Context: an optimization exercise on an open-source flow, tuned for small area and a short achievable clock period. The choices shown serve that exercise and are no tape-out recipe.
The RTL was checked by simulation tests, not by an equivalence proof against the original design.
The series may have gaps, and a smaller design here may also do less where the tests do not look.
Treat power and IR drop as tool artefacts here; the default activity estimate runs too high for this design.

File: design/flow/config.mk
export PLATFORM = sky130hd
export DESIGN_NAME = custom_isa_extensions
export DESIGN_NICKNAME = custom_isa_extensions
export VERILOG_FILES = /design/flow/design.v
export SDC_FILE = /design/flow/constraint.sdc
export NUM_CORES = 4
export LEC_CHECK = 0
export CAP_MARGIN = 20
export CORE_MARGIN = 2
export CORE_UTILIZATION = 40
export SLEW_MARGIN = 20
File: design/flow/constraint.sdc
create_clock -name core_clock -period 9.0 [get_ports {clk}]
set_input_delay 1.8000 -clock core_clock [delete_from_list [all_inputs] [get_ports {clk}]]
set_output_delay 1.8000 -clock core_clock [all_outputs]
set_load 0.01 [all_outputs]
File: design/flow/design.v
module custom_isa_extensions (
    input wire clk,
    input wire resetn,
    input wire is_custom_instruction,
    input wire is_vconv_instruction,
    input wire is_relu_instruction,
    input wire is_madd_instruction,
    input wire is_gemm_instruction,
    input wire [31:0] rs1_data,
    input wire [31:0] rs2_data,
    input wire [31:0] rs3_data,
    input wire instruction_valid,
    output reg instruction_ready,
    output reg [31:0] result_data,
    input wire [31:0] mem_addr,
    input wire [31:0] mem_wdata,
    output reg [31:0] mem_rdata,
    input wire [3:0] mem_wstrb,
    input wire mem_valid,
    output reg mem_ready,
    input wire mem_we
);
    typedef enum logic [2:0] {
        IDLE,
        DECODE,
        EXECUTE_VCONV,
        EXECUTE_RELU,
        EXECUTE_MADD,
        EXECUTE_GEMM,
        COMPLETE
    } state_t;
    state_t current_state, next_state;
    reg [7:0] execution_counter;
    reg [31:0] temp_result;
    reg [15:0] vconv_accumulator [0:7];
    reg [3:0] vconv_index;
    reg [31:0] relu_input;
    reg [63:0] madd_product;
    reg [15:0] gemm_accumulator [0:15];
    reg [3:0] gemm_row, gemm_col;
    always @(posedge clk) begin
        if (!resetn) begin
            current_state <= IDLE;
        end else begin
            current_state <= next_state;
        end
    end
    always @(*) begin
        next_state = current_state;
        case (current_state)
            IDLE: begin
                if (instruction_valid && is_custom_instruction) begin
                    next_state = DECODE;
                end
            end
            DECODE: begin
                if (is_vconv_instruction) begin
                    next_state = EXECUTE_VCONV;
                end else if (is_relu_instruction) begin
                    next_state = EXECUTE_RELU;
                end else if (is_madd_instruction) begin
                    next_state = EXECUTE_MADD;
                end else if (is_gemm_instruction) begin
                    next_state = EXECUTE_GEMM;
                end else begin
                    next_state = IDLE;
                end
            end
            EXECUTE_VCONV: begin
                if (execution_counter >= 8'd15) begin  
                    next_state = COMPLETE;
                end
            end
            EXECUTE_RELU: begin
                if (execution_counter >= 8'd3) begin  
                    next_state = COMPLETE;
                end
            end
            EXECUTE_MADD: begin
                if (execution_counter >= 8'd7) begin  
                    next_state = COMPLETE;
                end
            end
            EXECUTE_GEMM: begin
                if (execution_counter >= 8'd31) begin  
                    next_state = COMPLETE;
                end
            end
            COMPLETE: begin
                next_state = IDLE;
            end
            default: begin
                next_state = IDLE;
            end
        endcase
    end
    always @(posedge clk) begin
        if (!resetn) begin
            instruction_ready <= 1'b0;
            result_data <= 32'h0;
            execution_counter <= 8'h0;
            temp_result <= 32'h0;
            for (int i = 0; i < 8; i++) begin
                vconv_accumulator[i] <= 16'h0;
            end
            for (int i = 0; i < 16; i++) begin
                gemm_accumulator[i] <= 16'h0;
            end
            vconv_index <= 4'h0;
            gemm_row <= 4'h0;
            gemm_col <= 4'h0;
        end else begin
            case (current_state)
                IDLE: begin
                    instruction_ready <= 1'b1;
                    execution_counter <= 8'h0;
                    result_data <= 32'h0;
                end
                DECODE: begin
                    instruction_ready <= 1'b0;
                    execution_counter <= 8'h0;
                end
                EXECUTE_VCONV: begin
                    execution_counter <= execution_counter + 1;
                    if (execution_counter < 8) begin
                        if (vconv_index < 4'd8)
                            vconv_accumulator[vconv_index[2:0]] <= vconv_accumulator[vconv_index[2:0]] +
                                                                  rs1_data[15:0] * rs2_data[15:0];
                        vconv_index <= vconv_index + 1;
                    end else begin
                        temp_result <= temp_result + {16'h0, vconv_accumulator[execution_counter - 8]};
                    end
                    if (execution_counter == 8'd15) begin
                        result_data <= temp_result;
                    end
                end
                EXECUTE_RELU: begin
                    execution_counter <= execution_counter + 1;
                    case (execution_counter)
                        8'd0: begin
                            relu_input <= rs1_data;
                        end
                        8'd1: begin
                            if (relu_input[31] == 1'b1) begin
                                temp_result <= 32'h0;  
                            end else begin
                                temp_result <= relu_input;  
                            end
                        end
                        8'd2: begin
                            result_data <= temp_result;
                        end
                        8'd3: begin
                            result_data <= temp_result;
                        end
                    endcase
                end
                EXECUTE_MADD: begin
                    execution_counter <= execution_counter + 1;
                    case (execution_counter)
                        8'd0: begin
                            madd_product <= rs1_data * rs2_data;
                        end
                        8'd1, 8'd2, 8'd3: begin
                            madd_product <= madd_product;
                        end
                        8'd4: begin
                            temp_result <= madd_product[31:0] + rs3_data;
                        end
                        8'd5, 8'd6: begin
                            temp_result <= temp_result;
                        end
                        8'd7: begin
                            result_data <= temp_result;
                        end
                    endcase
                end
                EXECUTE_GEMM: begin
                    execution_counter <= execution_counter + 1;
                    if (execution_counter < 16) begin
                        gemm_accumulator[gemm_row * 4 + gemm_col] <= 
                            gemm_accumulator[gemm_row * 4 + gemm_col] + 
                            rs1_data[15:0] * rs2_data[15:0];
                        if (gemm_col == 3) begin
                            gemm_col <= 0;
                            if (gemm_row == 3) begin
                                gemm_row <= 0;
                            end else begin
                                gemm_row <= gemm_row + 1;
                            end
                        end else begin
                            gemm_col <= gemm_col + 1;
                        end
                    end else begin
                        temp_result <= temp_result + {16'h0, gemm_accumulator[execution_counter - 16]};
                        if (execution_counter == 8'd31) begin
                            result_data <= temp_result;
                        end
                    end
                end
                COMPLETE: begin
                    instruction_ready <= 1'b1;
                end
                default: begin
                    instruction_ready <= 1'b0;
                    result_data <= 32'h0;
                end
            endcase
        end
    end
    always @(posedge clk) begin
        if (!resetn) begin
            mem_ready <= 1'b1;
            mem_rdata <= 32'h0;
        end else begin
            if (mem_valid) begin
                if (mem_we) begin
                    mem_ready <= 1'b1;
                end else begin
                    mem_rdata <= {mem_addr[7:0], mem_addr[15:8], mem_addr[23:16], mem_addr[31:24]};
                    mem_ready <= 1'b1;
                end
            end else begin
                mem_ready <= 1'b1;
            end
        end
    end
endmodule
File: design/flow/run.sh
#!/bin/bash
# synth_recipe.tcl (not shown) runs the flow's synth.tcl, then flattens the netlist and writes it again
# the make line also repeats each setting of config.mk as NAME=value (left out here)
make -C /OpenROAD-flow-scripts/flow DESIGN_CONFIG=/design/flow/config.mk WORK_HOME=/design/flow/orfs CLKGATE_MAP_FILE= SYNTH_SCRIPT=/design/flow/synth_recipe.tcl finish
**Run 1: cell sizes after repair**

(1.5 px per um)
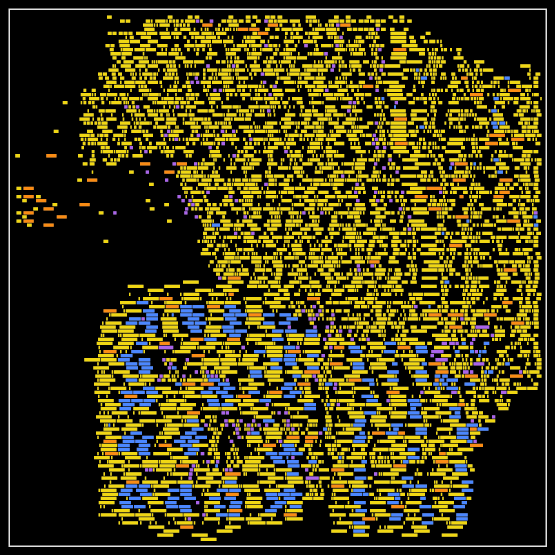
Blue shows _2 cells, cells 293, share 6.0%. Purple shows _3 and _4 cells, cells 206, share 4.2%. Yellow shows _0 and _1 cells, cells 4283, share 88%. Orange shows _6 and larger, cells 109, share 2.2%.
Setup WS post-layout: 446 ps
Buffers excl. clock: 422

**Run 1: IR drop map**

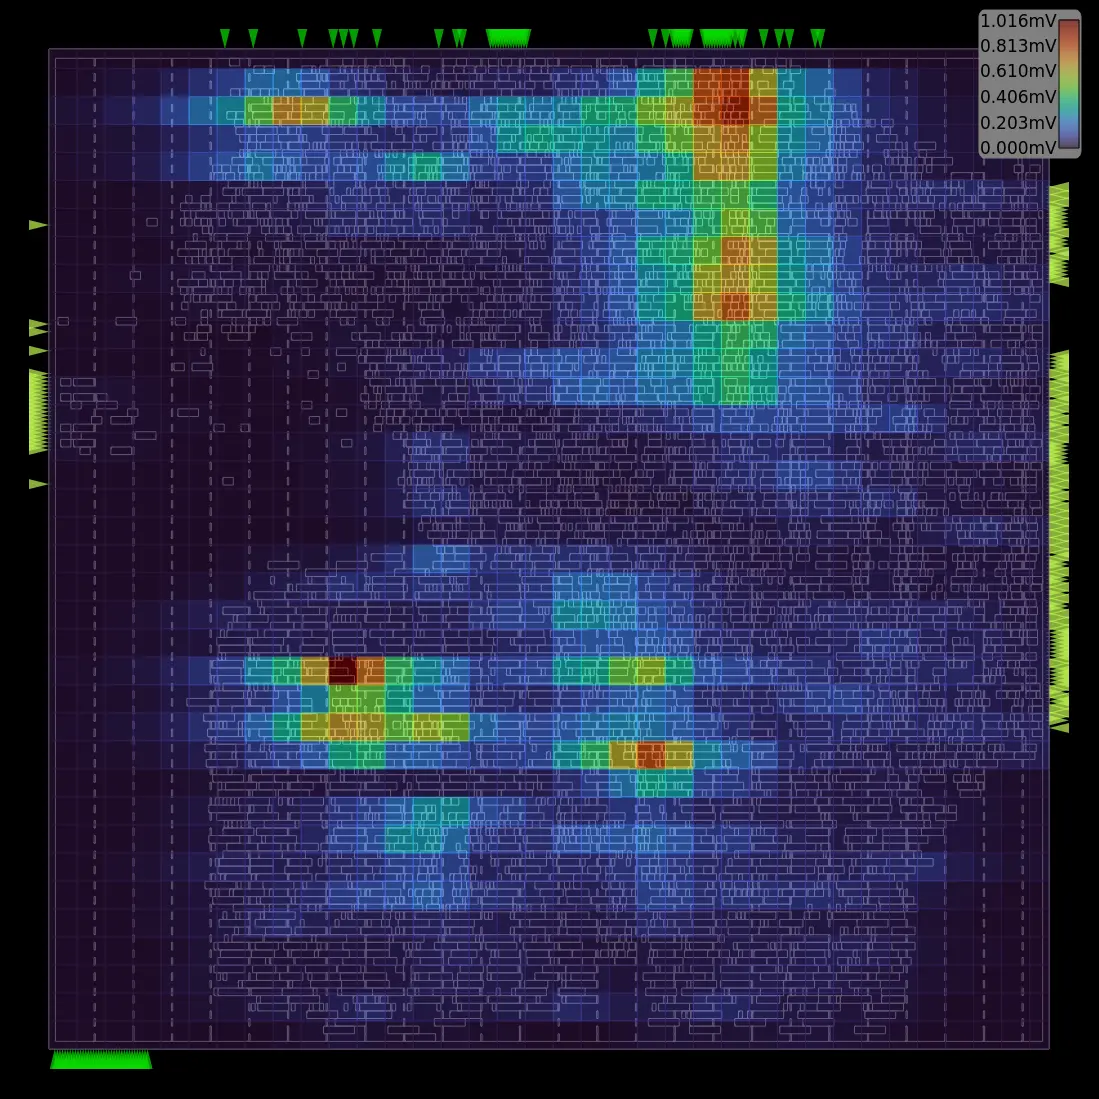

**Run 1: clock tree after CTS**

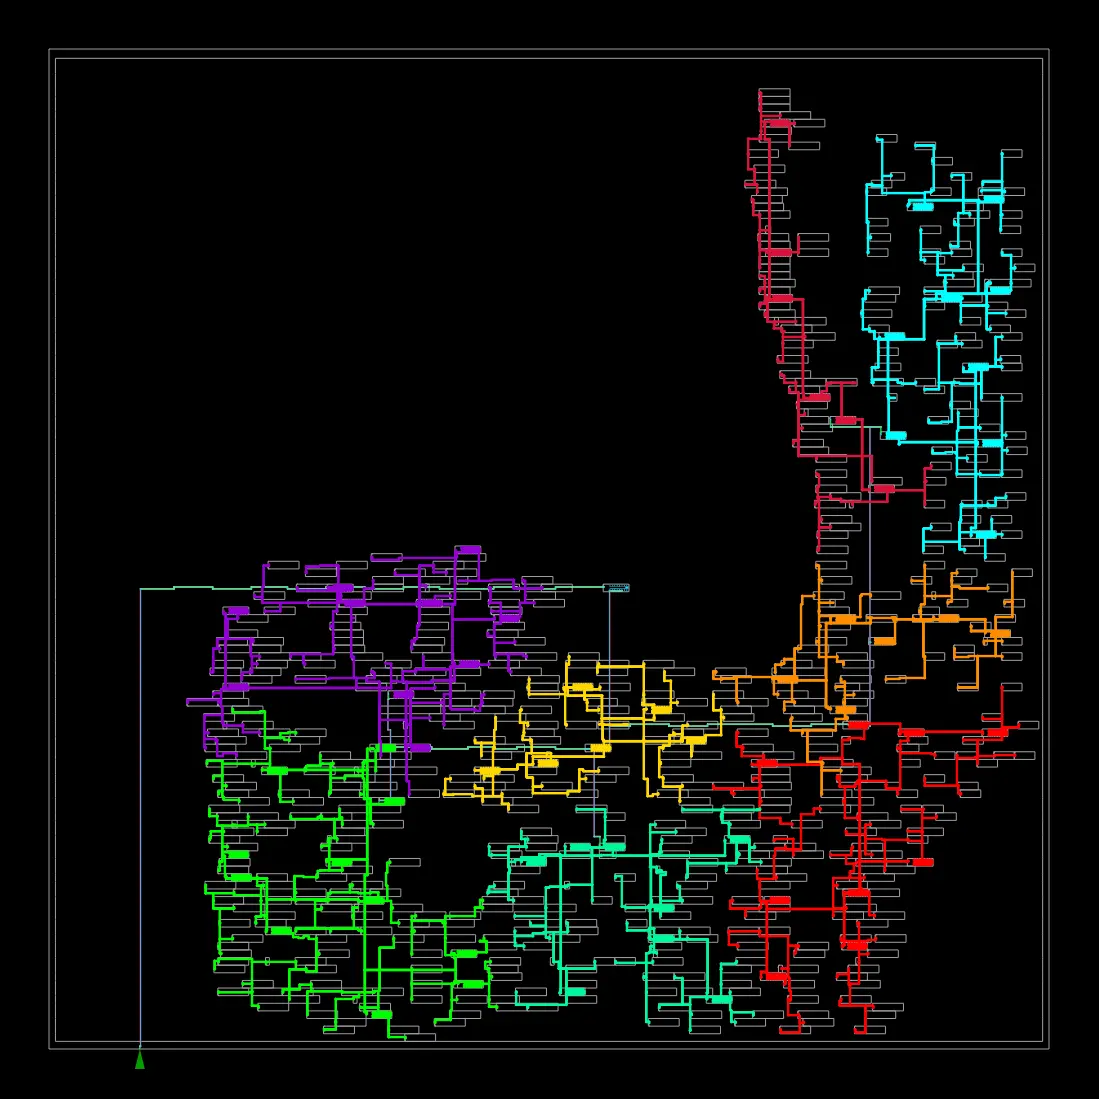
clk sinks: 575
number of sequential cells: 575
H-tree lvl count: 3

**Run 1: placed cells, one color a class**

(1.5 px per um)
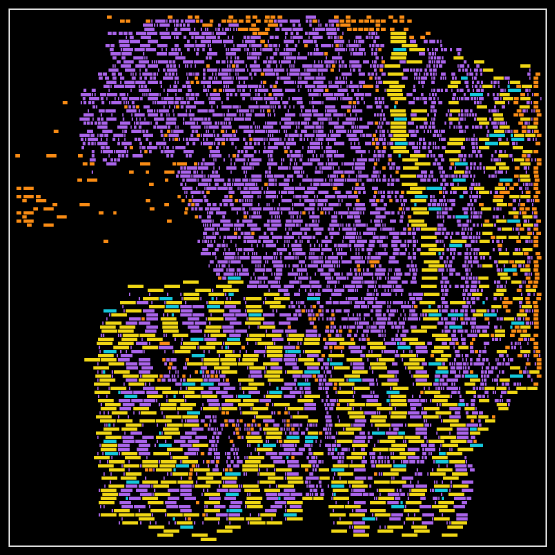
Yellow shows sequential cells, cells 575. Purple shows combinational and other logic, cells 3778. Cyan shows clock drivers and dummy loads, cells 116. Orange shows remaining buffers and delay cells, cells 422.

-- run 1: through the flow --
step,hold WS [ps]
floorplan,461
global placement,438
detailed placement,444
CTS,450
global route,464
finish,448
-- run 1: cells in the mapped netlist, types with 30 or more instances --
master / n / area share
ha_1: 256 / 0.064
inv_1: 595 / 0.045
xnor2_1: 142 / 0.025
a21o_1: 39 / 0.0059
dfxtp_1: 127 / 0.051
nand3_1: 71 / 0.0071
fa_1: 492 / 0.20
a21boi_0: 41 / 0.0062
o21ai_0: 83 / 0.0083
edfxtp_1: 448 / 0.27
mux4_2: 224 / 0.10
a21oi_1: 114 / 0.011
nand2_1: 440 / 0.033
and2_1: 321 / 0.040
xor2_1: 49 / 0.0086
mux2i_1: 30 / 0.0060
nor3_1: 34 / 0.0034
nor2_1: 491 / 0.037
clkbuf_1: 188 / 0.014
-- run 1: kinds of logic after synthesis --
logic type / count (synthesis) / share of synthesized area
other cells: 1 / 0.0000753
compound gates: 496 / 0.0678
fa+ha+maj: 748 / 0.262
xor+xnor: 195 / 0.0354
simple gates: 1473 / 0.137
flops: 575 / 0.321
mux: 268 / 0.110
buf+inv: 850 / 0.0659
==> summary.txt, run 1 <==
fin. max-slew vios 0; Tcrit/Tclk final 0.950; via count 35500; Clock transition at path regs 50 ps; Routed Antenna Nets 0; worst endpoint data arrival time just under 9000 ps; pin count of the biggest net entering global routing 85; CLK BUF approximately 90; GR peak layer met2; hold path cells 2; Stages on worst setup path 23; Fin Setup TNS 0 ps; NonClk Buf Share 0.0703; DRT iter0 DRCs 3226; GR Util met2 0.369; IO buf count 202; Largest register FFs 256; die width 357 um; Synth Net Count 5528; largest registers gemm_accumulator (256), vconv_accumulator (128); area added between synthesis and finish 14.5%; Via density 5.44; Fin. Hold Viols 0; initial antenna violation count 13; r2r setup slk between 3000 and 4000 ps; maximum clock path buffer count 3; yosys warns 1; Post-synth ARST share 0; met3 WL roughly 13 mm; CP max stage cell clkdlybuf4s50_1; Pre-antenna DRT Iters 6; Core Footprint between 100000 and 150000 sq um; Critical Path End madd_product[30]; wire length per cell 22.5 um; # IOs 240; slew at the pin closest to its max-slew limit ~1100 ps; Place WS -193 ps; R2R cell count 15; vias in the first global route 36300; tap cells 1637; Reg-to-Reg End temp_result[31]; FP Rows 129; status complete, no violations; Layout clock area frac 0.0369; worst skew pair latency 630 ps; placed cells 6412; Cell Count, Final, Fillers Out 6530; fin crit period 8550 ps; area of the multi-input gates 30600 sq um; DR WL met2 67.3 mm; met1 Use GR 0.329; Seq/total area 0.281; crit-path max FO 5; Post-synth EDFFs 448; RSZ-0062 raised after global routing false; cells after synthesis roughly 4600; Initial Utilization 0.403; hold_buf cts 0; DP HPWL roughly 110 mm; Die Y 357 um; worst hold path endpoint result_data[9]; worst path bufs/invs 4
**Run 1: clock wires, drivers and flops**

(1.5 px per um)
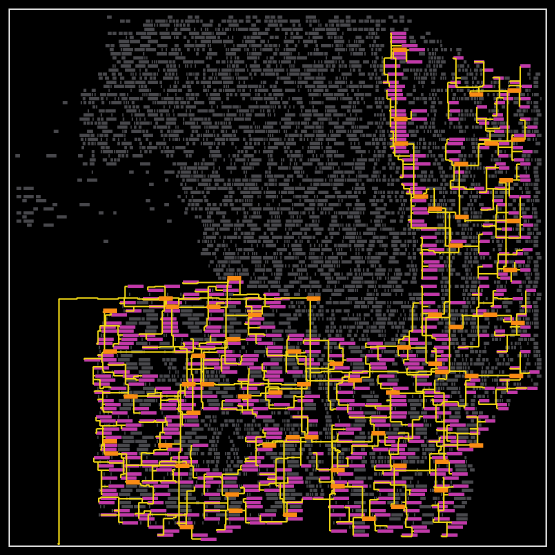

## Run 2: files that changed since run 1, shown whole
==> design/flow/design.v <==
module custom_isa_extensions (
    input wire clk,
    input wire resetn,
    input wire is_custom_instruction,
    input wire is_vconv_instruction,
    input wire is_relu_instruction,
    input wire is_madd_instruction,
    input wire is_gemm_instruction,
    input wire [31:0] rs1_data,
    input wire [31:0] rs2_data,
    input wire [31:0] rs3_data,
    input wire instruction_valid,
    output reg instruction_ready,
    output reg [31:0] result_data,
    input wire [31:0] mem_addr,
    input wire [31:0] mem_wdata,
    output reg [31:0] mem_rdata,
    input wire [3:0] mem_wstrb,
    input wire mem_valid,
    output wire mem_ready,
    input wire mem_we
);
    reg s_idle, s_dec, s_vc, s_relu, s_madd, s_gemm, s_comp;
    reg [4:0] cnt;               
    reg [31:0] temp;
    reg vph;                     
    reg fresh_v, fresh_g;        
    reg [15:0] vr [0:7];         
    reg [15:0] gr [0:15];        
    reg [15:0] xr, yr;           
    reg [15:0] sr, cr;           
    reg [15:0] hr;               
    wire s_exec    = s_vc | s_relu | s_madd | s_gemm;
    wire vc_last   = s_vc   & (cnt[3:0] == 4'd15);
    wire relu_last = s_relu & (cnt[1:0] == 2'd3);
    wire madd_last = s_madd & (cnt[2:0] == 3'd7);
    wire gemm_last = s_gemm & (cnt == 5'd31);
    wire go        = instruction_valid & is_custom_instruction;
    wire m0 = s_madd & (cnt[2:0] == 3'd0);
    wire m1 = s_madd & (cnt[2:0] == 3'd1);
    wire m2 = s_madd & (cnt[2:0] == 3'd2);
    wire m3 = s_madd & (cnt[2:0] == 3'd3);
    wire m4 = s_madd & (cnt[2:0] == 3'd4);
    wire m5 = s_madd & (cnt[2:0] == 3'd5);
    wire m6 = s_madd & (cnt[2:0] == 3'd6);
    always @(posedge clk) begin
        if (!resetn) begin
            s_idle <= 1'b1;
            s_dec  <= 1'b0;
            s_vc   <= 1'b0;
            s_relu <= 1'b0;
            s_madd <= 1'b0;
            s_gemm <= 1'b0;
            s_comp <= 1'b0;
        end else begin
            s_idle <= (s_idle & ~go) | s_comp |
                      (s_dec & ~(is_vconv_instruction | is_relu_instruction |
                                 is_madd_instruction | is_gemm_instruction));
            s_dec  <= s_idle & go;
            s_vc   <= (s_dec & is_vconv_instruction) | (s_vc & ~vc_last);
            s_relu <= (s_dec & ~is_vconv_instruction & is_relu_instruction) |
                      (s_relu & ~relu_last);
            s_madd <= (s_dec & ~is_vconv_instruction & ~is_relu_instruction &
                       is_madd_instruction) | (s_madd & ~madd_last);
            s_gemm <= (s_dec & ~is_vconv_instruction & ~is_relu_instruction &
                       ~is_madd_instruction & is_gemm_instruction) |
                      (s_gemm & ~gemm_last);
            s_comp <= vc_last | relu_last | madd_last | gemm_last;
        end
    end
    always @(posedge clk) begin
        if (!resetn || !s_exec)
            cnt <= 5'd0;
        else
            cnt <= cnt + 5'd1;
    end
    always @(posedge clk) begin
        if (!(s_madd && cnt != 5'd0)) begin
            xr <= rs1_data[15:0];
            yr <= rs2_data[15:0];
        end
    end
    wire [15:0] ma = m2        ? temp[31:16] :
                     (m3 | m5) ? {8'd0, xr[15:8]} :
                     (m4 | m6) ? {8'd0, xr[7:0]} : xr;
    wire [15:0] mb = m1        ? temp[15:0] :
                     (m3 | m6) ? {8'd0, yr[15:8]} :
                     (m4 | m5) ? {8'd0, yr[7:0]} : yr;
    wire [15:0] cs_s, cs_c;
    wire cs_p0_0 = ma[0] & mb[0];
    wire cs_p0_1 = ma[0] & mb[1];
    wire cs_p0_2 = ma[0] & mb[2];
    wire cs_p0_3 = ma[0] & mb[3];
    wire cs_p0_4 = ma[0] & mb[4];
    wire cs_p0_5 = ma[0] & mb[5];
    wire cs_p0_6 = ma[0] & mb[6];
    wire cs_p0_7 = ma[0] & mb[7];
    wire cs_p0_8 = ma[0] & mb[8];
    wire cs_p0_9 = ma[0] & mb[9];
    wire cs_p0_10 = ma[0] & mb[10];
    wire cs_p0_11 = ma[0] & mb[11];
    wire cs_p0_12 = ma[0] & mb[12];
    wire cs_p0_13 = ma[0] & mb[13];
    wire cs_p0_14 = ma[0] & mb[14];
    wire cs_p0_15 = ma[0] & mb[15];
    wire cs_p1_0 = ma[1] & mb[0];
    wire cs_p1_1 = ma[1] & mb[1];
    wire cs_p1_2 = ma[1] & mb[2];
    wire cs_p1_3 = ma[1] & mb[3];
    wire cs_p1_4 = ma[1] & mb[4];
    wire cs_p1_5 = ma[1] & mb[5];
    wire cs_p1_6 = ma[1] & mb[6];
    wire cs_p1_7 = ma[1] & mb[7];
    wire cs_p1_8 = ma[1] & mb[8];
    wire cs_p1_9 = ma[1] & mb[9];
    wire cs_p1_10 = ma[1] & mb[10];
    wire cs_p1_11 = ma[1] & mb[11];
    wire cs_p1_12 = ma[1] & mb[12];
    wire cs_p1_13 = ma[1] & mb[13];
    wire cs_p1_14 = ma[1] & mb[14];
    wire cs_p2_0 = ma[2] & mb[0];
    wire cs_p2_1 = ma[2] & mb[1];
    wire cs_p2_2 = ma[2] & mb[2];
    wire cs_p2_3 = ma[2] & mb[3];
    wire cs_p2_4 = ma[2] & mb[4];
    wire cs_p2_5 = ma[2] & mb[5];
    wire cs_p2_6 = ma[2] & mb[6];
    wire cs_p2_7 = ma[2] & mb[7];
    wire cs_p2_8 = ma[2] & mb[8];
    wire cs_p2_9 = ma[2] & mb[9];
    wire cs_p2_10 = ma[2] & mb[10];
    wire cs_p2_11 = ma[2] & mb[11];
    wire cs_p2_12 = ma[2] & mb[12];
    wire cs_p2_13 = ma[2] & mb[13];
    wire cs_p3_0 = ma[3] & mb[0];
    wire cs_p3_1 = ma[3] & mb[1];
    wire cs_p3_2 = ma[3] & mb[2];
    wire cs_p3_3 = ma[3] & mb[3];
    wire cs_p3_4 = ma[3] & mb[4];
    wire cs_p3_5 = ma[3] & mb[5];
    wire cs_p3_6 = ma[3] & mb[6];
    wire cs_p3_7 = ma[3] & mb[7];
    wire cs_p3_8 = ma[3] & mb[8];
    wire cs_p3_9 = ma[3] & mb[9];
    wire cs_p3_10 = ma[3] & mb[10];
    wire cs_p3_11 = ma[3] & mb[11];
    wire cs_p3_12 = ma[3] & mb[12];
    wire cs_p4_0 = ma[4] & mb[0];
    wire cs_p4_1 = ma[4] & mb[1];
    wire cs_p4_2 = ma[4] & mb[2];
    wire cs_p4_3 = ma[4] & mb[3];
    wire cs_p4_4 = ma[4] & mb[4];
    wire cs_p4_5 = ma[4] & mb[5];
    wire cs_p4_6 = ma[4] & mb[6];
    wire cs_p4_7 = ma[4] & mb[7];
    wire cs_p4_8 = ma[4] & mb[8];
    wire cs_p4_9 = ma[4] & mb[9];
    wire cs_p4_10 = ma[4] & mb[10];
    wire cs_p4_11 = ma[4] & mb[11];
    wire cs_p5_0 = ma[5] & mb[0];
    wire cs_p5_1 = ma[5] & mb[1];
    wire cs_p5_2 = ma[5] & mb[2];
    wire cs_p5_3 = ma[5] & mb[3];
    wire cs_p5_4 = ma[5] & mb[4];
    wire cs_p5_5 = ma[5] & mb[5];
    wire cs_p5_6 = ma[5] & mb[6];
    wire cs_p5_7 = ma[5] & mb[7];
    wire cs_p5_8 = ma[5] & mb[8];
    wire cs_p5_9 = ma[5] & mb[9];
    wire cs_p5_10 = ma[5] & mb[10];
    wire cs_p6_0 = ma[6] & mb[0];
    wire cs_p6_1 = ma[6] & mb[1];
    wire cs_p6_2 = ma[6] & mb[2];
    wire cs_p6_3 = ma[6] & mb[3];
    wire cs_p6_4 = ma[6] & mb[4];
    wire cs_p6_5 = ma[6] & mb[5];
    wire cs_p6_6 = ma[6] & mb[6];
    wire cs_p6_7 = ma[6] & mb[7];
    wire cs_p6_8 = ma[6] & mb[8];
    wire cs_p6_9 = ma[6] & mb[9];
    wire cs_p7_0 = ma[7] & mb[0];
    wire cs_p7_1 = ma[7] & mb[1];
    wire cs_p7_2 = ma[7] & mb[2];
    wire cs_p7_3 = ma[7] & mb[3];
    wire cs_p7_4 = ma[7] & mb[4];
    wire cs_p7_5 = ma[7] & mb[5];
    wire cs_p7_6 = ma[7] & mb[6];
    wire cs_p7_7 = ma[7] & mb[7];
    wire cs_p7_8 = ma[7] & mb[8];
    wire cs_p8_0 = ma[8] & mb[0];
    wire cs_p8_1 = ma[8] & mb[1];
    wire cs_p8_2 = ma[8] & mb[2];
    wire cs_p8_3 = ma[8] & mb[3];
    wire cs_p8_4 = ma[8] & mb[4];
    wire cs_p8_5 = ma[8] & mb[5];
    wire cs_p8_6 = ma[8] & mb[6];
    wire cs_p8_7 = ma[8] & mb[7];
    wire cs_p9_0 = ma[9] & mb[0];
    wire cs_p9_1 = ma[9] & mb[1];
    wire cs_p9_2 = ma[9] & mb[2];
    wire cs_p9_3 = ma[9] & mb[3];
    wire cs_p9_4 = ma[9] & mb[4];
    wire cs_p9_5 = ma[9] & mb[5];
    wire cs_p9_6 = ma[9] & mb[6];
    wire cs_p10_0 = ma[10] & mb[0];
    wire cs_p10_1 = ma[10] & mb[1];
    wire cs_p10_2 = ma[10] & mb[2];
    wire cs_p10_3 = ma[10] & mb[3];
    wire cs_p10_4 = ma[10] & mb[4];
    wire cs_p10_5 = ma[10] & mb[5];
    wire cs_p11_0 = ma[11] & mb[0];
    wire cs_p11_1 = ma[11] & mb[1];
    wire cs_p11_2 = ma[11] & mb[2];
    wire cs_p11_3 = ma[11] & mb[3];
    wire cs_p11_4 = ma[11] & mb[4];
    wire cs_p12_0 = ma[12] & mb[0];
    wire cs_p12_1 = ma[12] & mb[1];
    wire cs_p12_2 = ma[12] & mb[2];
    wire cs_p12_3 = ma[12] & mb[3];
    wire cs_p13_0 = ma[13] & mb[0];
    wire cs_p13_1 = ma[13] & mb[1];
    wire cs_p13_2 = ma[13] & mb[2];
    wire cs_p14_0 = ma[14] & mb[0];
    wire cs_p14_1 = ma[14] & mb[1];
    wire cs_p15_0 = ma[15] & mb[0];
    wire cs_s0 = cs_p0_13 ^ cs_p1_12;
    wire cs_c0 = cs_p0_13 & cs_p1_12;
    wire cs_s1 = cs_p0_14 ^ cs_p1_13 ^ cs_p2_12;
    wire cs_c1 = (cs_p0_14 & cs_p1_13) | (cs_p0_14 & cs_p2_12) | (cs_p1_13 & cs_p2_12);
    wire cs_s2 = cs_p3_11 ^ cs_p4_10;
    wire cs_c2 = cs_p3_11 & cs_p4_10;
    wire cs_s3 = cs_p0_15 ^ cs_p1_14 ^ cs_p2_13;
    wire cs_s4 = cs_p3_12 ^ cs_p4_11 ^ cs_p5_10;
    wire cs_s5 = cs_p6_9 ^ cs_p7_8;
    wire cs_s6 = cs_p0_9 ^ cs_p1_8;
    wire cs_c6 = cs_p0_9 & cs_p1_8;
    wire cs_s7 = cs_p0_10 ^ cs_p1_9 ^ cs_p2_8;
    wire cs_c7 = (cs_p0_10 & cs_p1_9) | (cs_p0_10 & cs_p2_8) | (cs_p1_9 & cs_p2_8);
    wire cs_s8 = cs_p3_7 ^ cs_p4_6;
    wire cs_c8 = cs_p3_7 & cs_p4_6;
    wire cs_s9 = cs_p0_11 ^ cs_p1_10 ^ cs_p2_9;
    wire cs_c9 = (cs_p0_11 & cs_p1_10) | (cs_p0_11 & cs_p2_9) | (cs_p1_10 & cs_p2_9);
    wire cs_s10 = cs_p3_8 ^ cs_p4_7 ^ cs_p5_6;
    wire cs_c10 = (cs_p3_8 & cs_p4_7) | (cs_p3_8 & cs_p5_6) | (cs_p4_7 & cs_p5_6);
    wire cs_s11 = cs_p6_5 ^ cs_p7_4;
    wire cs_c11 = cs_p6_5 & cs_p7_4;
    wire cs_s12 = cs_p0_12 ^ cs_p1_11 ^ cs_p2_10;
    wire cs_c12 = (cs_p0_12 & cs_p1_11) | (cs_p0_12 & cs_p2_10) | (cs_p1_11 & cs_p2_10);
    wire cs_s13 = cs_p3_9 ^ cs_p4_8 ^ cs_p5_7;
    wire cs_c13 = (cs_p3_9 & cs_p4_8) | (cs_p3_9 & cs_p5_7) | (cs_p4_8 & cs_p5_7);
    wire cs_s14 = cs_p6_6 ^ cs_p7_5 ^ cs_p8_4;
    wire cs_c14 = (cs_p6_6 & cs_p7_5) | (cs_p6_6 & cs_p8_4) | (cs_p7_5 & cs_p8_4);
    wire cs_s15 = cs_p9_3 ^ cs_p10_2;
    wire cs_c15 = cs_p9_3 & cs_p10_2;
    wire cs_s16 = cs_s0 ^ cs_p2_11 ^ cs_p3_10;
    wire cs_c16 = (cs_s0 & cs_p2_11) | (cs_s0 & cs_p3_10) | (cs_p2_11 & cs_p3_10);
    wire cs_s17 = cs_p4_9 ^ cs_p5_8 ^ cs_p6_7;
    wire cs_c17 = (cs_p4_9 & cs_p5_8) | (cs_p4_9 & cs_p6_7) | (cs_p5_8 & cs_p6_7);
    wire cs_s18 = cs_p7_6 ^ cs_p8_5 ^ cs_p9_4;
    wire cs_c18 = (cs_p7_6 & cs_p8_5) | (cs_p7_6 & cs_p9_4) | (cs_p8_5 & cs_p9_4);
    wire cs_s19 = cs_p10_3 ^ cs_p11_2 ^ cs_p12_1;
    wire cs_c19 = (cs_p10_3 & cs_p11_2) | (cs_p10_3 & cs_p12_1) | (cs_p11_2 & cs_p12_1);
    wire cs_s20 = cs_c0 ^ cs_s1 ^ cs_s2;
    wire cs_c20 = (cs_c0 & cs_s1) | (cs_c0 & cs_s2) | (cs_s1 & cs_s2);
    wire cs_s21 = cs_p5_9 ^ cs_p6_8 ^ cs_p7_7;
    wire cs_c21 = (cs_p5_9 & cs_p6_8) | (cs_p5_9 & cs_p7_7) | (cs_p6_8 & cs_p7_7);
    wire cs_s22 = cs_p8_6 ^ cs_p9_5 ^ cs_p10_4;
    wire cs_c22 = (cs_p8_6 & cs_p9_5) | (cs_p8_6 & cs_p10_4) | (cs_p9_5 & cs_p10_4);
    wire cs_s23 = cs_p11_3 ^ cs_p12_2 ^ cs_p13_1;
    wire cs_c23 = (cs_p11_3 & cs_p12_2) | (cs_p11_3 & cs_p13_1) | (cs_p12_2 & cs_p13_1);
    wire cs_s24 = cs_c1 ^ cs_c2 ^ cs_s3;
    wire cs_s25 = cs_s4 ^ cs_s5 ^ cs_p8_7;
    wire cs_s26 = cs_p9_6 ^ cs_p10_5 ^ cs_p11_4;
    wire cs_s27 = cs_p12_3 ^ cs_p13_2 ^ cs_p14_1;
    wire cs_s28 = cs_p0_6 ^ cs_p1_5;
    wire cs_c28 = cs_p0_6 & cs_p1_5;
    wire cs_s29 = cs_p0_7 ^ cs_p1_6 ^ cs_p2_5;
    wire cs_c29 = (cs_p0_7 & cs_p1_6) | (cs_p0_7 & cs_p2_5) | (cs_p1_6 & cs_p2_5);
    wire cs_s30 = cs_p3_4 ^ cs_p4_3;
    wire cs_c30 = cs_p3_4 & cs_p4_3;
    wire cs_s31 = cs_p0_8 ^ cs_p1_7 ^ cs_p2_6;
    wire cs_c31 = (cs_p0_8 & cs_p1_7) | (cs_p0_8 & cs_p2_6) | (cs_p1_7 & cs_p2_6);
    wire cs_s32 = cs_p3_5 ^ cs_p4_4 ^ cs_p5_3;
    wire cs_c32 = (cs_p3_5 & cs_p4_4) | (cs_p3_5 & cs_p5_3) | (cs_p4_4 & cs_p5_3);
    wire cs_s33 = cs_p6_2 ^ cs_p7_1;
    wire cs_c33 = cs_p6_2 & cs_p7_1;
    wire cs_s34 = cs_s6 ^ cs_p2_7 ^ cs_p3_6;
    wire cs_c34 = (cs_s6 & cs_p2_7) | (cs_s6 & cs_p3_6) | (cs_p2_7 & cs_p3_6);
    wire cs_s35 = cs_p4_5 ^ cs_p5_4 ^ cs_p6_3;
    wire cs_c35 = (cs_p4_5 & cs_p5_4) | (cs_p4_5 & cs_p6_3) | (cs_p5_4 & cs_p6_3);
    wire cs_s36 = cs_p7_2 ^ cs_p8_1 ^ cs_p9_0;
    wire cs_c36 = (cs_p7_2 & cs_p8_1) | (cs_p7_2 & cs_p9_0) | (cs_p8_1 & cs_p9_0);
    wire cs_s37 = cs_c6 ^ cs_s7 ^ cs_s8;
    wire cs_c37 = (cs_c6 & cs_s7) | (cs_c6 & cs_s8) | (cs_s7 & cs_s8);
    wire cs_s38 = cs_p5_5 ^ cs_p6_4 ^ cs_p7_3;
    wire cs_c38 = (cs_p5_5 & cs_p6_4) | (cs_p5_5 & cs_p7_3) | (cs_p6_4 & cs_p7_3);
    wire cs_s39 = cs_p8_2 ^ cs_p9_1 ^ cs_p10_0;
    wire cs_c39 = (cs_p8_2 & cs_p9_1) | (cs_p8_2 & cs_p10_0) | (cs_p9_1 & cs_p10_0);
    wire cs_s40 = cs_c7 ^ cs_c8 ^ cs_s9;
    wire cs_c40 = (cs_c7 & cs_c8) | (cs_c7 & cs_s9) | (cs_c8 & cs_s9);
    wire cs_s41 = cs_s10 ^ cs_s11 ^ cs_p8_3;
    wire cs_c41 = (cs_s10 & cs_s11) | (cs_s10 & cs_p8_3) | (cs_s11 & cs_p8_3);
    wire cs_s42 = cs_p9_2 ^ cs_p10_1 ^ cs_p11_0;
    wire cs_c42 = (cs_p9_2 & cs_p10_1) | (cs_p9_2 & cs_p11_0) | (cs_p10_1 & cs_p11_0);
    wire cs_s43 = cs_c9 ^ cs_c10 ^ cs_c11;
    wire cs_c43 = (cs_c9 & cs_c10) | (cs_c9 & cs_c11) | (cs_c10 & cs_c11);
    wire cs_s44 = cs_s12 ^ cs_s13 ^ cs_s14;
    wire cs_c44 = (cs_s12 & cs_s13) | (cs_s12 & cs_s14) | (cs_s13 & cs_s14);
    wire cs_s45 = cs_s15 ^ cs_p11_1 ^ cs_p12_0;
    wire cs_c45 = (cs_s15 & cs_p11_1) | (cs_s15 & cs_p12_0) | (cs_p11_1 & cs_p12_0);
    wire cs_s46 = cs_c12 ^ cs_c13 ^ cs_c14;
    wire cs_c46 = (cs_c12 & cs_c13) | (cs_c12 & cs_c14) | (cs_c13 & cs_c14);
    wire cs_s47 = cs_c15 ^ cs_s16 ^ cs_s17;
    wire cs_c47 = (cs_c15 & cs_s16) | (cs_c15 & cs_s17) | (cs_s16 & cs_s17);
    wire cs_s48 = cs_s18 ^ cs_s19 ^ cs_p13_0;
    wire cs_c48 = (cs_s18 & cs_s19) | (cs_s18 & cs_p13_0) | (cs_s19 & cs_p13_0);
    wire cs_s49 = cs_c16 ^ cs_c17 ^ cs_c18;
    wire cs_c49 = (cs_c16 & cs_c17) | (cs_c16 & cs_c18) | (cs_c17 & cs_c18);
    wire cs_s50 = cs_c19 ^ cs_s20 ^ cs_s21;
    wire cs_c50 = (cs_c19 & cs_s20) | (cs_c19 & cs_s21) | (cs_s20 & cs_s21);
    wire cs_s51 = cs_s22 ^ cs_s23 ^ cs_p14_0;
    wire cs_c51 = (cs_s22 & cs_s23) | (cs_s22 & cs_p14_0) | (cs_s23 & cs_p14_0);
    wire cs_s52 = cs_c20 ^ cs_c21 ^ cs_c22;
    wire cs_s53 = cs_c23 ^ cs_s24 ^ cs_s25;
    wire cs_s54 = cs_s26 ^ cs_s27 ^ cs_p15_0;
    wire cs_s55 = cs_p0_4 ^ cs_p1_3;
    wire cs_c55 = cs_p0_4 & cs_p1_3;
    wire cs_s56 = cs_p0_5 ^ cs_p1_4 ^ cs_p2_3;
    wire cs_c56 = (cs_p0_5 & cs_p1_4) | (cs_p0_5 & cs_p2_3) | (cs_p1_4 & cs_p2_3);
    wire cs_s57 = cs_p3_2 ^ cs_p4_1;
    wire cs_c57 = cs_p3_2 & cs_p4_1;
    wire cs_s58 = cs_s28 ^ cs_p2_4 ^ cs_p3_3;
    wire cs_c58 = (cs_s28 & cs_p2_4) | (cs_s28 & cs_p3_3) | (cs_p2_4 & cs_p3_3);
    wire cs_s59 = cs_p4_2 ^ cs_p5_1 ^ cs_p6_0;
    wire cs_c59 = (cs_p4_2 & cs_p5_1) | (cs_p4_2 & cs_p6_0) | (cs_p5_1 & cs_p6_0);
    wire cs_s60 = cs_c28 ^ cs_s29 ^ cs_s30;
    wire cs_c60 = (cs_c28 & cs_s29) | (cs_c28 & cs_s30) | (cs_s29 & cs_s30);
    wire cs_s61 = cs_p5_2 ^ cs_p6_1 ^ cs_p7_0;
    wire cs_c61 = (cs_p5_2 & cs_p6_1) | (cs_p5_2 & cs_p7_0) | (cs_p6_1 & cs_p7_0);
    wire cs_s62 = cs_c29 ^ cs_c30 ^ cs_s31;
    wire cs_c62 = (cs_c29 & cs_c30) | (cs_c29 & cs_s31) | (cs_c30 & cs_s31);
    wire cs_s63 = cs_s32 ^ cs_s33 ^ cs_p8_0;
    wire cs_c63 = (cs_s32 & cs_s33) | (cs_s32 & cs_p8_0) | (cs_s33 & cs_p8_0);
    wire cs_s64 = cs_c31 ^ cs_c32 ^ cs_c33;
    wire cs_c64 = (cs_c31 & cs_c32) | (cs_c31 & cs_c33) | (cs_c32 & cs_c33);
    wire cs_s65 = cs_s34 ^ cs_s35 ^ cs_s36;
    wire cs_c65 = (cs_s34 & cs_s35) | (cs_s34 & cs_s36) | (cs_s35 & cs_s36);
    wire cs_s66 = cs_c34 ^ cs_c35 ^ cs_c36;
    wire cs_c66 = (cs_c34 & cs_c35) | (cs_c34 & cs_c36) | (cs_c35 & cs_c36);
    wire cs_s67 = cs_s37 ^ cs_s38 ^ cs_s39;
    wire cs_c67 = (cs_s37 & cs_s38) | (cs_s37 & cs_s39) | (cs_s38 & cs_s39);
    wire cs_s68 = cs_c37 ^ cs_c38 ^ cs_c39;
    wire cs_c68 = (cs_c37 & cs_c38) | (cs_c37 & cs_c39) | (cs_c38 & cs_c39);
    wire cs_s69 = cs_s40 ^ cs_s41 ^ cs_s42;
    wire cs_c69 = (cs_s40 & cs_s41) | (cs_s40 & cs_s42) | (cs_s41 & cs_s42);
    wire cs_s70 = cs_c40 ^ cs_c41 ^ cs_c42;
    wire cs_c70 = (cs_c40 & cs_c41) | (cs_c40 & cs_c42) | (cs_c41 & cs_c42);
    wire cs_s71 = cs_s43 ^ cs_s44 ^ cs_s45;
    wire cs_c71 = (cs_s43 & cs_s44) | (cs_s43 & cs_s45) | (cs_s44 & cs_s45);
    wire cs_s72 = cs_c43 ^ cs_c44 ^ cs_c45;
    wire cs_c72 = (cs_c43 & cs_c44) | (cs_c43 & cs_c45) | (cs_c44 & cs_c45);
    wire cs_s73 = cs_s46 ^ cs_s47 ^ cs_s48;
    wire cs_c73 = (cs_s46 & cs_s47) | (cs_s46 & cs_s48) | (cs_s47 & cs_s48);
    wire cs_s74 = cs_c46 ^ cs_c47 ^ cs_c48;
    wire cs_c74 = (cs_c46 & cs_c47) | (cs_c46 & cs_c48) | (cs_c47 & cs_c48);
    wire cs_s75 = cs_s49 ^ cs_s50 ^ cs_s51;
    wire cs_c75 = (cs_s49 & cs_s50) | (cs_s49 & cs_s51) | (cs_s50 & cs_s51);
    wire cs_s76 = cs_c49 ^ cs_c50 ^ cs_c51;
    wire cs_s77 = cs_s52 ^ cs_s53 ^ cs_s54;
    wire cs_s78 = cs_p0_3 ^ cs_p1_2;
    wire cs_c78 = cs_p0_3 & cs_p1_2;
    wire cs_s79 = cs_s55 ^ cs_p2_2 ^ cs_p3_1;
    wire cs_c79 = (cs_s55 & cs_p2_2) | (cs_s55 & cs_p3_1) | (cs_p2_2 & cs_p3_1);
    wire cs_s80 = cs_c55 ^ cs_s56 ^ cs_s57;
    wire cs_c80 = (cs_c55 & cs_s56) | (cs_c55 & cs_s57) | (cs_s56 & cs_s57);
    wire cs_s81 = cs_c56 ^ cs_c57 ^ cs_s58;
    wire cs_c81 = (cs_c56 & cs_c57) | (cs_c56 & cs_s58) | (cs_c57 & cs_s58);
    wire cs_s82 = cs_c58 ^ cs_c59 ^ cs_s60;
    wire cs_c82 = (cs_c58 & cs_c59) | (cs_c58 & cs_s60) | (cs_c59 & cs_s60);
    wire cs_s83 = cs_c60 ^ cs_c61 ^ cs_s62;
    wire cs_c83 = (cs_c60 & cs_c61) | (cs_c60 & cs_s62) | (cs_c61 & cs_s62);
    wire cs_s84 = cs_c62 ^ cs_c63 ^ cs_s64;
    wire cs_c84 = (cs_c62 & cs_c63) | (cs_c62 & cs_s64) | (cs_c63 & cs_s64);
    wire cs_s85 = cs_c64 ^ cs_c65 ^ cs_s66;
    wire cs_c85 = (cs_c64 & cs_c65) | (cs_c64 & cs_s66) | (cs_c65 & cs_s66);
    wire cs_s86 = cs_c66 ^ cs_c67 ^ cs_s68;
    wire cs_c86 = (cs_c66 & cs_c67) | (cs_c66 & cs_s68) | (cs_c67 & cs_s68);
    wire cs_s87 = cs_c68 ^ cs_c69 ^ cs_s70;
    wire cs_c87 = (cs_c68 & cs_c69) | (cs_c68 & cs_s70) | (cs_c69 & cs_s70);
    wire cs_s88 = cs_c70 ^ cs_c71 ^ cs_s72;
    wire cs_c88 = (cs_c70 & cs_c71) | (cs_c70 & cs_s72) | (cs_c71 & cs_s72);
    wire cs_s89 = cs_c72 ^ cs_c73 ^ cs_s74;
    wire cs_c89 = (cs_c72 & cs_c73) | (cs_c72 & cs_s74) | (cs_c73 & cs_s74);
    wire cs_s90 = cs_c74 ^ cs_c75 ^ cs_s76;
    wire cs_s91 = cs_p0_2 ^ cs_p1_1;
    wire cs_c91 = cs_p0_2 & cs_p1_1;
    wire cs_s92 = cs_s78 ^ cs_p2_1 ^ cs_p3_0;
    wire cs_c92 = (cs_s78 & cs_p2_1) | (cs_s78 & cs_p3_0) | (cs_p2_1 & cs_p3_0);
    wire cs_s93 = cs_c78 ^ cs_s79 ^ cs_p4_0;
    wire cs_c93 = (cs_c78 & cs_s79) | (cs_c78 & cs_p4_0) | (cs_s79 & cs_p4_0);
    wire cs_s94 = cs_c79 ^ cs_s80 ^ cs_p5_0;
    wire cs_c94 = (cs_c79 & cs_s80) | (cs_c79 & cs_p5_0) | (cs_s80 & cs_p5_0);
    wire cs_s95 = cs_c80 ^ cs_s81 ^ cs_s59;
    wire cs_c95 = (cs_c80 & cs_s81) | (cs_c80 & cs_s59) | (cs_s81 & cs_s59);
    wire cs_s96 = cs_c81 ^ cs_s82 ^ cs_s61;
    wire cs_c96 = (cs_c81 & cs_s82) | (cs_c81 & cs_s61) | (cs_s82 & cs_s61);
    wire cs_s97 = cs_c82 ^ cs_s83 ^ cs_s63;
    wire cs_c97 = (cs_c82 & cs_s83) | (cs_c82 & cs_s63) | (cs_s83 & cs_s63);
    wire cs_s98 = cs_c83 ^ cs_s84 ^ cs_s65;
    wire cs_c98 = (cs_c83 & cs_s84) | (cs_c83 & cs_s65) | (cs_s84 & cs_s65);
    wire cs_s99 = cs_c84 ^ cs_s85 ^ cs_s67;
    wire cs_c99 = (cs_c84 & cs_s85) | (cs_c84 & cs_s67) | (cs_s85 & cs_s67);
    wire cs_s100 = cs_c85 ^ cs_s86 ^ cs_s69;
    wire cs_c100 = (cs_c85 & cs_s86) | (cs_c85 & cs_s69) | (cs_s86 & cs_s69);
    wire cs_s101 = cs_c86 ^ cs_s87 ^ cs_s71;
    wire cs_c101 = (cs_c86 & cs_s87) | (cs_c86 & cs_s71) | (cs_s87 & cs_s71);
    wire cs_s102 = cs_c87 ^ cs_s88 ^ cs_s73;
    wire cs_c102 = (cs_c87 & cs_s88) | (cs_c87 & cs_s73) | (cs_s88 & cs_s73);
    wire cs_s103 = cs_c88 ^ cs_s89 ^ cs_s75;
    wire cs_c103 = (cs_c88 & cs_s89) | (cs_c88 & cs_s75) | (cs_s89 & cs_s75);
    wire cs_s104 = cs_c89 ^ cs_s90 ^ cs_s77;
    assign cs_s[0] = cs_p0_0;
    assign cs_c[0] = 1'b0;
    assign cs_s[1] = cs_p0_1;
    assign cs_c[1] = cs_p1_0;
    assign cs_s[2] = cs_s91;
    assign cs_c[2] = cs_p2_0;
    assign cs_s[3] = cs_c91;
    assign cs_c[3] = cs_s92;
    assign cs_s[4] = cs_c92;
    assign cs_c[4] = cs_s93;
    assign cs_s[5] = cs_c93;
    assign cs_c[5] = cs_s94;
    assign cs_s[6] = cs_c94;
    assign cs_c[6] = cs_s95;
    assign cs_s[7] = cs_c95;
    assign cs_c[7] = cs_s96;
    assign cs_s[8] = cs_c96;
    assign cs_c[8] = cs_s97;
    assign cs_s[9] = cs_c97;
    assign cs_c[9] = cs_s98;
    assign cs_s[10] = cs_c98;
    assign cs_c[10] = cs_s99;
    assign cs_s[11] = cs_c99;
    assign cs_c[11] = cs_s100;
    assign cs_s[12] = cs_c100;
    assign cs_c[12] = cs_s101;
    assign cs_s[13] = cs_c101;
    assign cs_c[13] = cs_s102;
    assign cs_s[14] = cs_c102;
    assign cs_c[14] = cs_s103;
    assign cs_s[15] = cs_c103;
    assign cs_c[15] = cs_s104;
    always @(posedge clk) begin
        sr <= cs_s;
        cr <= cs_c;
    end
    wire [15:0] vold = fresh_v ? 16'd0 : vr[6];
    wire [15:0] gacc = fresh_g ? 16'd0 : gr[14];
    wire [15:0] s2a  = s_vc ? vold : s_gemm ? gacc : (m3 | m4) ? hr : 16'd0;
    wire [15:0] p16  = s2a + sr + cr;
    wire vwe = s_vc & ~vph & (cnt[3:0] >= 4'd2) & (cnt[3:0] <= 4'd9);
    wire gwe = s_gemm & (cnt >= 5'd2) & (cnt <= 5'd17);
    integer i;
    always @(posedge clk) begin
        if (s_vc) begin
            for (i = 0; i < 7; i = i + 1)
                vr[i] <= vr[i + 1];
            vr[7] <= vr[0];
            vr[5] <= vwe ? p16 : vr[6];
        end
    end
    always @(posedge clk) begin
        if (s_gemm) begin
            for (i = 0; i < 15; i = i + 1)
                gr[i] <= gr[i + 1];
            gr[15] <= gr[0];
            gr[13] <= gwe ? p16 : gr[14];
        end
    end
    always @(posedge clk) begin
        if (!resetn) begin
            vph <= 1'b0;
            fresh_v <= 1'b1;
            fresh_g <= 1'b1;
        end else begin
            if (vc_last) begin
                vph <= ~vph;
                fresh_v <= 1'b0;
            end
            if (gemm_last)
                fresh_g <= 1'b0;
        end
    end
    always @(posedge clk) begin
        if (m2 | m3 | m4)
            hr <= p16;
    end
    wire [31:0] tadd = s_vc   ? {16'd0, vr[0]} :
                       s_gemm ? {16'd0, gr[0]} :
                       m5     ? {hr, p16} : {8'd0, p16, 8'd0};
    wire [31:0] tsum = temp + tadd;
    always @(posedge clk) begin
        if (!resetn)
            temp <= 32'd0;
        else if ((s_vc & cnt[3]) | (s_gemm & cnt[4]) | (s_madd & (cnt[2:0] >= 3'd5)))
            temp <= tsum;
        else if (s_relu & (cnt[1:0] == 2'd0))
            temp <= rs1_data[31] ? 32'd0 : rs1_data;
        else if (m0)
            temp <= {rs1_data[31:16], rs2_data[31:16]};
        else if (m4)
            temp <= rs3_data;
    end
    always @(posedge clk) begin
        if (!resetn)
            instruction_ready <= 1'b0;
        else if (s_idle | s_comp)
            instruction_ready <= 1'b1;
        else if (s_dec)
            instruction_ready <= 1'b0;
    end
    always @(posedge clk) begin
        if (!resetn || s_idle)
            result_data <= 32'd0;
        else if (vc_last | gemm_last | (s_relu & cnt[1]))
            result_data <= temp;
        else if (madd_last)
            result_data <= tsum;
    end
    always @(posedge clk) begin
        if (!resetn)
            mem_rdata <= 32'd0;
        else if (mem_valid && !mem_we)
            mem_rdata <= {mem_addr[7:0], mem_addr[15:8], mem_addr[23:16], mem_addr[31:24]};
    end
    assign mem_ready = 1'b1;
endmodule
**Run 2: clock wires, drivers and flops**

(2 px per um)
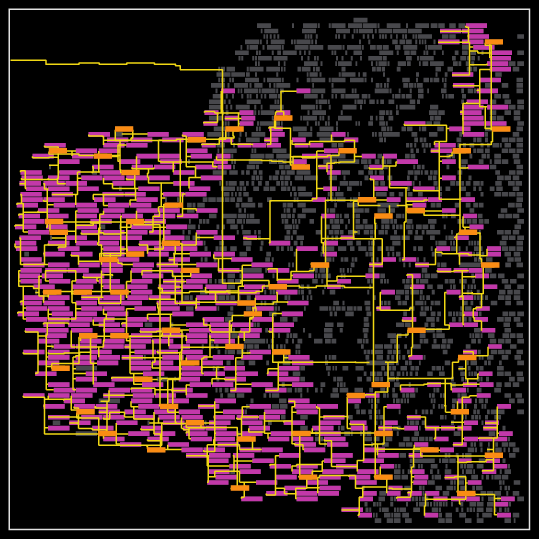
Yellow shows clock wires, length 7040 um. Orange shows clock drivers, count 59. Magenta shows flip-flops, count 575.
There are 60 routed clock nets.

==> run 2 against run 1 <==
Effect of this change:
- clock skew shrank 18 ps
- non-clock buffer count shrank 190
- still clean on timing, DRC and antenna
- register-to-register slack lost 2200 ps
- clock-buffer cell count shrank 20
==> summary.txt, run 2 <==
status complete, no violations (unchanged); Cell Count, Final, Fillers Out 3200 (was 6530); worst path bufs/invs 3 (was 4); largest registers gr (256), vr (128) (was gemm_accumulator (256), vconv_accumulator (128)); largest area contributor in the netlist edfxtp_1 (unchanged); Fin. Hold Viols 0 (unchanged); Core Footprint 64500 sq um (was 124000 sq um); met1 Use GR 0.280 (was 0.329); IO buf count 202 (unchanged); largest family of logic cells by synthesized area compound AO/OA/AOI/OAI gates (was adder cells); cells after synthesis 2101 (was 4606); top cell type's share of synthesized area 0.497 (was 0.270); initial antenna violation count 1 (was 13); yosys warns 3 (was 1); Clock transition at path regs 70 ps (was 50 ps); DRT met1 WL 30.9 mm (was 63.0 mm); slew at the pin closest to its max-slew limit 1060 ps (was 1120 ps); die width 259 um (was 357 um); H-tree lvl count 2 (was 3); Yosys reg bits 575 (unchanged); maximum clock path buffer count 3 (unchanged); vias in the first global route 16900 (was 36300); Pre-antenna DRT Iters 8 (was 6); clk sinks 575 (unchanged); GR Util met2 0.337 (was 0.369); most frequent cells after synthesis 432 x edfxtp_1, 201 x nor2_1, 200 x nand2_1 (was 595 x inv_1, 492 x fa_1, 491 x nor2_1); via count 17300 (was 35500); DP HPWL 50.6 mm (was 108 mm); DRC Markers 0 (unchanged); Fin Setup TNS 0 ps (unchanged); worst skew pair latency 630 ps (about the same); Die Y 259 um (was 357 um); Initial Utilization 0.405 (was 0.403); Worst Setup End Kind flip-flop (unchanged); FP Rows 93 (was 129); worst hold path endpoint vr[6][14] (was result_data[9]); # IOs 240 (unchanged); area added between synthesis and finish 19.1% (was 14.5%); Synth Net Count 2439 (was 5528); wire length per cell 22.1 um (was 22.5 um); r2r setup slk 960 ps (was 3200 ps); first-pass GRT wire length 104 mm (was 224 mm); fin crit period 8040 ps (was 8550 ps); Setup WS post-layout 965 ps (was 446 ps); hold_buf cts 0 (unchanged); placed cells 3089 (was 6412); Routed Antenna Nets 0 (unchanged); RSZ-0062 raised after global routing false (unchanged); pin count of the biggest net entering global routing 96 (was 85); Nets 2633 (was 5765); Post-synth ARST share 0 (unchanged); hold slack 407 ps (was 448 ps); GRT Overall Usage 0.206 (was 0.233); Synth Area in Adders 0.106 (was 0.262); Via density 5.39 (was 5.44); simple-gate share of the synthesized area 0.0935 (was 0.137); Place WS 1100 ps (was -193 ps); most instantiated library cell after synthesis edfxtp_1 (was inv_1); hold path cells 0 (was 2); xor-xnor portion of the synthesized cell area 0.0249 (was 0.0354); DR WL met2 33.1 mm (was 67.3 mm); GR peak layer met2 (unchanged); Reg-to-Reg End result_data[24] (was temp_result[31]); Critical Path End result_data[24] (was madd_product[30]); post-synthesis mux area share 0.0230 (was 0.110); DRT iter0 DRCs 1528 (was 3226); CP max stage cell a222oi_1 (was clkdlybuf4s50_1); crit-path max FO 11 (was 5); fin. max-slew vios 0 (unchanged); GPL Wtd Cong 0.909 (was 0.885)
**Run 2: sequential cells grouped by signal name**

(2 px per um) Other sequential cells in the stronger gray, the rest of the logic in the fainter gray.
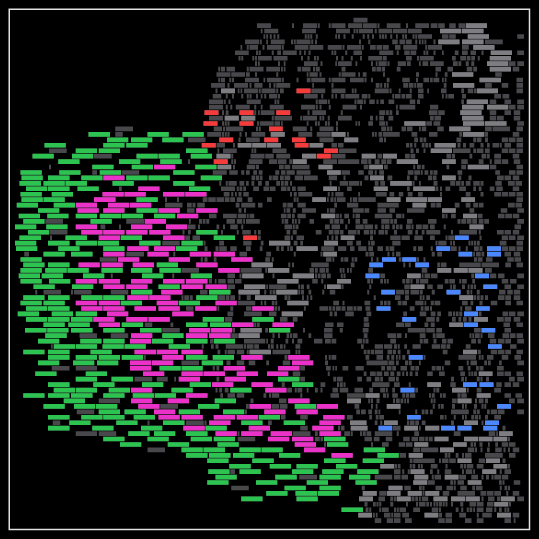
Green shows `gr`, flops 256. Magenta shows `vr`, flops 128. Red shows `sr`, flops 16, where top center. Blue shows `result_data`, flops 32.
register area: 15800 sq um
Seq/total area: 0.510
Util after Layout: 0.482

run 2: cell types whose count changed in the layout (fill, tap and decap cells not counted), moves of 166 or more:
cell / delta
ha_1: -185
mux4_2: -224
nand2_1: -239
fa_1: -398
nor2_1: -288
inv_1: -470
buf_4: -166
and2_1: -315
run 2: layout make-up:
class / instances / area [sq um]
well taps: 855 / 1070
clock inverters: 41 / 484
inverters: 127 / 477
multi-input cells: 1300 / 9430
clock buffers: 69 / 1510
fillers: 5763 / 33400
diodes: 1 / 2.50
repair buffers: 232 / 2250
flip-flops and latches: 575 / 15800
run 2: worst reg2reg max path: cells and delay by family (launching register included):
kind,cells,cell delay (ps)
and+or+nand+nor,5,850
DFF,1,500
buffers and inverters,3,290
muxes,1,110
adders and majority gates,5,1830
xor gates and xnor gates,2,610
AOI/OAI and AO/OA,14,3750
**Run 2: IR drop map**

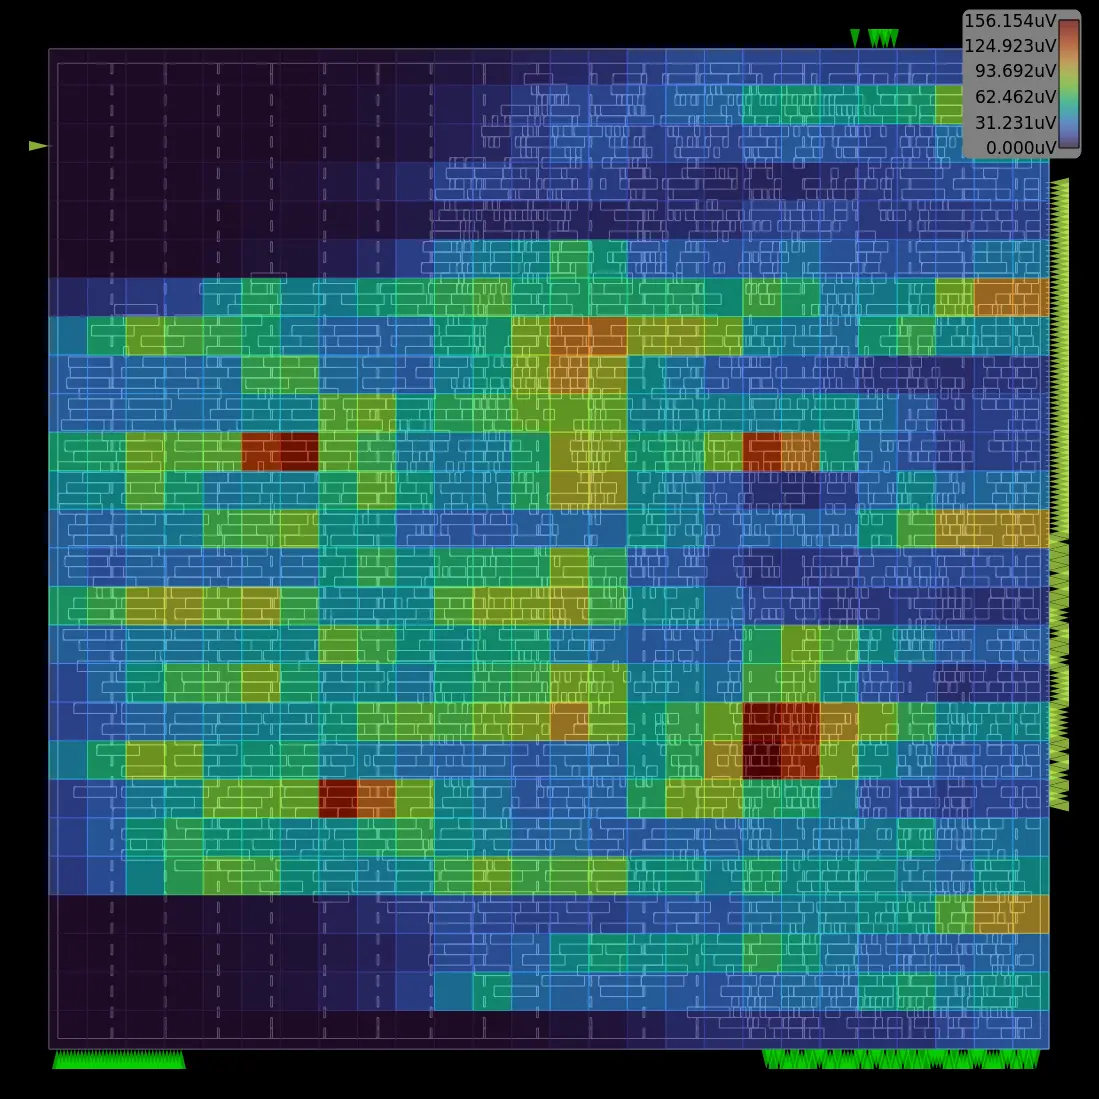

==> run 3: a larger rewrite; changed files in full <==
==> design/flow/design.v <==
module custom_isa_extensions (
    input wire clk,
    input wire resetn,
    input wire is_custom_instruction,
    input wire is_vconv_instruction,
    input wire is_relu_instruction,
    input wire is_madd_instruction,
    input wire is_gemm_instruction,
    input wire [31:0] rs1_data,
    input wire [31:0] rs2_data,
    input wire [31:0] rs3_data,
    input wire instruction_valid,
    output reg instruction_ready,
    output reg [31:0] result_data,
    input wire [31:0] mem_addr,
    input wire [31:0] mem_wdata,
    output reg [31:0] mem_rdata,
    input wire [3:0] mem_wstrb,
    input wire mem_valid,
    output wire mem_ready,
    input wire mem_we
);
    reg s_idle, s_dec, s_vc, s_relu, s_madd, s_gemm, s_comp;
    reg [7:0] mst;               
    reg [4:0] cnt;               
    reg [31:0] temp;
    reg vph;                     
    reg fresh_v, fresh_g;        
    reg [15:0] vr [0:7];         
    reg [15:0] gr [0:15];        
    reg [15:0] xr, yr;           
    reg [15:0] sr, cr;           
    reg [15:0] hr;               
    reg bm;                      
    reg vwe, gwe;                
    wire vc_last   = s_vc   & (cnt[3:0] == 4'd15);
    wire relu_last = s_relu & (cnt[1:0] == 2'd3);
    wire madd_last = mst[7];
    wire gemm_last = s_gemm & (cnt == 5'd31);
    wire go        = instruction_valid & is_custom_instruction;
    wire nbm       = ~bm;
    always @(posedge clk) begin
        if (!resetn) begin
            s_idle <= 1'b1;
            s_dec  <= 1'b0;
            s_vc   <= 1'b0;
            s_relu <= 1'b0;
            s_madd <= 1'b0;
            s_gemm <= 1'b0;
            s_comp <= 1'b0;
            mst    <= 8'd0;
        end else begin
            s_idle <= (s_idle & ~go) | s_comp |
                      (s_dec & ~(is_vconv_instruction | is_relu_instruction |
                                 is_madd_instruction | is_gemm_instruction));
            s_dec  <= s_idle & go;
            s_vc   <= (s_dec & is_vconv_instruction) | (s_vc & ~vc_last);
            s_relu <= (s_dec & ~is_vconv_instruction & is_relu_instruction) |
                      (s_relu & ~relu_last);
            s_madd <= (s_dec & ~is_vconv_instruction & ~is_relu_instruction &
                       is_madd_instruction) | (s_madd & ~madd_last);
            mst    <= {mst[6:0], s_dec & ~is_vconv_instruction &
                       ~is_relu_instruction & is_madd_instruction};
            s_gemm <= (s_dec & ~is_vconv_instruction & ~is_relu_instruction &
                       ~is_madd_instruction & is_gemm_instruction) |
                      (s_gemm & ~gemm_last);
            s_comp <= vc_last | relu_last | madd_last | gemm_last;
        end
    end
    always @(posedge clk) begin
        if (!resetn || !(s_vc | s_relu | s_gemm))
            cnt <= 5'd0;
        else
            cnt <= cnt + 5'd1;
    end
    always @(posedge clk) begin
        if (!resetn) begin
            vwe <= 1'b0;
            gwe <= 1'b0;
            bm  <= 1'b0;
        end else begin
            vwe <= s_vc & ~vph & (cnt[3:0] >= 4'd1) & (cnt[3:0] <= 4'd8);
            gwe <= s_gemm & (cnt >= 5'd1) & (cnt <= 5'd16);
            bm  <= mst[2] | mst[3] | mst[4] | mst[5];
        end
    end
    always @(posedge clk) begin
        if (mst[0]) begin
            xr <= rs1_data[15:0];
            yr <= rs2_data[31:16];
        end else if (mst[1]) begin
            xr <= temp[31:16];
            yr <= temp[15:0];
        end else if (mst[2]) begin
            xr <= {temp[23:16], temp[31:24]};
            yr <= {temp[7:0], temp[15:8]};
        end else if (mst[3] | mst[5]) begin
            xr <= {xr[7:0], xr[15:8]};
            yr <= {yr[7:0], yr[15:8]};
        end else if (mst[4]) begin
            yr <= {yr[7:0], yr[15:8]};
        end else begin
            xr <= rs1_data[15:0];
            yr <= rs2_data[15:0];
        end
    end
    wire [15:0] cs_s, cs_c;
    wire cs_p0_0 = xr[0] & yr[0];
    wire cs_p0_1 = xr[0] & yr[1];
    wire cs_p0_2 = xr[0] & yr[2];
    wire cs_p0_3 = xr[0] & yr[3];
    wire cs_p0_4 = xr[0] & yr[4];
    wire cs_p0_5 = xr[0] & yr[5];
    wire cs_p0_6 = xr[0] & yr[6];
    wire cs_p0_7 = xr[0] & yr[7];
    wire cs_p0_8 = xr[0] & yr[8] & nbm;
    wire cs_p0_9 = xr[0] & yr[9] & nbm;
    wire cs_p0_10 = xr[0] & yr[10] & nbm;
    wire cs_p0_11 = xr[0] & yr[11] & nbm;
    wire cs_p0_12 = xr[0] & yr[12] & nbm;
    wire cs_p0_13 = xr[0] & yr[13] & nbm;
    wire cs_p0_14 = xr[0] & yr[14] & nbm;
    wire cs_p0_15 = xr[0] & yr[15] & nbm;
    wire cs_p1_0 = xr[1] & yr[0];
    wire cs_p1_1 = xr[1] & yr[1];
    wire cs_p1_2 = xr[1] & yr[2];
    wire cs_p1_3 = xr[1] & yr[3];
    wire cs_p1_4 = xr[1] & yr[4];
    wire cs_p1_5 = xr[1] & yr[5];
    wire cs_p1_6 = xr[1] & yr[6];
    wire cs_p1_7 = xr[1] & yr[7];
    wire cs_p1_8 = xr[1] & yr[8] & nbm;
    wire cs_p1_9 = xr[1] & yr[9] & nbm;
    wire cs_p1_10 = xr[1] & yr[10] & nbm;
    wire cs_p1_11 = xr[1] & yr[11] & nbm;
    wire cs_p1_12 = xr[1] & yr[12] & nbm;
    wire cs_p1_13 = xr[1] & yr[13] & nbm;
    wire cs_p1_14 = xr[1] & yr[14] & nbm;
    wire cs_p2_0 = xr[2] & yr[0];
    wire cs_p2_1 = xr[2] & yr[1];
    wire cs_p2_2 = xr[2] & yr[2];
    wire cs_p2_3 = xr[2] & yr[3];
    wire cs_p2_4 = xr[2] & yr[4];
    wire cs_p2_5 = xr[2] & yr[5];
    wire cs_p2_6 = xr[2] & yr[6];
    wire cs_p2_7 = xr[2] & yr[7];
    wire cs_p2_8 = xr[2] & yr[8] & nbm;
    wire cs_p2_9 = xr[2] & yr[9] & nbm;
    wire cs_p2_10 = xr[2] & yr[10] & nbm;
    wire cs_p2_11 = xr[2] & yr[11] & nbm;
    wire cs_p2_12 = xr[2] & yr[12] & nbm;
    wire cs_p2_13 = xr[2] & yr[13] & nbm;
    wire cs_p3_0 = xr[3] & yr[0];
    wire cs_p3_1 = xr[3] & yr[1];
    wire cs_p3_2 = xr[3] & yr[2];
    wire cs_p3_3 = xr[3] & yr[3];
    wire cs_p3_4 = xr[3] & yr[4];
    wire cs_p3_5 = xr[3] & yr[5];
    wire cs_p3_6 = xr[3] & yr[6];
    wire cs_p3_7 = xr[3] & yr[7];
    wire cs_p3_8 = xr[3] & yr[8] & nbm;
    wire cs_p3_9 = xr[3] & yr[9] & nbm;
    wire cs_p3_10 = xr[3] & yr[10] & nbm;
    wire cs_p3_11 = xr[3] & yr[11] & nbm;
    wire cs_p3_12 = xr[3] & yr[12] & nbm;
    wire cs_p4_0 = xr[4] & yr[0];
    wire cs_p4_1 = xr[4] & yr[1];
    wire cs_p4_2 = xr[4] & yr[2];
    wire cs_p4_3 = xr[4] & yr[3];
    wire cs_p4_4 = xr[4] & yr[4];
    wire cs_p4_5 = xr[4] & yr[5];
    wire cs_p4_6 = xr[4] & yr[6];
    wire cs_p4_7 = xr[4] & yr[7];
    wire cs_p4_8 = xr[4] & yr[8] & nbm;
    wire cs_p4_9 = xr[4] & yr[9] & nbm;
    wire cs_p4_10 = xr[4] & yr[10] & nbm;
    wire cs_p4_11 = xr[4] & yr[11] & nbm;
    wire cs_p5_0 = xr[5] & yr[0];
    wire cs_p5_1 = xr[5] & yr[1];
    wire cs_p5_2 = xr[5] & yr[2];
    wire cs_p5_3 = xr[5] & yr[3];
    wire cs_p5_4 = xr[5] & yr[4];
    wire cs_p5_5 = xr[5] & yr[5];
    wire cs_p5_6 = xr[5] & yr[6];
    wire cs_p5_7 = xr[5] & yr[7];
    wire cs_p5_8 = xr[5] & yr[8] & nbm;
    wire cs_p5_9 = xr[5] & yr[9] & nbm;
    wire cs_p5_10 = xr[5] & yr[10] & nbm;
    wire cs_p6_0 = xr[6] & yr[0];
    wire cs_p6_1 = xr[6] & yr[1];
    wire cs_p6_2 = xr[6] & yr[2];
    wire cs_p6_3 = xr[6] & yr[3];
    wire cs_p6_4 = xr[6] & yr[4];
    wire cs_p6_5 = xr[6] & yr[5];
    wire cs_p6_6 = xr[6] & yr[6];
    wire cs_p6_7 = xr[6] & yr[7];
    wire cs_p6_8 = xr[6] & yr[8] & nbm;
    wire cs_p6_9 = xr[6] & yr[9] & nbm;
    wire cs_p7_0 = xr[7] & yr[0];
    wire cs_p7_1 = xr[7] & yr[1];
    wire cs_p7_2 = xr[7] & yr[2];
    wire cs_p7_3 = xr[7] & yr[3];
    wire cs_p7_4 = xr[7] & yr[4];
    wire cs_p7_5 = xr[7] & yr[5];
    wire cs_p7_6 = xr[7] & yr[6];
    wire cs_p7_7 = xr[7] & yr[7];
    wire cs_p7_8 = xr[7] & yr[8] & nbm;
    wire cs_p8_0 = xr[8] & yr[0] & nbm;
    wire cs_p8_1 = xr[8] & yr[1] & nbm;
    wire cs_p8_2 = xr[8] & yr[2] & nbm;
    wire cs_p8_3 = xr[8] & yr[3] & nbm;
    wire cs_p8_4 = xr[8] & yr[4] & nbm;
    wire cs_p8_5 = xr[8] & yr[5] & nbm;
    wire cs_p8_6 = xr[8] & yr[6] & nbm;
    wire cs_p8_7 = xr[8] & yr[7] & nbm;
    wire cs_p9_0 = xr[9] & yr[0] & nbm;
    wire cs_p9_1 = xr[9] & yr[1] & nbm;
    wire cs_p9_2 = xr[9] & yr[2] & nbm;
    wire cs_p9_3 = xr[9] & yr[3] & nbm;
    wire cs_p9_4 = xr[9] & yr[4] & nbm;
    wire cs_p9_5 = xr[9] & yr[5] & nbm;
    wire cs_p9_6 = xr[9] & yr[6] & nbm;
    wire cs_p10_0 = xr[10] & yr[0] & nbm;
    wire cs_p10_1 = xr[10] & yr[1] & nbm;
    wire cs_p10_2 = xr[10] & yr[2] & nbm;
    wire cs_p10_3 = xr[10] & yr[3] & nbm;
    wire cs_p10_4 = xr[10] & yr[4] & nbm;
    wire cs_p10_5 = xr[10] & yr[5] & nbm;
    wire cs_p11_0 = xr[11] & yr[0] & nbm;
    wire cs_p11_1 = xr[11] & yr[1] & nbm;
    wire cs_p11_2 = xr[11] & yr[2] & nbm;
    wire cs_p11_3 = xr[11] & yr[3] & nbm;
    wire cs_p11_4 = xr[11] & yr[4] & nbm;
    wire cs_p12_0 = xr[12] & yr[0] & nbm;
    wire cs_p12_1 = xr[12] & yr[1] & nbm;
    wire cs_p12_2 = xr[12] & yr[2] & nbm;
    wire cs_p12_3 = xr[12] & yr[3] & nbm;
    wire cs_p13_0 = xr[13] & yr[0] & nbm;
    wire cs_p13_1 = xr[13] & yr[1] & nbm;
    wire cs_p13_2 = xr[13] & yr[2] & nbm;
    wire cs_p14_0 = xr[14] & yr[0] & nbm;
    wire cs_p14_1 = xr[14] & yr[1] & nbm;
    wire cs_p15_0 = xr[15] & yr[0] & nbm;
    wire cs_s0 = cs_p0_13 ^ cs_p1_12;
    wire cs_c0 = cs_p0_13 & cs_p1_12;
    wire cs_s1 = cs_p0_14 ^ cs_p1_13 ^ cs_p2_12;
    wire cs_c1 = (cs_p0_14 & cs_p1_13) | (cs_p0_14 & cs_p2_12) | (cs_p1_13 & cs_p2_12);
    wire cs_s2 = cs_p3_11 ^ cs_p4_10;
    wire cs_c2 = cs_p3_11 & cs_p4_10;
    wire cs_s3 = cs_p0_15 ^ cs_p1_14 ^ cs_p2_13;
    wire cs_s4 = cs_p3_12 ^ cs_p4_11 ^ cs_p5_10;
    wire cs_s5 = cs_p6_9 ^ cs_p7_8;
    wire cs_s6 = cs_p0_9 ^ cs_p1_8;
    wire cs_c6 = cs_p0_9 & cs_p1_8;
    wire cs_s7 = cs_p0_10 ^ cs_p1_9 ^ cs_p2_8;
    wire cs_c7 = (cs_p0_10 & cs_p1_9) | (cs_p0_10 & cs_p2_8) | (cs_p1_9 & cs_p2_8);
    wire cs_s8 = cs_p3_7 ^ cs_p4_6;
    wire cs_c8 = cs_p3_7 & cs_p4_6;
    wire cs_s9 = cs_p0_11 ^ cs_p1_10 ^ cs_p2_9;
    wire cs_c9 = (cs_p0_11 & cs_p1_10) | (cs_p0_11 & cs_p2_9) | (cs_p1_10 & cs_p2_9);
    wire cs_s10 = cs_p3_8 ^ cs_p4_7 ^ cs_p5_6;
    wire cs_c10 = (cs_p3_8 & cs_p4_7) | (cs_p3_8 & cs_p5_6) | (cs_p4_7 & cs_p5_6);
    wire cs_s11 = cs_p6_5 ^ cs_p7_4;
    wire cs_c11 = cs_p6_5 & cs_p7_4;
    wire cs_s12 = cs_p0_12 ^ cs_p1_11 ^ cs_p2_10;
    wire cs_c12 = (cs_p0_12 & cs_p1_11) | (cs_p0_12 & cs_p2_10) | (cs_p1_11 & cs_p2_10);
    wire cs_s13 = cs_p3_9 ^ cs_p4_8 ^ cs_p5_7;
    wire cs_c13 = (cs_p3_9 & cs_p4_8) | (cs_p3_9 & cs_p5_7) | (cs_p4_8 & cs_p5_7);
    wire cs_s14 = cs_p6_6 ^ cs_p7_5 ^ cs_p8_4;
    wire cs_c14 = (cs_p6_6 & cs_p7_5) | (cs_p6_6 & cs_p8_4) | (cs_p7_5 & cs_p8_4);
    wire cs_s15 = cs_p9_3 ^ cs_p10_2;
    wire cs_c15 = cs_p9_3 & cs_p10_2;
    wire cs_s16 = cs_s0 ^ cs_p2_11 ^ cs_p3_10;
    wire cs_c16 = (cs_s0 & cs_p2_11) | (cs_s0 & cs_p3_10) | (cs_p2_11 & cs_p3_10);
    wire cs_s17 = cs_p4_9 ^ cs_p5_8 ^ cs_p6_7;
    wire cs_c17 = (cs_p4_9 & cs_p5_8) | (cs_p4_9 & cs_p6_7) | (cs_p5_8 & cs_p6_7);
    wire cs_s18 = cs_p7_6 ^ cs_p8_5 ^ cs_p9_4;
    wire cs_c18 = (cs_p7_6 & cs_p8_5) | (cs_p7_6 & cs_p9_4) | (cs_p8_5 & cs_p9_4);
    wire cs_s19 = cs_p10_3 ^ cs_p11_2 ^ cs_p12_1;
    wire cs_c19 = (cs_p10_3 & cs_p11_2) | (cs_p10_3 & cs_p12_1) | (cs_p11_2 & cs_p12_1);
    wire cs_s20 = cs_c0 ^ cs_s1 ^ cs_s2;
    wire cs_c20 = (cs_c0 & cs_s1) | (cs_c0 & cs_s2) | (cs_s1 & cs_s2);
    wire cs_s21 = cs_p5_9 ^ cs_p6_8 ^ cs_p7_7;
    wire cs_c21 = (cs_p5_9 & cs_p6_8) | (cs_p5_9 & cs_p7_7) | (cs_p6_8 & cs_p7_7);
    wire cs_s22 = cs_p8_6 ^ cs_p9_5 ^ cs_p10_4;
    wire cs_c22 = (cs_p8_6 & cs_p9_5) | (cs_p8_6 & cs_p10_4) | (cs_p9_5 & cs_p10_4);
    wire cs_s23 = cs_p11_3 ^ cs_p12_2 ^ cs_p13_1;
    wire cs_c23 = (cs_p11_3 & cs_p12_2) | (cs_p11_3 & cs_p13_1) | (cs_p12_2 & cs_p13_1);
    wire cs_s24 = cs_c1 ^ cs_c2 ^ cs_s3;
    wire cs_s25 = cs_s4 ^ cs_s5 ^ cs_p8_7;
    wire cs_s26 = cs_p9_6 ^ cs_p10_5 ^ cs_p11_4;
    wire cs_s27 = cs_p12_3 ^ cs_p13_2 ^ cs_p14_1;
    wire cs_s28 = cs_p0_6 ^ cs_p1_5;
    wire cs_c28 = cs_p0_6 & cs_p1_5;
    wire cs_s29 = cs_p0_7 ^ cs_p1_6 ^ cs_p2_5;
    wire cs_c29 = (cs_p0_7 & cs_p1_6) | (cs_p0_7 & cs_p2_5) | (cs_p1_6 & cs_p2_5);
    wire cs_s30 = cs_p3_4 ^ cs_p4_3;
    wire cs_c30 = cs_p3_4 & cs_p4_3;
    wire cs_s31 = cs_p0_8 ^ cs_p1_7 ^ cs_p2_6;
    wire cs_c31 = (cs_p0_8 & cs_p1_7) | (cs_p0_8 & cs_p2_6) | (cs_p1_7 & cs_p2_6);
    wire cs_s32 = cs_p3_5 ^ cs_p4_4 ^ cs_p5_3;
    wire cs_c32 = (cs_p3_5 & cs_p4_4) | (cs_p3_5 & cs_p5_3) | (cs_p4_4 & cs_p5_3);
    wire cs_s33 = cs_p6_2 ^ cs_p7_1;
    wire cs_c33 = cs_p6_2 & cs_p7_1;
    wire cs_s34 = cs_s6 ^ cs_p2_7 ^ cs_p3_6;
    wire cs_c34 = (cs_s6 & cs_p2_7) | (cs_s6 & cs_p3_6) | (cs_p2_7 & cs_p3_6);
    wire cs_s35 = cs_p4_5 ^ cs_p5_4 ^ cs_p6_3;
    wire cs_c35 = (cs_p4_5 & cs_p5_4) | (cs_p4_5 & cs_p6_3) | (cs_p5_4 & cs_p6_3);
    wire cs_s36 = cs_p7_2 ^ cs_p8_1 ^ cs_p9_0;
    wire cs_c36 = (cs_p7_2 & cs_p8_1) | (cs_p7_2 & cs_p9_0) | (cs_p8_1 & cs_p9_0);
    wire cs_s37 = cs_c6 ^ cs_s7 ^ cs_s8;
    wire cs_c37 = (cs_c6 & cs_s7) | (cs_c6 & cs_s8) | (cs_s7 & cs_s8);
    wire cs_s38 = cs_p5_5 ^ cs_p6_4 ^ cs_p7_3;
    wire cs_c38 = (cs_p5_5 & cs_p6_4) | (cs_p5_5 & cs_p7_3) | (cs_p6_4 & cs_p7_3);
    wire cs_s39 = cs_p8_2 ^ cs_p9_1 ^ cs_p10_0;
    wire cs_c39 = (cs_p8_2 & cs_p9_1) | (cs_p8_2 & cs_p10_0) | (cs_p9_1 & cs_p10_0);
    wire cs_s40 = cs_c7 ^ cs_c8 ^ cs_s9;
    wire cs_c40 = (cs_c7 & cs_c8) | (cs_c7 & cs_s9) | (cs_c8 & cs_s9);
    wire cs_s41 = cs_s10 ^ cs_s11 ^ cs_p8_3;
    wire cs_c41 = (cs_s10 & cs_s11) | (cs_s10 & cs_p8_3) | (cs_s11 & cs_p8_3);
    wire cs_s42 = cs_p9_2 ^ cs_p10_1 ^ cs_p11_0;
    wire cs_c42 = (cs_p9_2 & cs_p10_1) | (cs_p9_2 & cs_p11_0) | (cs_p10_1 & cs_p11_0);
    wire cs_s43 = cs_c9 ^ cs_c10 ^ cs_c11;
    wire cs_c43 = (cs_c9 & cs_c10) | (cs_c9 & cs_c11) | (cs_c10 & cs_c11);
    wire cs_s44 = cs_s12 ^ cs_s13 ^ cs_s14;
    wire cs_c44 = (cs_s12 & cs_s13) | (cs_s12 & cs_s14) | (cs_s13 & cs_s14);
    wire cs_s45 = cs_s15 ^ cs_p11_1 ^ cs_p12_0;
    wire cs_c45 = (cs_s15 & cs_p11_1) | (cs_s15 & cs_p12_0) | (cs_p11_1 & cs_p12_0);
    wire cs_s46 = cs_c12 ^ cs_c13 ^ cs_c14;
    wire cs_c46 = (cs_c12 & cs_c13) | (cs_c12 & cs_c14) | (cs_c13 & cs_c14);
    wire cs_s47 = cs_c15 ^ cs_s16 ^ cs_s17;
    wire cs_c47 = (cs_c15 & cs_s16) | (cs_c15 & cs_s17) | (cs_s16 & cs_s17);
    wire cs_s48 = cs_s18 ^ cs_s19 ^ cs_p13_0;
    wire cs_c48 = (cs_s18 & cs_s19) | (cs_s18 & cs_p13_0) | (cs_s19 & cs_p13_0);
    wire cs_s49 = cs_c16 ^ cs_c17 ^ cs_c18;
    wire cs_c49 = (cs_c16 & cs_c17) | (cs_c16 & cs_c18) | (cs_c17 & cs_c18);
    wire cs_s50 = cs_c19 ^ cs_s20 ^ cs_s21;
    wire cs_c50 = (cs_c19 & cs_s20) | (cs_c19 & cs_s21) | (cs_s20 & cs_s21);
    wire cs_s51 = cs_s22 ^ cs_s23 ^ cs_p14_0;
    wire cs_c51 = (cs_s22 & cs_s23) | (cs_s22 & cs_p14_0) | (cs_s23 & cs_p14_0);
    wire cs_s52 = cs_c20 ^ cs_c21 ^ cs_c22;
    wire cs_s53 = cs_c23 ^ cs_s24 ^ cs_s25;
    wire cs_s54 = cs_s26 ^ cs_s27 ^ cs_p15_0;
    wire cs_s55 = cs_p0_4 ^ cs_p1_3;
    wire cs_c55 = cs_p0_4 & cs_p1_3;
    wire cs_s56 = cs_p0_5 ^ cs_p1_4 ^ cs_p2_3;
    wire cs_c56 = (cs_p0_5 & cs_p1_4) | (cs_p0_5 & cs_p2_3) | (cs_p1_4 & cs_p2_3);
    wire cs_s57 = cs_p3_2 ^ cs_p4_1;
    wire cs_c57 = cs_p3_2 & cs_p4_1;
    wire cs_s58 = cs_s28 ^ cs_p2_4 ^ cs_p3_3;
    wire cs_c58 = (cs_s28 & cs_p2_4) | (cs_s28 & cs_p3_3) | (cs_p2_4 & cs_p3_3);
    wire cs_s59 = cs_p4_2 ^ cs_p5_1 ^ cs_p6_0;
    wire cs_c59 = (cs_p4_2 & cs_p5_1) | (cs_p4_2 & cs_p6_0) | (cs_p5_1 & cs_p6_0);
    wire cs_s60 = cs_c28 ^ cs_s29 ^ cs_s30;
    wire cs_c60 = (cs_c28 & cs_s29) | (cs_c28 & cs_s30) | (cs_s29 & cs_s30);
    wire cs_s61 = cs_p5_2 ^ cs_p6_1 ^ cs_p7_0;
    wire cs_c61 = (cs_p5_2 & cs_p6_1) | (cs_p5_2 & cs_p7_0) | (cs_p6_1 & cs_p7_0);
    wire cs_s62 = cs_c29 ^ cs_c30 ^ cs_s31;
    wire cs_c62 = (cs_c29 & cs_c30) | (cs_c29 & cs_s31) | (cs_c30 & cs_s31);
    wire cs_s63 = cs_s32 ^ cs_s33 ^ cs_p8_0;
    wire cs_c63 = (cs_s32 & cs_s33) | (cs_s32 & cs_p8_0) | (cs_s33 & cs_p8_0);
    wire cs_s64 = cs_c31 ^ cs_c32 ^ cs_c33;
    wire cs_c64 = (cs_c31 & cs_c32) | (cs_c31 & cs_c33) | (cs_c32 & cs_c33);
    wire cs_s65 = cs_s34 ^ cs_s35 ^ cs_s36;
    wire cs_c65 = (cs_s34 & cs_s35) | (cs_s34 & cs_s36) | (cs_s35 & cs_s36);
    wire cs_s66 = cs_c34 ^ cs_c35 ^ cs_c36;
    wire cs_c66 = (cs_c34 & cs_c35) | (cs_c34 & cs_c36) | (cs_c35 & cs_c36);
    wire cs_s67 = cs_s37 ^ cs_s38 ^ cs_s39;
    wire cs_c67 = (cs_s37 & cs_s38) | (cs_s37 & cs_s39) | (cs_s38 & cs_s39);
    wire cs_s68 = cs_c37 ^ cs_c38 ^ cs_c39;
    wire cs_c68 = (cs_c37 & cs_c38) | (cs_c37 & cs_c39) | (cs_c38 & cs_c39);
    wire cs_s69 = cs_s40 ^ cs_s41 ^ cs_s42;
    wire cs_c69 = (cs_s40 & cs_s41) | (cs_s40 & cs_s42) | (cs_s41 & cs_s42);
    wire cs_s70 = cs_c40 ^ cs_c41 ^ cs_c42;
    wire cs_c70 = (cs_c40 & cs_c41) | (cs_c40 & cs_c42) | (cs_c41 & cs_c42);
    wire cs_s71 = cs_s43 ^ cs_s44 ^ cs_s45;
    wire cs_c71 = (cs_s43 & cs_s44) | (cs_s43 & cs_s45) | (cs_s44 & cs_s45);
    wire cs_s72 = cs_c43 ^ cs_c44 ^ cs_c45;
    wire cs_c72 = (cs_c43 & cs_c44) | (cs_c43 & cs_c45) | (cs_c44 & cs_c45);
    wire cs_s73 = cs_s46 ^ cs_s47 ^ cs_s48;
    wire cs_c73 = (cs_s46 & cs_s47) | (cs_s46 & cs_s48) | (cs_s47 & cs_s48);
    wire cs_s74 = cs_c46 ^ cs_c47 ^ cs_c48;
    wire cs_c74 = (cs_c46 & cs_c47) | (cs_c46 & cs_c48) | (cs_c47 & cs_c48);
    wire cs_s75 = cs_s49 ^ cs_s50 ^ cs_s51;
    wire cs_c75 = (cs_s49 & cs_s50) | (cs_s49 & cs_s51) | (cs_s50 & cs_s51);
    wire cs_s76 = cs_c49 ^ cs_c50 ^ cs_c51;
    wire cs_s77 = cs_s52 ^ cs_s53 ^ cs_s54;
    wire cs_s78 = cs_p0_3 ^ cs_p1_2;
    wire cs_c78 = cs_p0_3 & cs_p1_2;
    wire cs_s79 = cs_s55 ^ cs_p2_2 ^ cs_p3_1;
    wire cs_c79 = (cs_s55 & cs_p2_2) | (cs_s55 & cs_p3_1) | (cs_p2_2 & cs_p3_1);
    wire cs_s80 = cs_c55 ^ cs_s56 ^ cs_s57;
    wire cs_c80 = (cs_c55 & cs_s56) | (cs_c55 & cs_s57) | (cs_s56 & cs_s57);
    wire cs_s81 = cs_c56 ^ cs_c57 ^ cs_s58;
    wire cs_c81 = (cs_c56 & cs_c57) | (cs_c56 & cs_s58) | (cs_c57 & cs_s58);
    wire cs_s82 = cs_c58 ^ cs_c59 ^ cs_s60;
    wire cs_c82 = (cs_c58 & cs_c59) | (cs_c58 & cs_s60) | (cs_c59 & cs_s60);
    wire cs_s83 = cs_c60 ^ cs_c61 ^ cs_s62;
    wire cs_c83 = (cs_c60 & cs_c61) | (cs_c60 & cs_s62) | (cs_c61 & cs_s62);
    wire cs_s84 = cs_c62 ^ cs_c63 ^ cs_s64;
    wire cs_c84 = (cs_c62 & cs_c63) | (cs_c62 & cs_s64) | (cs_c63 & cs_s64);
    wire cs_s85 = cs_c64 ^ cs_c65 ^ cs_s66;
    wire cs_c85 = (cs_c64 & cs_c65) | (cs_c64 & cs_s66) | (cs_c65 & cs_s66);
    wire cs_s86 = cs_c66 ^ cs_c67 ^ cs_s68;
    wire cs_c86 = (cs_c66 & cs_c67) | (cs_c66 & cs_s68) | (cs_c67 & cs_s68);
    wire cs_s87 = cs_c68 ^ cs_c69 ^ cs_s70;
    wire cs_c87 = (cs_c68 & cs_c69) | (cs_c68 & cs_s70) | (cs_c69 & cs_s70);
    wire cs_s88 = cs_c70 ^ cs_c71 ^ cs_s72;
    wire cs_c88 = (cs_c70 & cs_c71) | (cs_c70 & cs_s72) | (cs_c71 & cs_s72);
    wire cs_s89 = cs_c72 ^ cs_c73 ^ cs_s74;
    wire cs_c89 = (cs_c72 & cs_c73) | (cs_c72 & cs_s74) | (cs_c73 & cs_s74);
    wire cs_s90 = cs_c74 ^ cs_c75 ^ cs_s76;
    wire cs_s91 = cs_p0_2 ^ cs_p1_1;
    wire cs_c91 = cs_p0_2 & cs_p1_1;
    wire cs_s92 = cs_s78 ^ cs_p2_1 ^ cs_p3_0;
    wire cs_c92 = (cs_s78 & cs_p2_1) | (cs_s78 & cs_p3_0) | (cs_p2_1 & cs_p3_0);
    wire cs_s93 = cs_c78 ^ cs_s79 ^ cs_p4_0;
    wire cs_c93 = (cs_c78 & cs_s79) | (cs_c78 & cs_p4_0) | (cs_s79 & cs_p4_0);
    wire cs_s94 = cs_c79 ^ cs_s80 ^ cs_p5_0;
    wire cs_c94 = (cs_c79 & cs_s80) | (cs_c79 & cs_p5_0) | (cs_s80 & cs_p5_0);
    wire cs_s95 = cs_c80 ^ cs_s81 ^ cs_s59;
    wire cs_c95 = (cs_c80 & cs_s81) | (cs_c80 & cs_s59) | (cs_s81 & cs_s59);
    wire cs_s96 = cs_c81 ^ cs_s82 ^ cs_s61;
    wire cs_c96 = (cs_c81 & cs_s82) | (cs_c81 & cs_s61) | (cs_s82 & cs_s61);
    wire cs_s97 = cs_c82 ^ cs_s83 ^ cs_s63;
    wire cs_c97 = (cs_c82 & cs_s83) | (cs_c82 & cs_s63) | (cs_s83 & cs_s63);
    wire cs_s98 = cs_c83 ^ cs_s84 ^ cs_s65;
    wire cs_c98 = (cs_c83 & cs_s84) | (cs_c83 & cs_s65) | (cs_s84 & cs_s65);
    wire cs_s99 = cs_c84 ^ cs_s85 ^ cs_s67;
    wire cs_c99 = (cs_c84 & cs_s85) | (cs_c84 & cs_s67) | (cs_s85 & cs_s67);
    wire cs_s100 = cs_c85 ^ cs_s86 ^ cs_s69;
    wire cs_c100 = (cs_c85 & cs_s86) | (cs_c85 & cs_s69) | (cs_s86 & cs_s69);
    wire cs_s101 = cs_c86 ^ cs_s87 ^ cs_s71;
    wire cs_c101 = (cs_c86 & cs_s87) | (cs_c86 & cs_s71) | (cs_s87 & cs_s71);
    wire cs_s102 = cs_c87 ^ cs_s88 ^ cs_s73;
    wire cs_c102 = (cs_c87 & cs_s88) | (cs_c87 & cs_s73) | (cs_s88 & cs_s73);
    wire cs_s103 = cs_c88 ^ cs_s89 ^ cs_s75;
    wire cs_c103 = (cs_c88 & cs_s89) | (cs_c88 & cs_s75) | (cs_s89 & cs_s75);
    wire cs_s104 = cs_c89 ^ cs_s90 ^ cs_s77;
    assign cs_s[0] = cs_p0_0;
    assign cs_c[0] = 1'b0;
    assign cs_s[1] = cs_p0_1;
    assign cs_c[1] = cs_p1_0;
    assign cs_s[2] = cs_s91;
    assign cs_c[2] = cs_p2_0;
    assign cs_s[3] = cs_c91;
    assign cs_c[3] = cs_s92;
    assign cs_s[4] = cs_c92;
    assign cs_c[4] = cs_s93;
    assign cs_s[5] = cs_c93;
    assign cs_c[5] = cs_s94;
    assign cs_s[6] = cs_c94;
    assign cs_c[6] = cs_s95;
    assign cs_s[7] = cs_c95;
    assign cs_c[7] = cs_s96;
    assign cs_s[8] = cs_c96;
    assign cs_c[8] = cs_s97;
    assign cs_s[9] = cs_c97;
    assign cs_c[9] = cs_s98;
    assign cs_s[10] = cs_c98;
    assign cs_c[10] = cs_s99;
    assign cs_s[11] = cs_c99;
    assign cs_c[11] = cs_s100;
    assign cs_s[12] = cs_c100;
    assign cs_c[12] = cs_s101;
    assign cs_s[13] = cs_c101;
    assign cs_c[13] = cs_s102;
    assign cs_s[14] = cs_c102;
    assign cs_c[14] = cs_s103;
    assign cs_s[15] = cs_c103;
    assign cs_c[15] = cs_s104;
    always @(posedge clk) begin
        sr <= cs_s;
        cr <= cs_c;
    end
    wire [15:0] vold = fresh_v ? 16'd0 : vr[6];
    wire [15:0] gacc = fresh_g ? 16'd0 : gr[14];
    wire [15:0] s2a  = s_vc ? vold : s_gemm ? gacc : (mst[3] | mst[4]) ? hr : 16'd0;
    wire [15:0] p16  = s2a + sr + cr;
    integer i;
    always @(posedge clk) begin
        if (s_vc) begin
            for (i = 0; i < 7; i = i + 1)
                vr[i] <= vr[i + 1];
            vr[7] <= vr[0];
            vr[5] <= vwe ? p16 : vr[6];
        end
    end
    always @(posedge clk) begin
        if (s_gemm) begin
            for (i = 0; i < 15; i = i + 1)
                gr[i] <= gr[i + 1];
            gr[15] <= gr[0];
            gr[13] <= gwe ? p16 : gr[14];
        end
    end
    always @(posedge clk) begin
        if (!resetn) begin
            vph <= 1'b0;
            fresh_v <= 1'b1;
            fresh_g <= 1'b1;
        end else begin
            if (vc_last) begin
                vph <= ~vph;
                fresh_v <= 1'b0;
            end
            if (gemm_last)
                fresh_g <= 1'b0;
        end
    end
    always @(posedge clk) begin
        if (mst[2] | mst[3] | mst[4])
            hr <= p16;
    end
    wire [31:0] tu = s_vc   ? {16'd0, vr[0]} :
                     s_gemm ? {16'd0, gr[0]} :
                     mst[5] ? {hr, sr} : {8'd0, sr, 8'd0};
    wire [31:0] tv = (s_vc | s_gemm) ? 32'd0 :
                     mst[5] ? {16'd0, cr} : {8'd0, cr, 8'd0};
    wire [31:0] t3s = temp ^ tu ^ tv;
    wire [31:0] t3c = (temp & tu) | (temp & tv) | (tu & tv);
    wire [31:0] tsum = t3s + {t3c[30:0], 1'b0};
    always @(posedge clk) begin
        if (!resetn)
            temp <= 32'd0;
        else if ((s_vc & cnt[3]) | (s_gemm & cnt[4]) | mst[5] | mst[6] | mst[7])
            temp <= tsum;
        else if (s_relu & (cnt[1:0] == 2'd0))
            temp <= rs1_data[31] ? 32'd0 : rs1_data;
        else if (mst[0])
            temp <= {rs1_data[31:16], rs2_data[15:0]};
        else if (mst[1])
            temp <= {xr, temp[15:0]};
        else if (mst[4])
            temp <= rs3_data;
    end
    always @(posedge clk) begin
        if (!resetn)
            instruction_ready <= 1'b0;
        else if (s_idle | s_comp)
            instruction_ready <= 1'b1;
        else if (s_dec)
            instruction_ready <= 1'b0;
    end
    always @(posedge clk) begin
        if (!resetn || s_idle)
            result_data <= 32'd0;
        else if (vc_last | gemm_last | (s_relu & cnt[1]))
            result_data <= temp;
        else if (madd_last)
            result_data <= tsum;
    end
    always @(posedge clk) begin
        if (!resetn)
            mem_rdata <= 32'd0;
        else if (mem_valid && !mem_we)
            mem_rdata <= {mem_addr[7:0], mem_addr[15:8], mem_addr[23:16], mem_addr[31:24]};
    end
    assign mem_ready = 1'b1;
endmodule
==> design/flow/config.mk <==
export PLATFORM = sky130hd
export DESIGN_NAME = custom_isa_extensions
export DESIGN_NICKNAME = custom_isa_extensions
export VERILOG_FILES = /design/flow/design.v
export SDC_FILE = /design/flow/constraint.sdc
export NUM_CORES = 4
export LEC_CHECK = 0
export CAP_MARGIN = 20
export CORE_MARGIN = 2
export CORE_UTILIZATION = 40
export SETUP_SLACK_MARGIN = 5
export SLEW_MARGIN = 20
export TNS_END_PERCENT = 100
**Run 3: IR drop map**

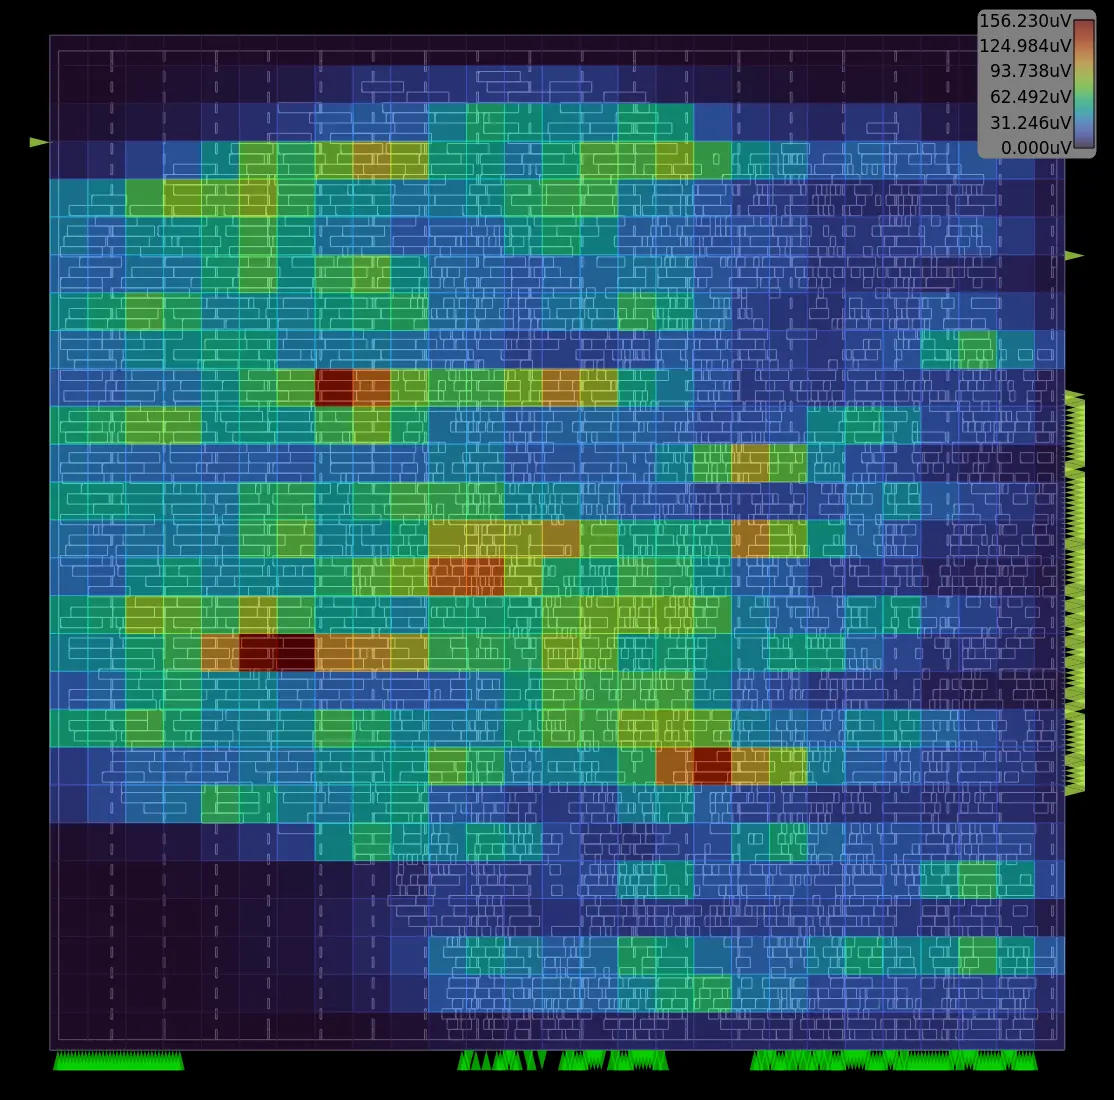

**Run 3: clock tree after CTS**

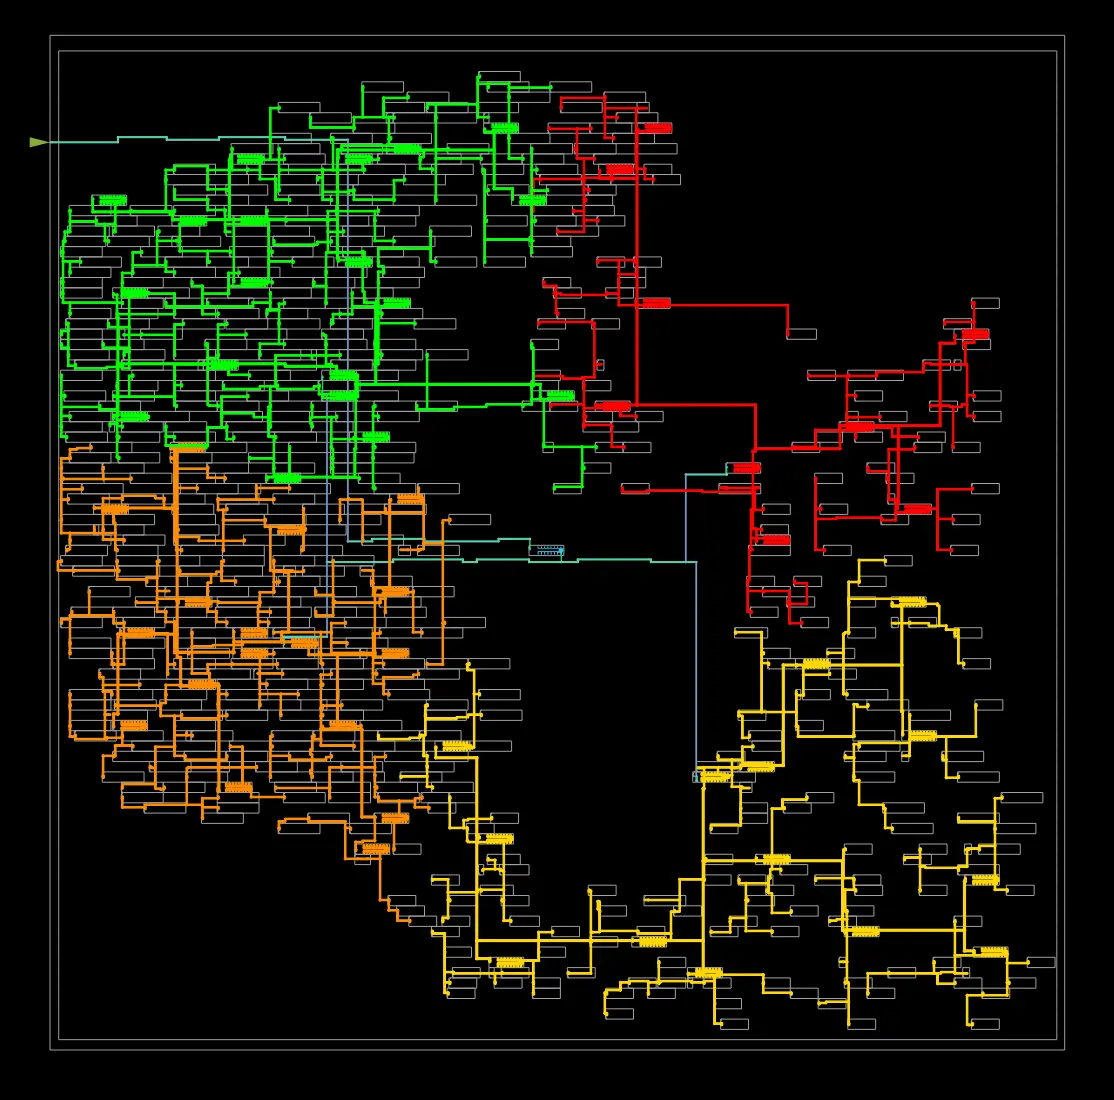
clk sinks: 585
number of sequential cells: 585
CTS buffer count: 60
root buf cell: clkbuf_16
H-tree lvl count: 2

==> run 3 against run 2 <==
Effect of this change:
- clock skew grew 51 ps
- non-clock buffer count grew 82
- worst hold slack lost 36 ps
- die area grew 6.7%
- highest routed layer is now met5
==> summary.txt, run 3 <==
RSZ-0062 raised after global routing true (was false); worst path bufs/invs 4 (was 3); vias in the first global route 19000 (was 16900); Synth Area in Adders 0.115 (was 0.106); DRT iter0 DRCs 1867 (was 1528); Routed Antenna Nets 0 (unchanged); Max Used Layer met5 (was met4); Nets 2955 (was 2633); GR Util met2 0.349 (was 0.337); Core Footprint 68800 sq um (was 64500 sq um); Worst Setup End Kind flip-flop (unchanged); met1 Use GR 0.319 (was 0.280); hold path cells 0 (unchanged); status complete, no violations (unchanged); Area after DPL 30900 sq um (was 29100 sq um); GRT Overall Usage 0.224 (was 0.206); fin. max-slew vios 0 (unchanged); Seq/Total Area, Yosys 0.570 (was 0.607); total gr overflow 0 (unchanged); yosys warns 3 (unchanged); fmax 240 MHz (was 124 MHz); worst skew pair latency 650 ps (was 630 ps); area added between synthesis and finish 23.8% (was 19.1%); CP top delay family compound AO/OA/AOI/OAI gates (unchanged); Rel. slew slack 0.303 (was 0.293); die area 71800 sq um (was 67300 sq um); Synth Area in Compound Gates 0.115 (was 0.112); Synth area leaders edfxtp_1 45%, dfxtp_1 12%, fa_1 8.4% (was edfxtp_1 50%, dfxtp_1 11%, fa_1 7.2%); Synth Net Count 2701 (was 2439); CP max stage delay 550 ps (was 600 ps); most frequent cells in the layout 416 x edfxtp_1, 267 x nand2_1, 201 x clkdlybuf4s50_1, 181 x inv_1, 161 x dfxtp_1 (was 432 x edfxtp_1, 202 x clkdlybuf4s50_1, 200 x nor2_1, 200 x nand2_1, 148 x a21oi_1); number of diodes 0 (was 1); largest family of logic cells by synthesized area adder cells (was compound AO/OA/AOI/OAI gates); top cell type's share of synthesized area 0.448 (was 0.497); most frequent cells after synthesis 416 x edfxtp_1, 269 x nand2_1, 187 x inv_1 (was 432 x edfxtp_1, 201 x nor2_1, 200 x nand2_1); most instantiated library cell after synthesis edfxtp_1 (unchanged); slew at the pin closest to its max-slew limit 1050 ps (was 1060 ps); CP Class flip-flop to flip-flop (unchanged); fin crit period 4170 ps (was 8040 ps); xor-xnor portion of the synthesized cell area 0.0220 (was 0.0249); first-pass GRT wire length 120 mm (was 104 mm); Via density 5.39 (about the same); GR peak layer met2 (unchanged); Clock transition at path regs 60 ps (was 70 ps); initial antenna violation count 3 (was 1); Worst Path Required 9490 ps (was 9520 ps); cell area after synthesis 27900 sq um (was 26100 sq um); Stages on worst setup path 18 (was 30); critical path startpoint category flip-flop (unchanged); Post-synth ARST share 0 (unchanged); R2R cell count 18 (was 30); worst hold path endpoint gr[9][2] (was vr[6][14]); simple-gate share of the synthesized area 0.107 (was 0.0935); wire length per cell 22.8 um (was 22.1 um); Synth cell types 66 (was 80); Pre-antenna DRT Iters 5 (was 8); Critical Path End result_data[30] (was result_data[24]); Min-Delay Path Class flip-flop to flip-flop (unchanged); clock skew 71.6 ps (was 20.5 ps); GPL Wtd Cong 0.920 (was 0.909); crit-path max FO 8 (was 11); fin area 34500 sq um (was 31100 sq um); post-synthesis mux area share 0.0288 (was 0.0230); Post-synth top flop edfxtp_1 (unchanged); maxcap violations 0 (unchanged); Initial Utilization 0.405 (about the same); worst hold start gr[10][2] (was vr[7][14]); r2r setup slk 4830 ps (was 960 ps); met3 WL 4.90 mm (was 4.77 mm); FP Rows 96 (was 93); Post-synth EDFFs 416 (was 432); worst r2r src mst[5] (was cnt[1]); Largest register FFs 256 (unchanged); largest area contributor in the netlist edfxtp_1 (unchanged); IO buf count 202 (unchanged); largest registers gr (256), vr (128) (unchanged); # IOs 240 (unchanged); worst endpoint data arrival time 4660 ps (was 8560 ps); CP max stage cell fa_1 (was a222oi_1); DRT met1 WL 36.0 mm (was 30.9 mm); Tcrit/Tclk final 0.464 (was 0.893); met3 track demand over resource 0.0258 (was 0.0348); pin count of the biggest net entering global routing 79 (was 96); maximum clock path buffer count 3 (unchanged); CTS tree done (unchanged); ratio of cells with drive above 1 in the final layout 0.149 (was 0.0858); via count 19300 (was 17300); Fin Setup TNS 0 ps (unchanged); DRC Markers 0 (unchanged); crit-path cells buf_12 > nor2b_4 > buf_6 > a221o_1 > o21ai_4 > fa_1 > inv_2 > ha_4 > a211oi_4 > o21ai_2 > nand4_1 > buf_4 > a21oi_4 > o31ai_4 > a21boi_2 > a221oi_2 > xor2_2 > a311oi_1; final wirelength 81.4 mm (was 70.8 mm); DP HPWL 56.5 mm (was 50.6 mm); Die Y 268 um (was 259 um); Yosys reg bits 585 (was 575); fill cell count 6059 (was 5763); most common library cell in the layout ignoring fill and taps edfxtp_1 (unchanged); most flop-heavy register gr (unchanged); CP startpoint mst[5] (was cnt[1]); die width 268 um (was 259 um); cells after synthesis 2340 (was 2101); Fin. Hold Viols 0 (unchanged); Final setup viols 0 (unchanged); Avg Inst Size Synth 11.9 sq um (was 12.4 sq um); Reg-to-Reg End result_data[30] (was result_data[24]); DR WL met2 36.6 mm (was 33.1 mm)
[run 3: metrics by stage]
stage	instances	hold WS [ps]	util	setup WS, ps
after floorplan	2340	400	-	3220
after global placement	3375	400	0.449	3710
after detailed placement	3375	405	0.449	3690
after CTS	3543	372	0.492	4920
after global routing	3574	368	0.501	4690
final	3574	371	0.501	4830
[run 3: cell families after synthesis]
| kind of cell | count (synthesis) |
|---|---|
| other cells | 1 |
| compound gates | 483 |
| buf+inv | 309 |
| simple gates | 630 |
| xor+xnor | 70 |
| mux | 75 |
| flops | 585 |
| fa+ha+maj | 187 |
[run 3: layout make-up]
type | instances | area [sq um] | area share
flip-flops and latches | 585 | 15900 | 0.461
multi-input cells | 1446 | 11700 | 0.338
repair buffers | 314 | 3110 | 0.0901
clock buffers | 71 | 1540 | 0.0447
well taps | 931 | 1160 | 0.0337
inverters | 187 | 706 | 0.0204
clock inverters | 40 | 429 | 0.0124
[run 3: repair_timing]
action                     4_1_cts  5_1_grt
cloned                           4        1
buffers inserted                53       30
gates resized for setup         90       86
pin swaps                       40       78
hold buffers                     0        0
setup endpoints to repair       97       45
**Run 3: placed cells, one color a class**

(2 px per um)
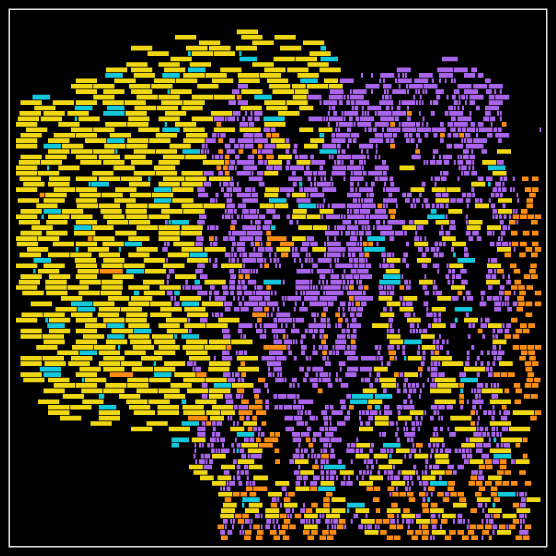

==> run 4, diff against run 3 <==
--- a/design/flow/config.mk
+++ b/design/flow/config.mk
@@ -5,9 +5,10 @@
 export SDC_FILE = /design/flow/constraint.sdc
 export NUM_CORES = 4
 export LEC_CHECK = 0
+export ABC_CLOCK_PERIOD_IN_PS = 3000
 export CAP_MARGIN = 20
 export CORE_MARGIN = 2
-export CORE_UTILIZATION = 40
+export CORE_UTILIZATION = 55
 export SETUP_SLACK_MARGIN = 5
 export SLEW_MARGIN = 20
 export TNS_END_PERCENT = 100
**Run 4: placed cells, one color a class**

(2 px per um)
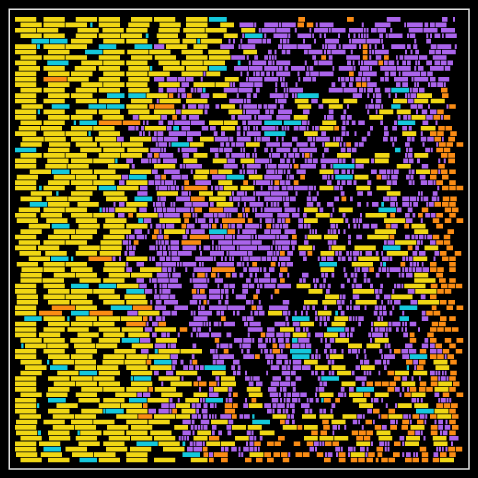
Orange shows remaining buffers and delay cells, cells 324. Purple shows combinational and other logic, cells 1633. Cyan shows clock drivers and dummy loads, cells 104. Yellow shows sequential cells, cells 585.
FP Rows: 82
Core Footprint: 50100 sq um
Util after Layout: 0.692

**Run 4: cell sizes after repair**

(2 px per um)
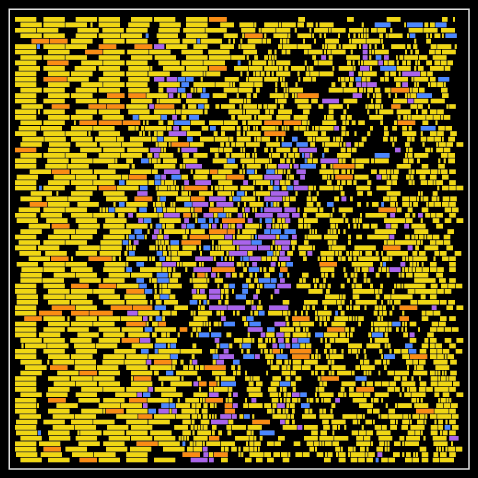
Orange shows _6 and larger, cells 102, share 3.9%. Blue shows _2 cells, cells 160, share 6.0%. Purple shows _3 and _4 cells, cells 167, share 6.3%. Yellow shows _0 and _1 cells, cells 2217, share 84%.
area added between synthesis and finish: 24.2%
Setup WS post-layout: 4910 ps

==> run 4 against run 3 <==
Effect of this change:
- still clean
- clock skew shrank 31 ps
- critical path depth up 1
- global-route usage is 8.0 points higher
- core utilization rose by 19 points
- flip-flop and latch count is the same
- worst hold slack better by 41 ps
- largest cell class unchanged
- highest routed layer unchanged
==> summary.txt, run 4 <==
Avg Inst Size Synth 11.9 sq um (unchanged); CP startpoint s_gemm (was mst[5]); post-synthesis mux area share 0.0288 (unchanged); R2R cell count 19 (was 18); Multi-In Gates 1446 (unchanged); Fin Setup TNS 0 ps (unchanged); GRT Overall Usage 0.304 (was 0.224); largest registers gr (256), vr (128) (unchanged); most frequent cells in the layout 416 x edfxtp_1, 267 x nand2_1, 201 x clkdlybuf4s50_1, 175 x inv_1, 159 x dfxtp_1 (was 416 x edfxtp_1, 267 x nand2_1, 201 x clkdlybuf4s50_1, 181 x inv_1, 161 x dfxtp_1); maximum clock path buffer count 3 (unchanged); Synth Area in Adders 0.115 (unchanged); initial antenna violation count 2 (was 3); clk sinks 585 (unchanged); Synth area leaders edfxtp_1 45%, dfxtp_1 12%, fa_1 8.4% (unchanged); Seq/Total Area, Yosys 0.570 (unchanged); maxcap violations 0 (unchanged); via count 19500 (was 19300); Max Used Layer met5 (unchanged); NonClk Buf Share 0.0977 (was 0.0901); DRC Markers 0 (unchanged); most frequent cells after synthesis 416 x edfxtp_1, 269 x nand2_1, 187 x inv_1 (unchanged); xor-xnor portion of the synthesized cell area 0.0220 (unchanged); number of sequential cells 585 (unchanged); clock skew 40.2 ps (was 71.6 ps); cell area after synthesis 27900 sq um (unchanged); DR WL met2 37.0 mm (was 36.6 mm); IO buf count 202 (unchanged); met3 track demand over resource 0.0487 (was 0.0258); Initial Utilization 0.557 (was 0.405); met3 WL 5.48 mm (was 4.90 mm); worst hold start vr[7][8] (was gr[10][2]); fill cell count 3620 (was 6059); GR peak layer met2 (unchanged); top cell category registers (unchanged); CLK BUF 69 (was 71); CTS tree done (unchanged); Non-clk invs 187 (unchanged); Cell Count, Final, Fillers Out 3318 (was 3574); yosys warns 3 (unchanged); Synth cell types 66 (unchanged); slew at the pin closest to its max-slew limit 1160 ps (was 1050 ps); fin area 34600 sq um (was 34500 sq um); Worst Path Required 9490 ps (about the same); hold_buf cts 0 (unchanged); pin count of the biggest net entering global routing 90 (was 79); Synth Net Count 2701 (unchanged); Rel. slew slack 0.223 (was 0.303); tap cells 672 (was 931); area of the multi-input gates 11900 sq um (was 11700 sq um); Seq/total area 0.459 (was 0.461); register area 15900 sq um (about the same); worst hold path endpoint vr[6][8] (was gr[9][2]); Fin. Hold Viols 0 (unchanged); total gr overflow 0 (unchanged); Final setup viols 0 (unchanged); most flop-heavy register gr (unchanged); Reg-to-Reg End result_data[25] (was result_data[30]); Min-Delay Path Class flip-flop to flip-flop (unchanged); # IOs 240 (unchanged); DP HPWL 53.8 mm (was 56.5 mm); fin crit period 4090 ps (was 4170 ps); GPL Wtd Cong 0.937 (was 0.920); Layout clock area frac 0.0553 (was 0.0571); Pre-antenna DRT Iters 6 (was 5); Nets 2962 (was 2955); wire length per cell 24.4 um (was 22.8 um); Routed Antenna Nets 0 (unchanged); RSZ-0062 raised after global routing true (unchanged); H-tree lvl count 2 (unchanged); crit-path max FO 8 (unchanged); Post-synth EDFFs 416 (unchanged); multi-input combinational area share 0.343 (was 0.338); CP Class flip-flop to flip-flop (unchanged); DRT iter0 DRCs 1950 (was 1867); worst endpoint data arrival time 4580 ps (was 4660 ps); worst r2r src s_gemm (was mst[5]); CTS buffer count 57 (was 60); simple-gate share of the synthesized area 0.107 (unchanged); Area after DPL 30600 sq um (was 30900 sq um); first-pass GRT wire length 120 mm (about the same); number of diodes 0 (unchanged); most instantiated library cell after synthesis edfxtp_1 (unchanged); Post-synth ARST share 0 (unchanged); Via density 5.88 (was 5.39); hold path cells 0 (unchanged); met1 Use GR 0.431 (was 0.319); most common library cell in the layout ignoring fill and taps edfxtp_1 (unchanged); Place WS 3360 ps (was 3690 ps); Die Y 229 um (was 268 um); placed cells 3114 (was 3375); status complete, no violations (unchanged); Largest register FFs 256 (unchanged); cells after synthesis 2340 (unchanged); DRT met1 WL 35.0 mm (was 36.0 mm); Tcrit/Tclk final 0.454 (was 0.464); fin. max-slew vios 0 (unchanged); r2r setup slk 4910 ps (was 4830 ps); final wirelength 81.0 mm (was 81.4 mm); hold slack 412 ps (was 371 ps); largest family of logic cells by synthesized area adder cells (unchanged); top cell type's share of synthesized area 0.448 (unchanged); largest area contributor in the netlist edfxtp_1 (unchanged); worst skew pair latency 640 ps (was 650 ps); Clock transition at path regs 70 ps (was 60 ps); Buffers excl. clock 324 (was 314); Yosys reg bits 585 (unchanged); GR Util met2 0.474 (was 0.349); die width 229 um (was 268 um); fmax 245 MHz (was 240 MHz); root buf cell clkbuf_16 (unchanged); critical path startpoint category flip-flop (unchanged); Post-synth top flop edfxtp_1 (unchanged); vias in the first global route 18900 (was 19000); Synth Area in Compound Gates 0.115 (unchanged); Worst Setup End Kind flip-flop (unchanged); ratio of cells with drive above 1 in the final layout 0.162 (was 0.149); die area 52500 sq um (was 71800 sq um)
[run 4: cell counts after synthesis]
No cell type changed its count.
[run 4: worst max-delay path by stage]
stage	endpoint	slack (ps)	depth (start not counted)
floorplan	gr[13][15]	3220	18
global placement	vr[5][15]	3470	17
detailed placement	gr[13][15]	3360	17
CTS	gr[13][15]	4900	18
global route	vr[5][15]	4810	18
finish	result_data[25]	4910	19
[run 4: worst max-delay path, cell delays in order (launching register included)]
cell and delay [ps]:
dfxtp_4 460, buf_6 130, nor2b_4 30, buf_12 130, a221o_1 300, o21ai_2 120, fa_1 480, inv_2 80
ha_4 130, inv_2 30, fa_2 330, nand2b_4 160, a21oi_4 190, o21ai_4 90, o31a_1 290, o2111ai_2 250
nand3_2 110, a21o_1 190, and3_1 160, o221a_2 240
[run 4: repair_timing]
item / 4_1_cts / 5_1_grt
buffers inserted: 51 / 37
gates resized for setup: 116 / 112
gates cloned: 11 / 1
endpoints found under the setup margin: 108 / 46
pin swaps: 49 / 84
**Run 4: clock wires, drivers and flops**

(2 px per um)
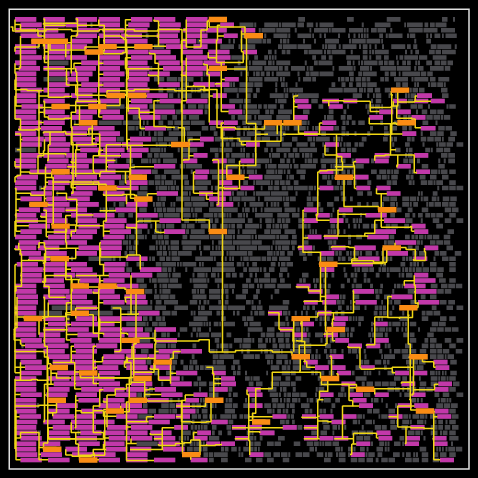

==> run 5, diff against run 4 <==
==> design/flow/flow/run.sh (new file) <==
#!/bin/bash
# Standard layout, with a larger setup repair margin (the SDC and its period are
# unchanged) and regular buffers instead of delay buffers on the ports.
set -euo pipefail
MARGIN=$(cat flow/margin.txt)
bash standard.sh "SETUP_SLACK_MARGIN=$MARGIN" \
  "BUFFER_PORTS_ARGS=-buffer_cell sky130_fd_sc_hd__buf_2" finish > standard_flow.log 2>&1
==> design/flow/flow/margin.txt (new file) <==
5.8
==> design/flow/standard.sh (new file) <==
#!/bin/bash
# synth_recipe.tcl (not shown) runs the flow's synth.tcl, then flattens the netlist and writes it again
# the make line also repeats each setting of config.mk as NAME=value (left out here)
make -C /OpenROAD-flow-scripts/flow DESIGN_CONFIG=/design/flow/config.mk WORK_HOME=/design/flow/orfs CLKGATE_MAP_FILE= SYNTH_SCRIPT=/design/flow/synth_recipe.tcl "${@:-finish}"
removed: design/flow/run.sh
**Run 5: clock wires, drivers and flops**

(2 px per um)
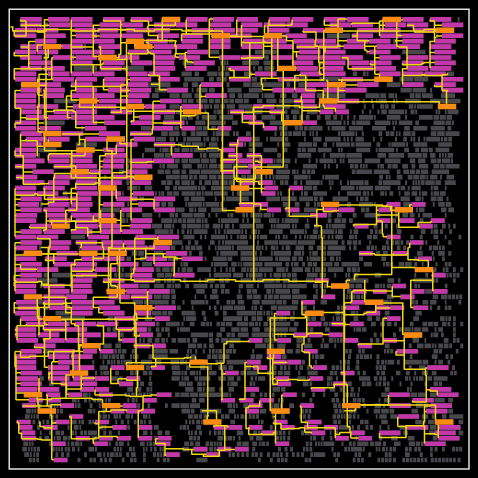
worst skew pair latency: 630 ps
clock skew: 15.8 ps

**Run 5: cell sizes after repair**

(2 px per um)
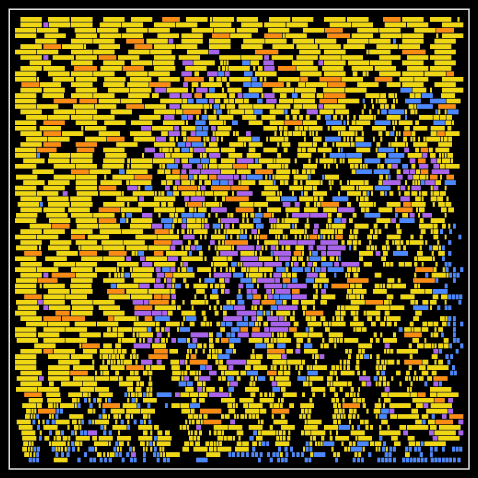
Orange shows _6 and larger, cells 134, share 5.0%. Blue shows _2 cells, cells 401, share 15%. Purple shows _3 and _4 cells, cells 223, share 8.3%. Yellow shows _0 and _1 cells, cells 1938, share 72%.
area added between synthesis and finish: 24.5%
fin area: 34700 sq um

==> run 5 against run 4 <==
Effect of this change:
- worst hold slack improved by 2.0 ps
- first-iteration DRC count increased by 4.3%
- maximum frequency decreased by 0.92%
- critical path type unchanged
- via count increased by 1.2%
- setup slack got worse by 38 ps
- clock skew decreased by 24 ps
- design area increased by 0.23%
- non-clock buffer count increased by 42
- synthesized cell count unchanged
- still clean on timing, DRC and antenna
- global-route usage increased by 0.084 points
==> summary.txt, run 5 <==
pin count of the biggest net entering global routing 90 (unchanged); fin crit period 4120 ps (was 4090 ps); largest registers gr (256), vr (128) (unchanged); Fin Setup TNS 0 ps (unchanged); status complete, no violations (unchanged); register area 15900 sq um (about the same); via count 19700 (was 19500); most frequent cells in the layout 416 x edfxtp_1, 255 x nand2_1, 203 x buf_2, 166 x inv_1, 158 x dfxtp_1 (was 416 x edfxtp_1, 267 x nand2_1, 201 x clkdlybuf4s50_1, 175 x inv_1, 159 x dfxtp_1); final wirelength 81.6 mm (was 81.0 mm); DRC Markers 0 (unchanged); largest area contributor in the netlist edfxtp_1 (unchanged); Rel. slew slack 0.201 (was 0.223); worst path bufs/invs 3 (was 4); most instantiated library cell after synthesis edfxtp_1 (unchanged); Clock transition at path regs 60 ps (was 70 ps); post-synthesis mux area share 0.0288 (unchanged); met3 WL 5.88 mm (was 5.48 mm); placed cells 3119 (was 3114); GR Util met2 0.480 (was 0.474); slew at the pin closest to its max-slew limit 1200 ps (was 1160 ps); first-pass GRT wire length 120 mm (about the same); cells after synthesis 2340 (unchanged); Die Y 229 um (unchanged); most frequent cells after synthesis 416 x edfxtp_1, 269 x nand2_1, 187 x inv_1 (unchanged); IO buf count 202 (unchanged); GPL Wtd Cong 0.939 (was 0.937); fmax 242 MHz (was 245 MHz); most common library cell in the layout ignoring fill and taps edfxtp_1 (unchanged); root buf cell clkbuf_16 (unchanged); clk sinks 585 (unchanged); Avg Inst Size Synth 11.9 sq um (unchanged); largest family of logic cells by synthesized area adder cells (unchanged); Core Footprint 50100 sq um (unchanged); critical path startpoint category flip-flop (unchanged); CP Class flip-flop to flip-flop (unchanged); Post-synth ARST share 0 (unchanged); most flop-heavy register gr (unchanged); Synth cell types 66 (unchanged); Post-synth top flop edfxtp_1 (unchanged); GRT Overall Usage 0.305 (was 0.304); Synth area leaders edfxtp_1 45%, dfxtp_1 12%, fa_1 8.4% (unchanged); met1 Use GR 0.423 (was 0.431); Max Used Layer met5 (unchanged); ratio of cells with drive above 1 in the final layout 0.281 (was 0.162); crit-path cells buf_6 > buf_16 > nor2_4 > buf_6 > a22oi_2 > o21ai_2 > fa_1 > ha_2 > fa_2 > a21o_1 > a21o_1 > a21oi_2 > o21ai_2 > a211o_1 > a31o_1 > a21oi_2 > xnor2_2 > mux2_4 (was buf_6 > nor2b_4 > buf_12 > a221o_1 > o21ai_2 > fa_1 > inv_2 > ha_4 > inv_2 > fa_2 > nand2b_4 > a21oi_4 > o21ai_4 > o31a_1 > o2111ai_2 > nand3_2 > a21o_1 > and3_1 > o221a_2); Final setup viols 0 (unchanged); xor-xnor portion of the synthesized cell area 0.0220 (unchanged); worst endpoint data arrival time 4500 ps (was 4580 ps); Largest register FFs 256 (unchanged); die area 52500 sq um (unchanged); Synth Net Count 2701 (unchanged); Nets 3006 (was 2962); fin. max-slew vios 0 (unchanged); DR WL met2 37.4 mm (was 37.0 mm); Worst Path Required 9380 ps (was 9490 ps); Routed Antenna Nets 0 (unchanged); FP Rows 82 (unchanged); DP HPWL 53.2 mm (was 53.8 mm); maximum clock path buffer count 3 (unchanged); CTS buffer count 59 (was 57); Min-Delay Path Class flip-flop to flip-flop (unchanged); Fin. Hold Viols 0 (unchanged); vias in the first global route 19300 (was 18900); fill cell count 3688 (was 3620); top cell type's share of synthesized area 0.448 (unchanged); DRT iter0 DRCs 2034 (was 1950); CP max stage cell dfxtp_4 (was fa_1); yosys warns 3 (unchanged); wire length per cell 24.2 um (was 24.4 um)
## run 5: cell count changes in the layout (fill, tap and decap cells not counted), moves of 18 or more
cell,change
buf_2,+201
clkdlybuf4s50_1,-201
buf_4,+19
buf_6,+18
fa_1,-18
fa_2,+18
## run 5: stage by stage
stage / worst slack [ps] / util
floorplan: 3220 / -
global placement: 3780 / 0.592
detailed placement: 3700 / 0.592
CTS: 4860 / 0.677
global route: 4760 / 0.693
finish: 4880 / 0.693
## run 5: timing repair
action / in CTS / in global routing
setup endpoints to repair: 121 / 108
endpoints found under the hold margin: 0 / 0
gates cloned: 11 / 0
setup buffers: 89 / 37
pin swaps: 104 / 64
hold buffers: 0 / 0
gates resized for setup: 249 / 116
## run 5: worst paths after layout
kind / from / end / slack, ps / cells past startpoint
max: s_gemm / gr[13][15] / 4880 / 18
max reg2reg: s_gemm / gr[13][15] / 4880 / 18
min: gr[15][5] / gr[14][5] / 410 / 0
min reg2reg: gr[15][5] / gr[14][5] / 410 / 0
## run 5: final cells by class
cell class                 count  share of cell area
sequential                   585               0.458
multi-input combinational   1446               0.355
timing repair buffer         366              0.0818
clock buffer                  75              0.0457
tap                          672              0.0242
inverter                     187              0.0203
clock inverter                37              0.0141
antenna                        3            0.000216

[re-timing with driven ports]
The results above use ideal ports. As a check the final layouts listed here were re-extracted and re-timed, cells and wires unchanged. Step 1, drivers: a clkbuf_16 drives clk and a buf_2 each remaining input, both assumed. Step 2 also shifts input and output timing later by t, the mid clock arrival at the registers, as if the neighbouring blocks saw the same clock. a / b / c = ideal ports / drivers / drivers and shift; a / b = the first two.
| run | shift t [ns] | setup WS [ns] | clock arrival spread, ns | cell pins on the clock port's net |
|---|---|---|---|---|
| run 1 | 0.680 | 0.446 / 0.399 / -0.281 | 0.040 / 0.041 | 1 |
| run 2 | 0.682 | 0.965 / 0.965 / 0.965 | 0.021 / 0.021 | 1 |
| run 3 | 0.669 | 4.827 / 4.827 / 4.809 | 0.071 / 0.072 | 1 |
| run 4 | 0.680 | 4.914 / 4.914 / 4.803 | 0.045 / 0.046 | 1 |
| run 5 | 0.684 | 4.876 / 4.876 / 4.876 | 0.017 / 0.017 | 1 |
Met with ideal ports but missed after step 2: setup timing in run 1. The setup slack of run 1, which loses most, moves by -0.047 ns with the drivers and by -0.727 ns with both steps.
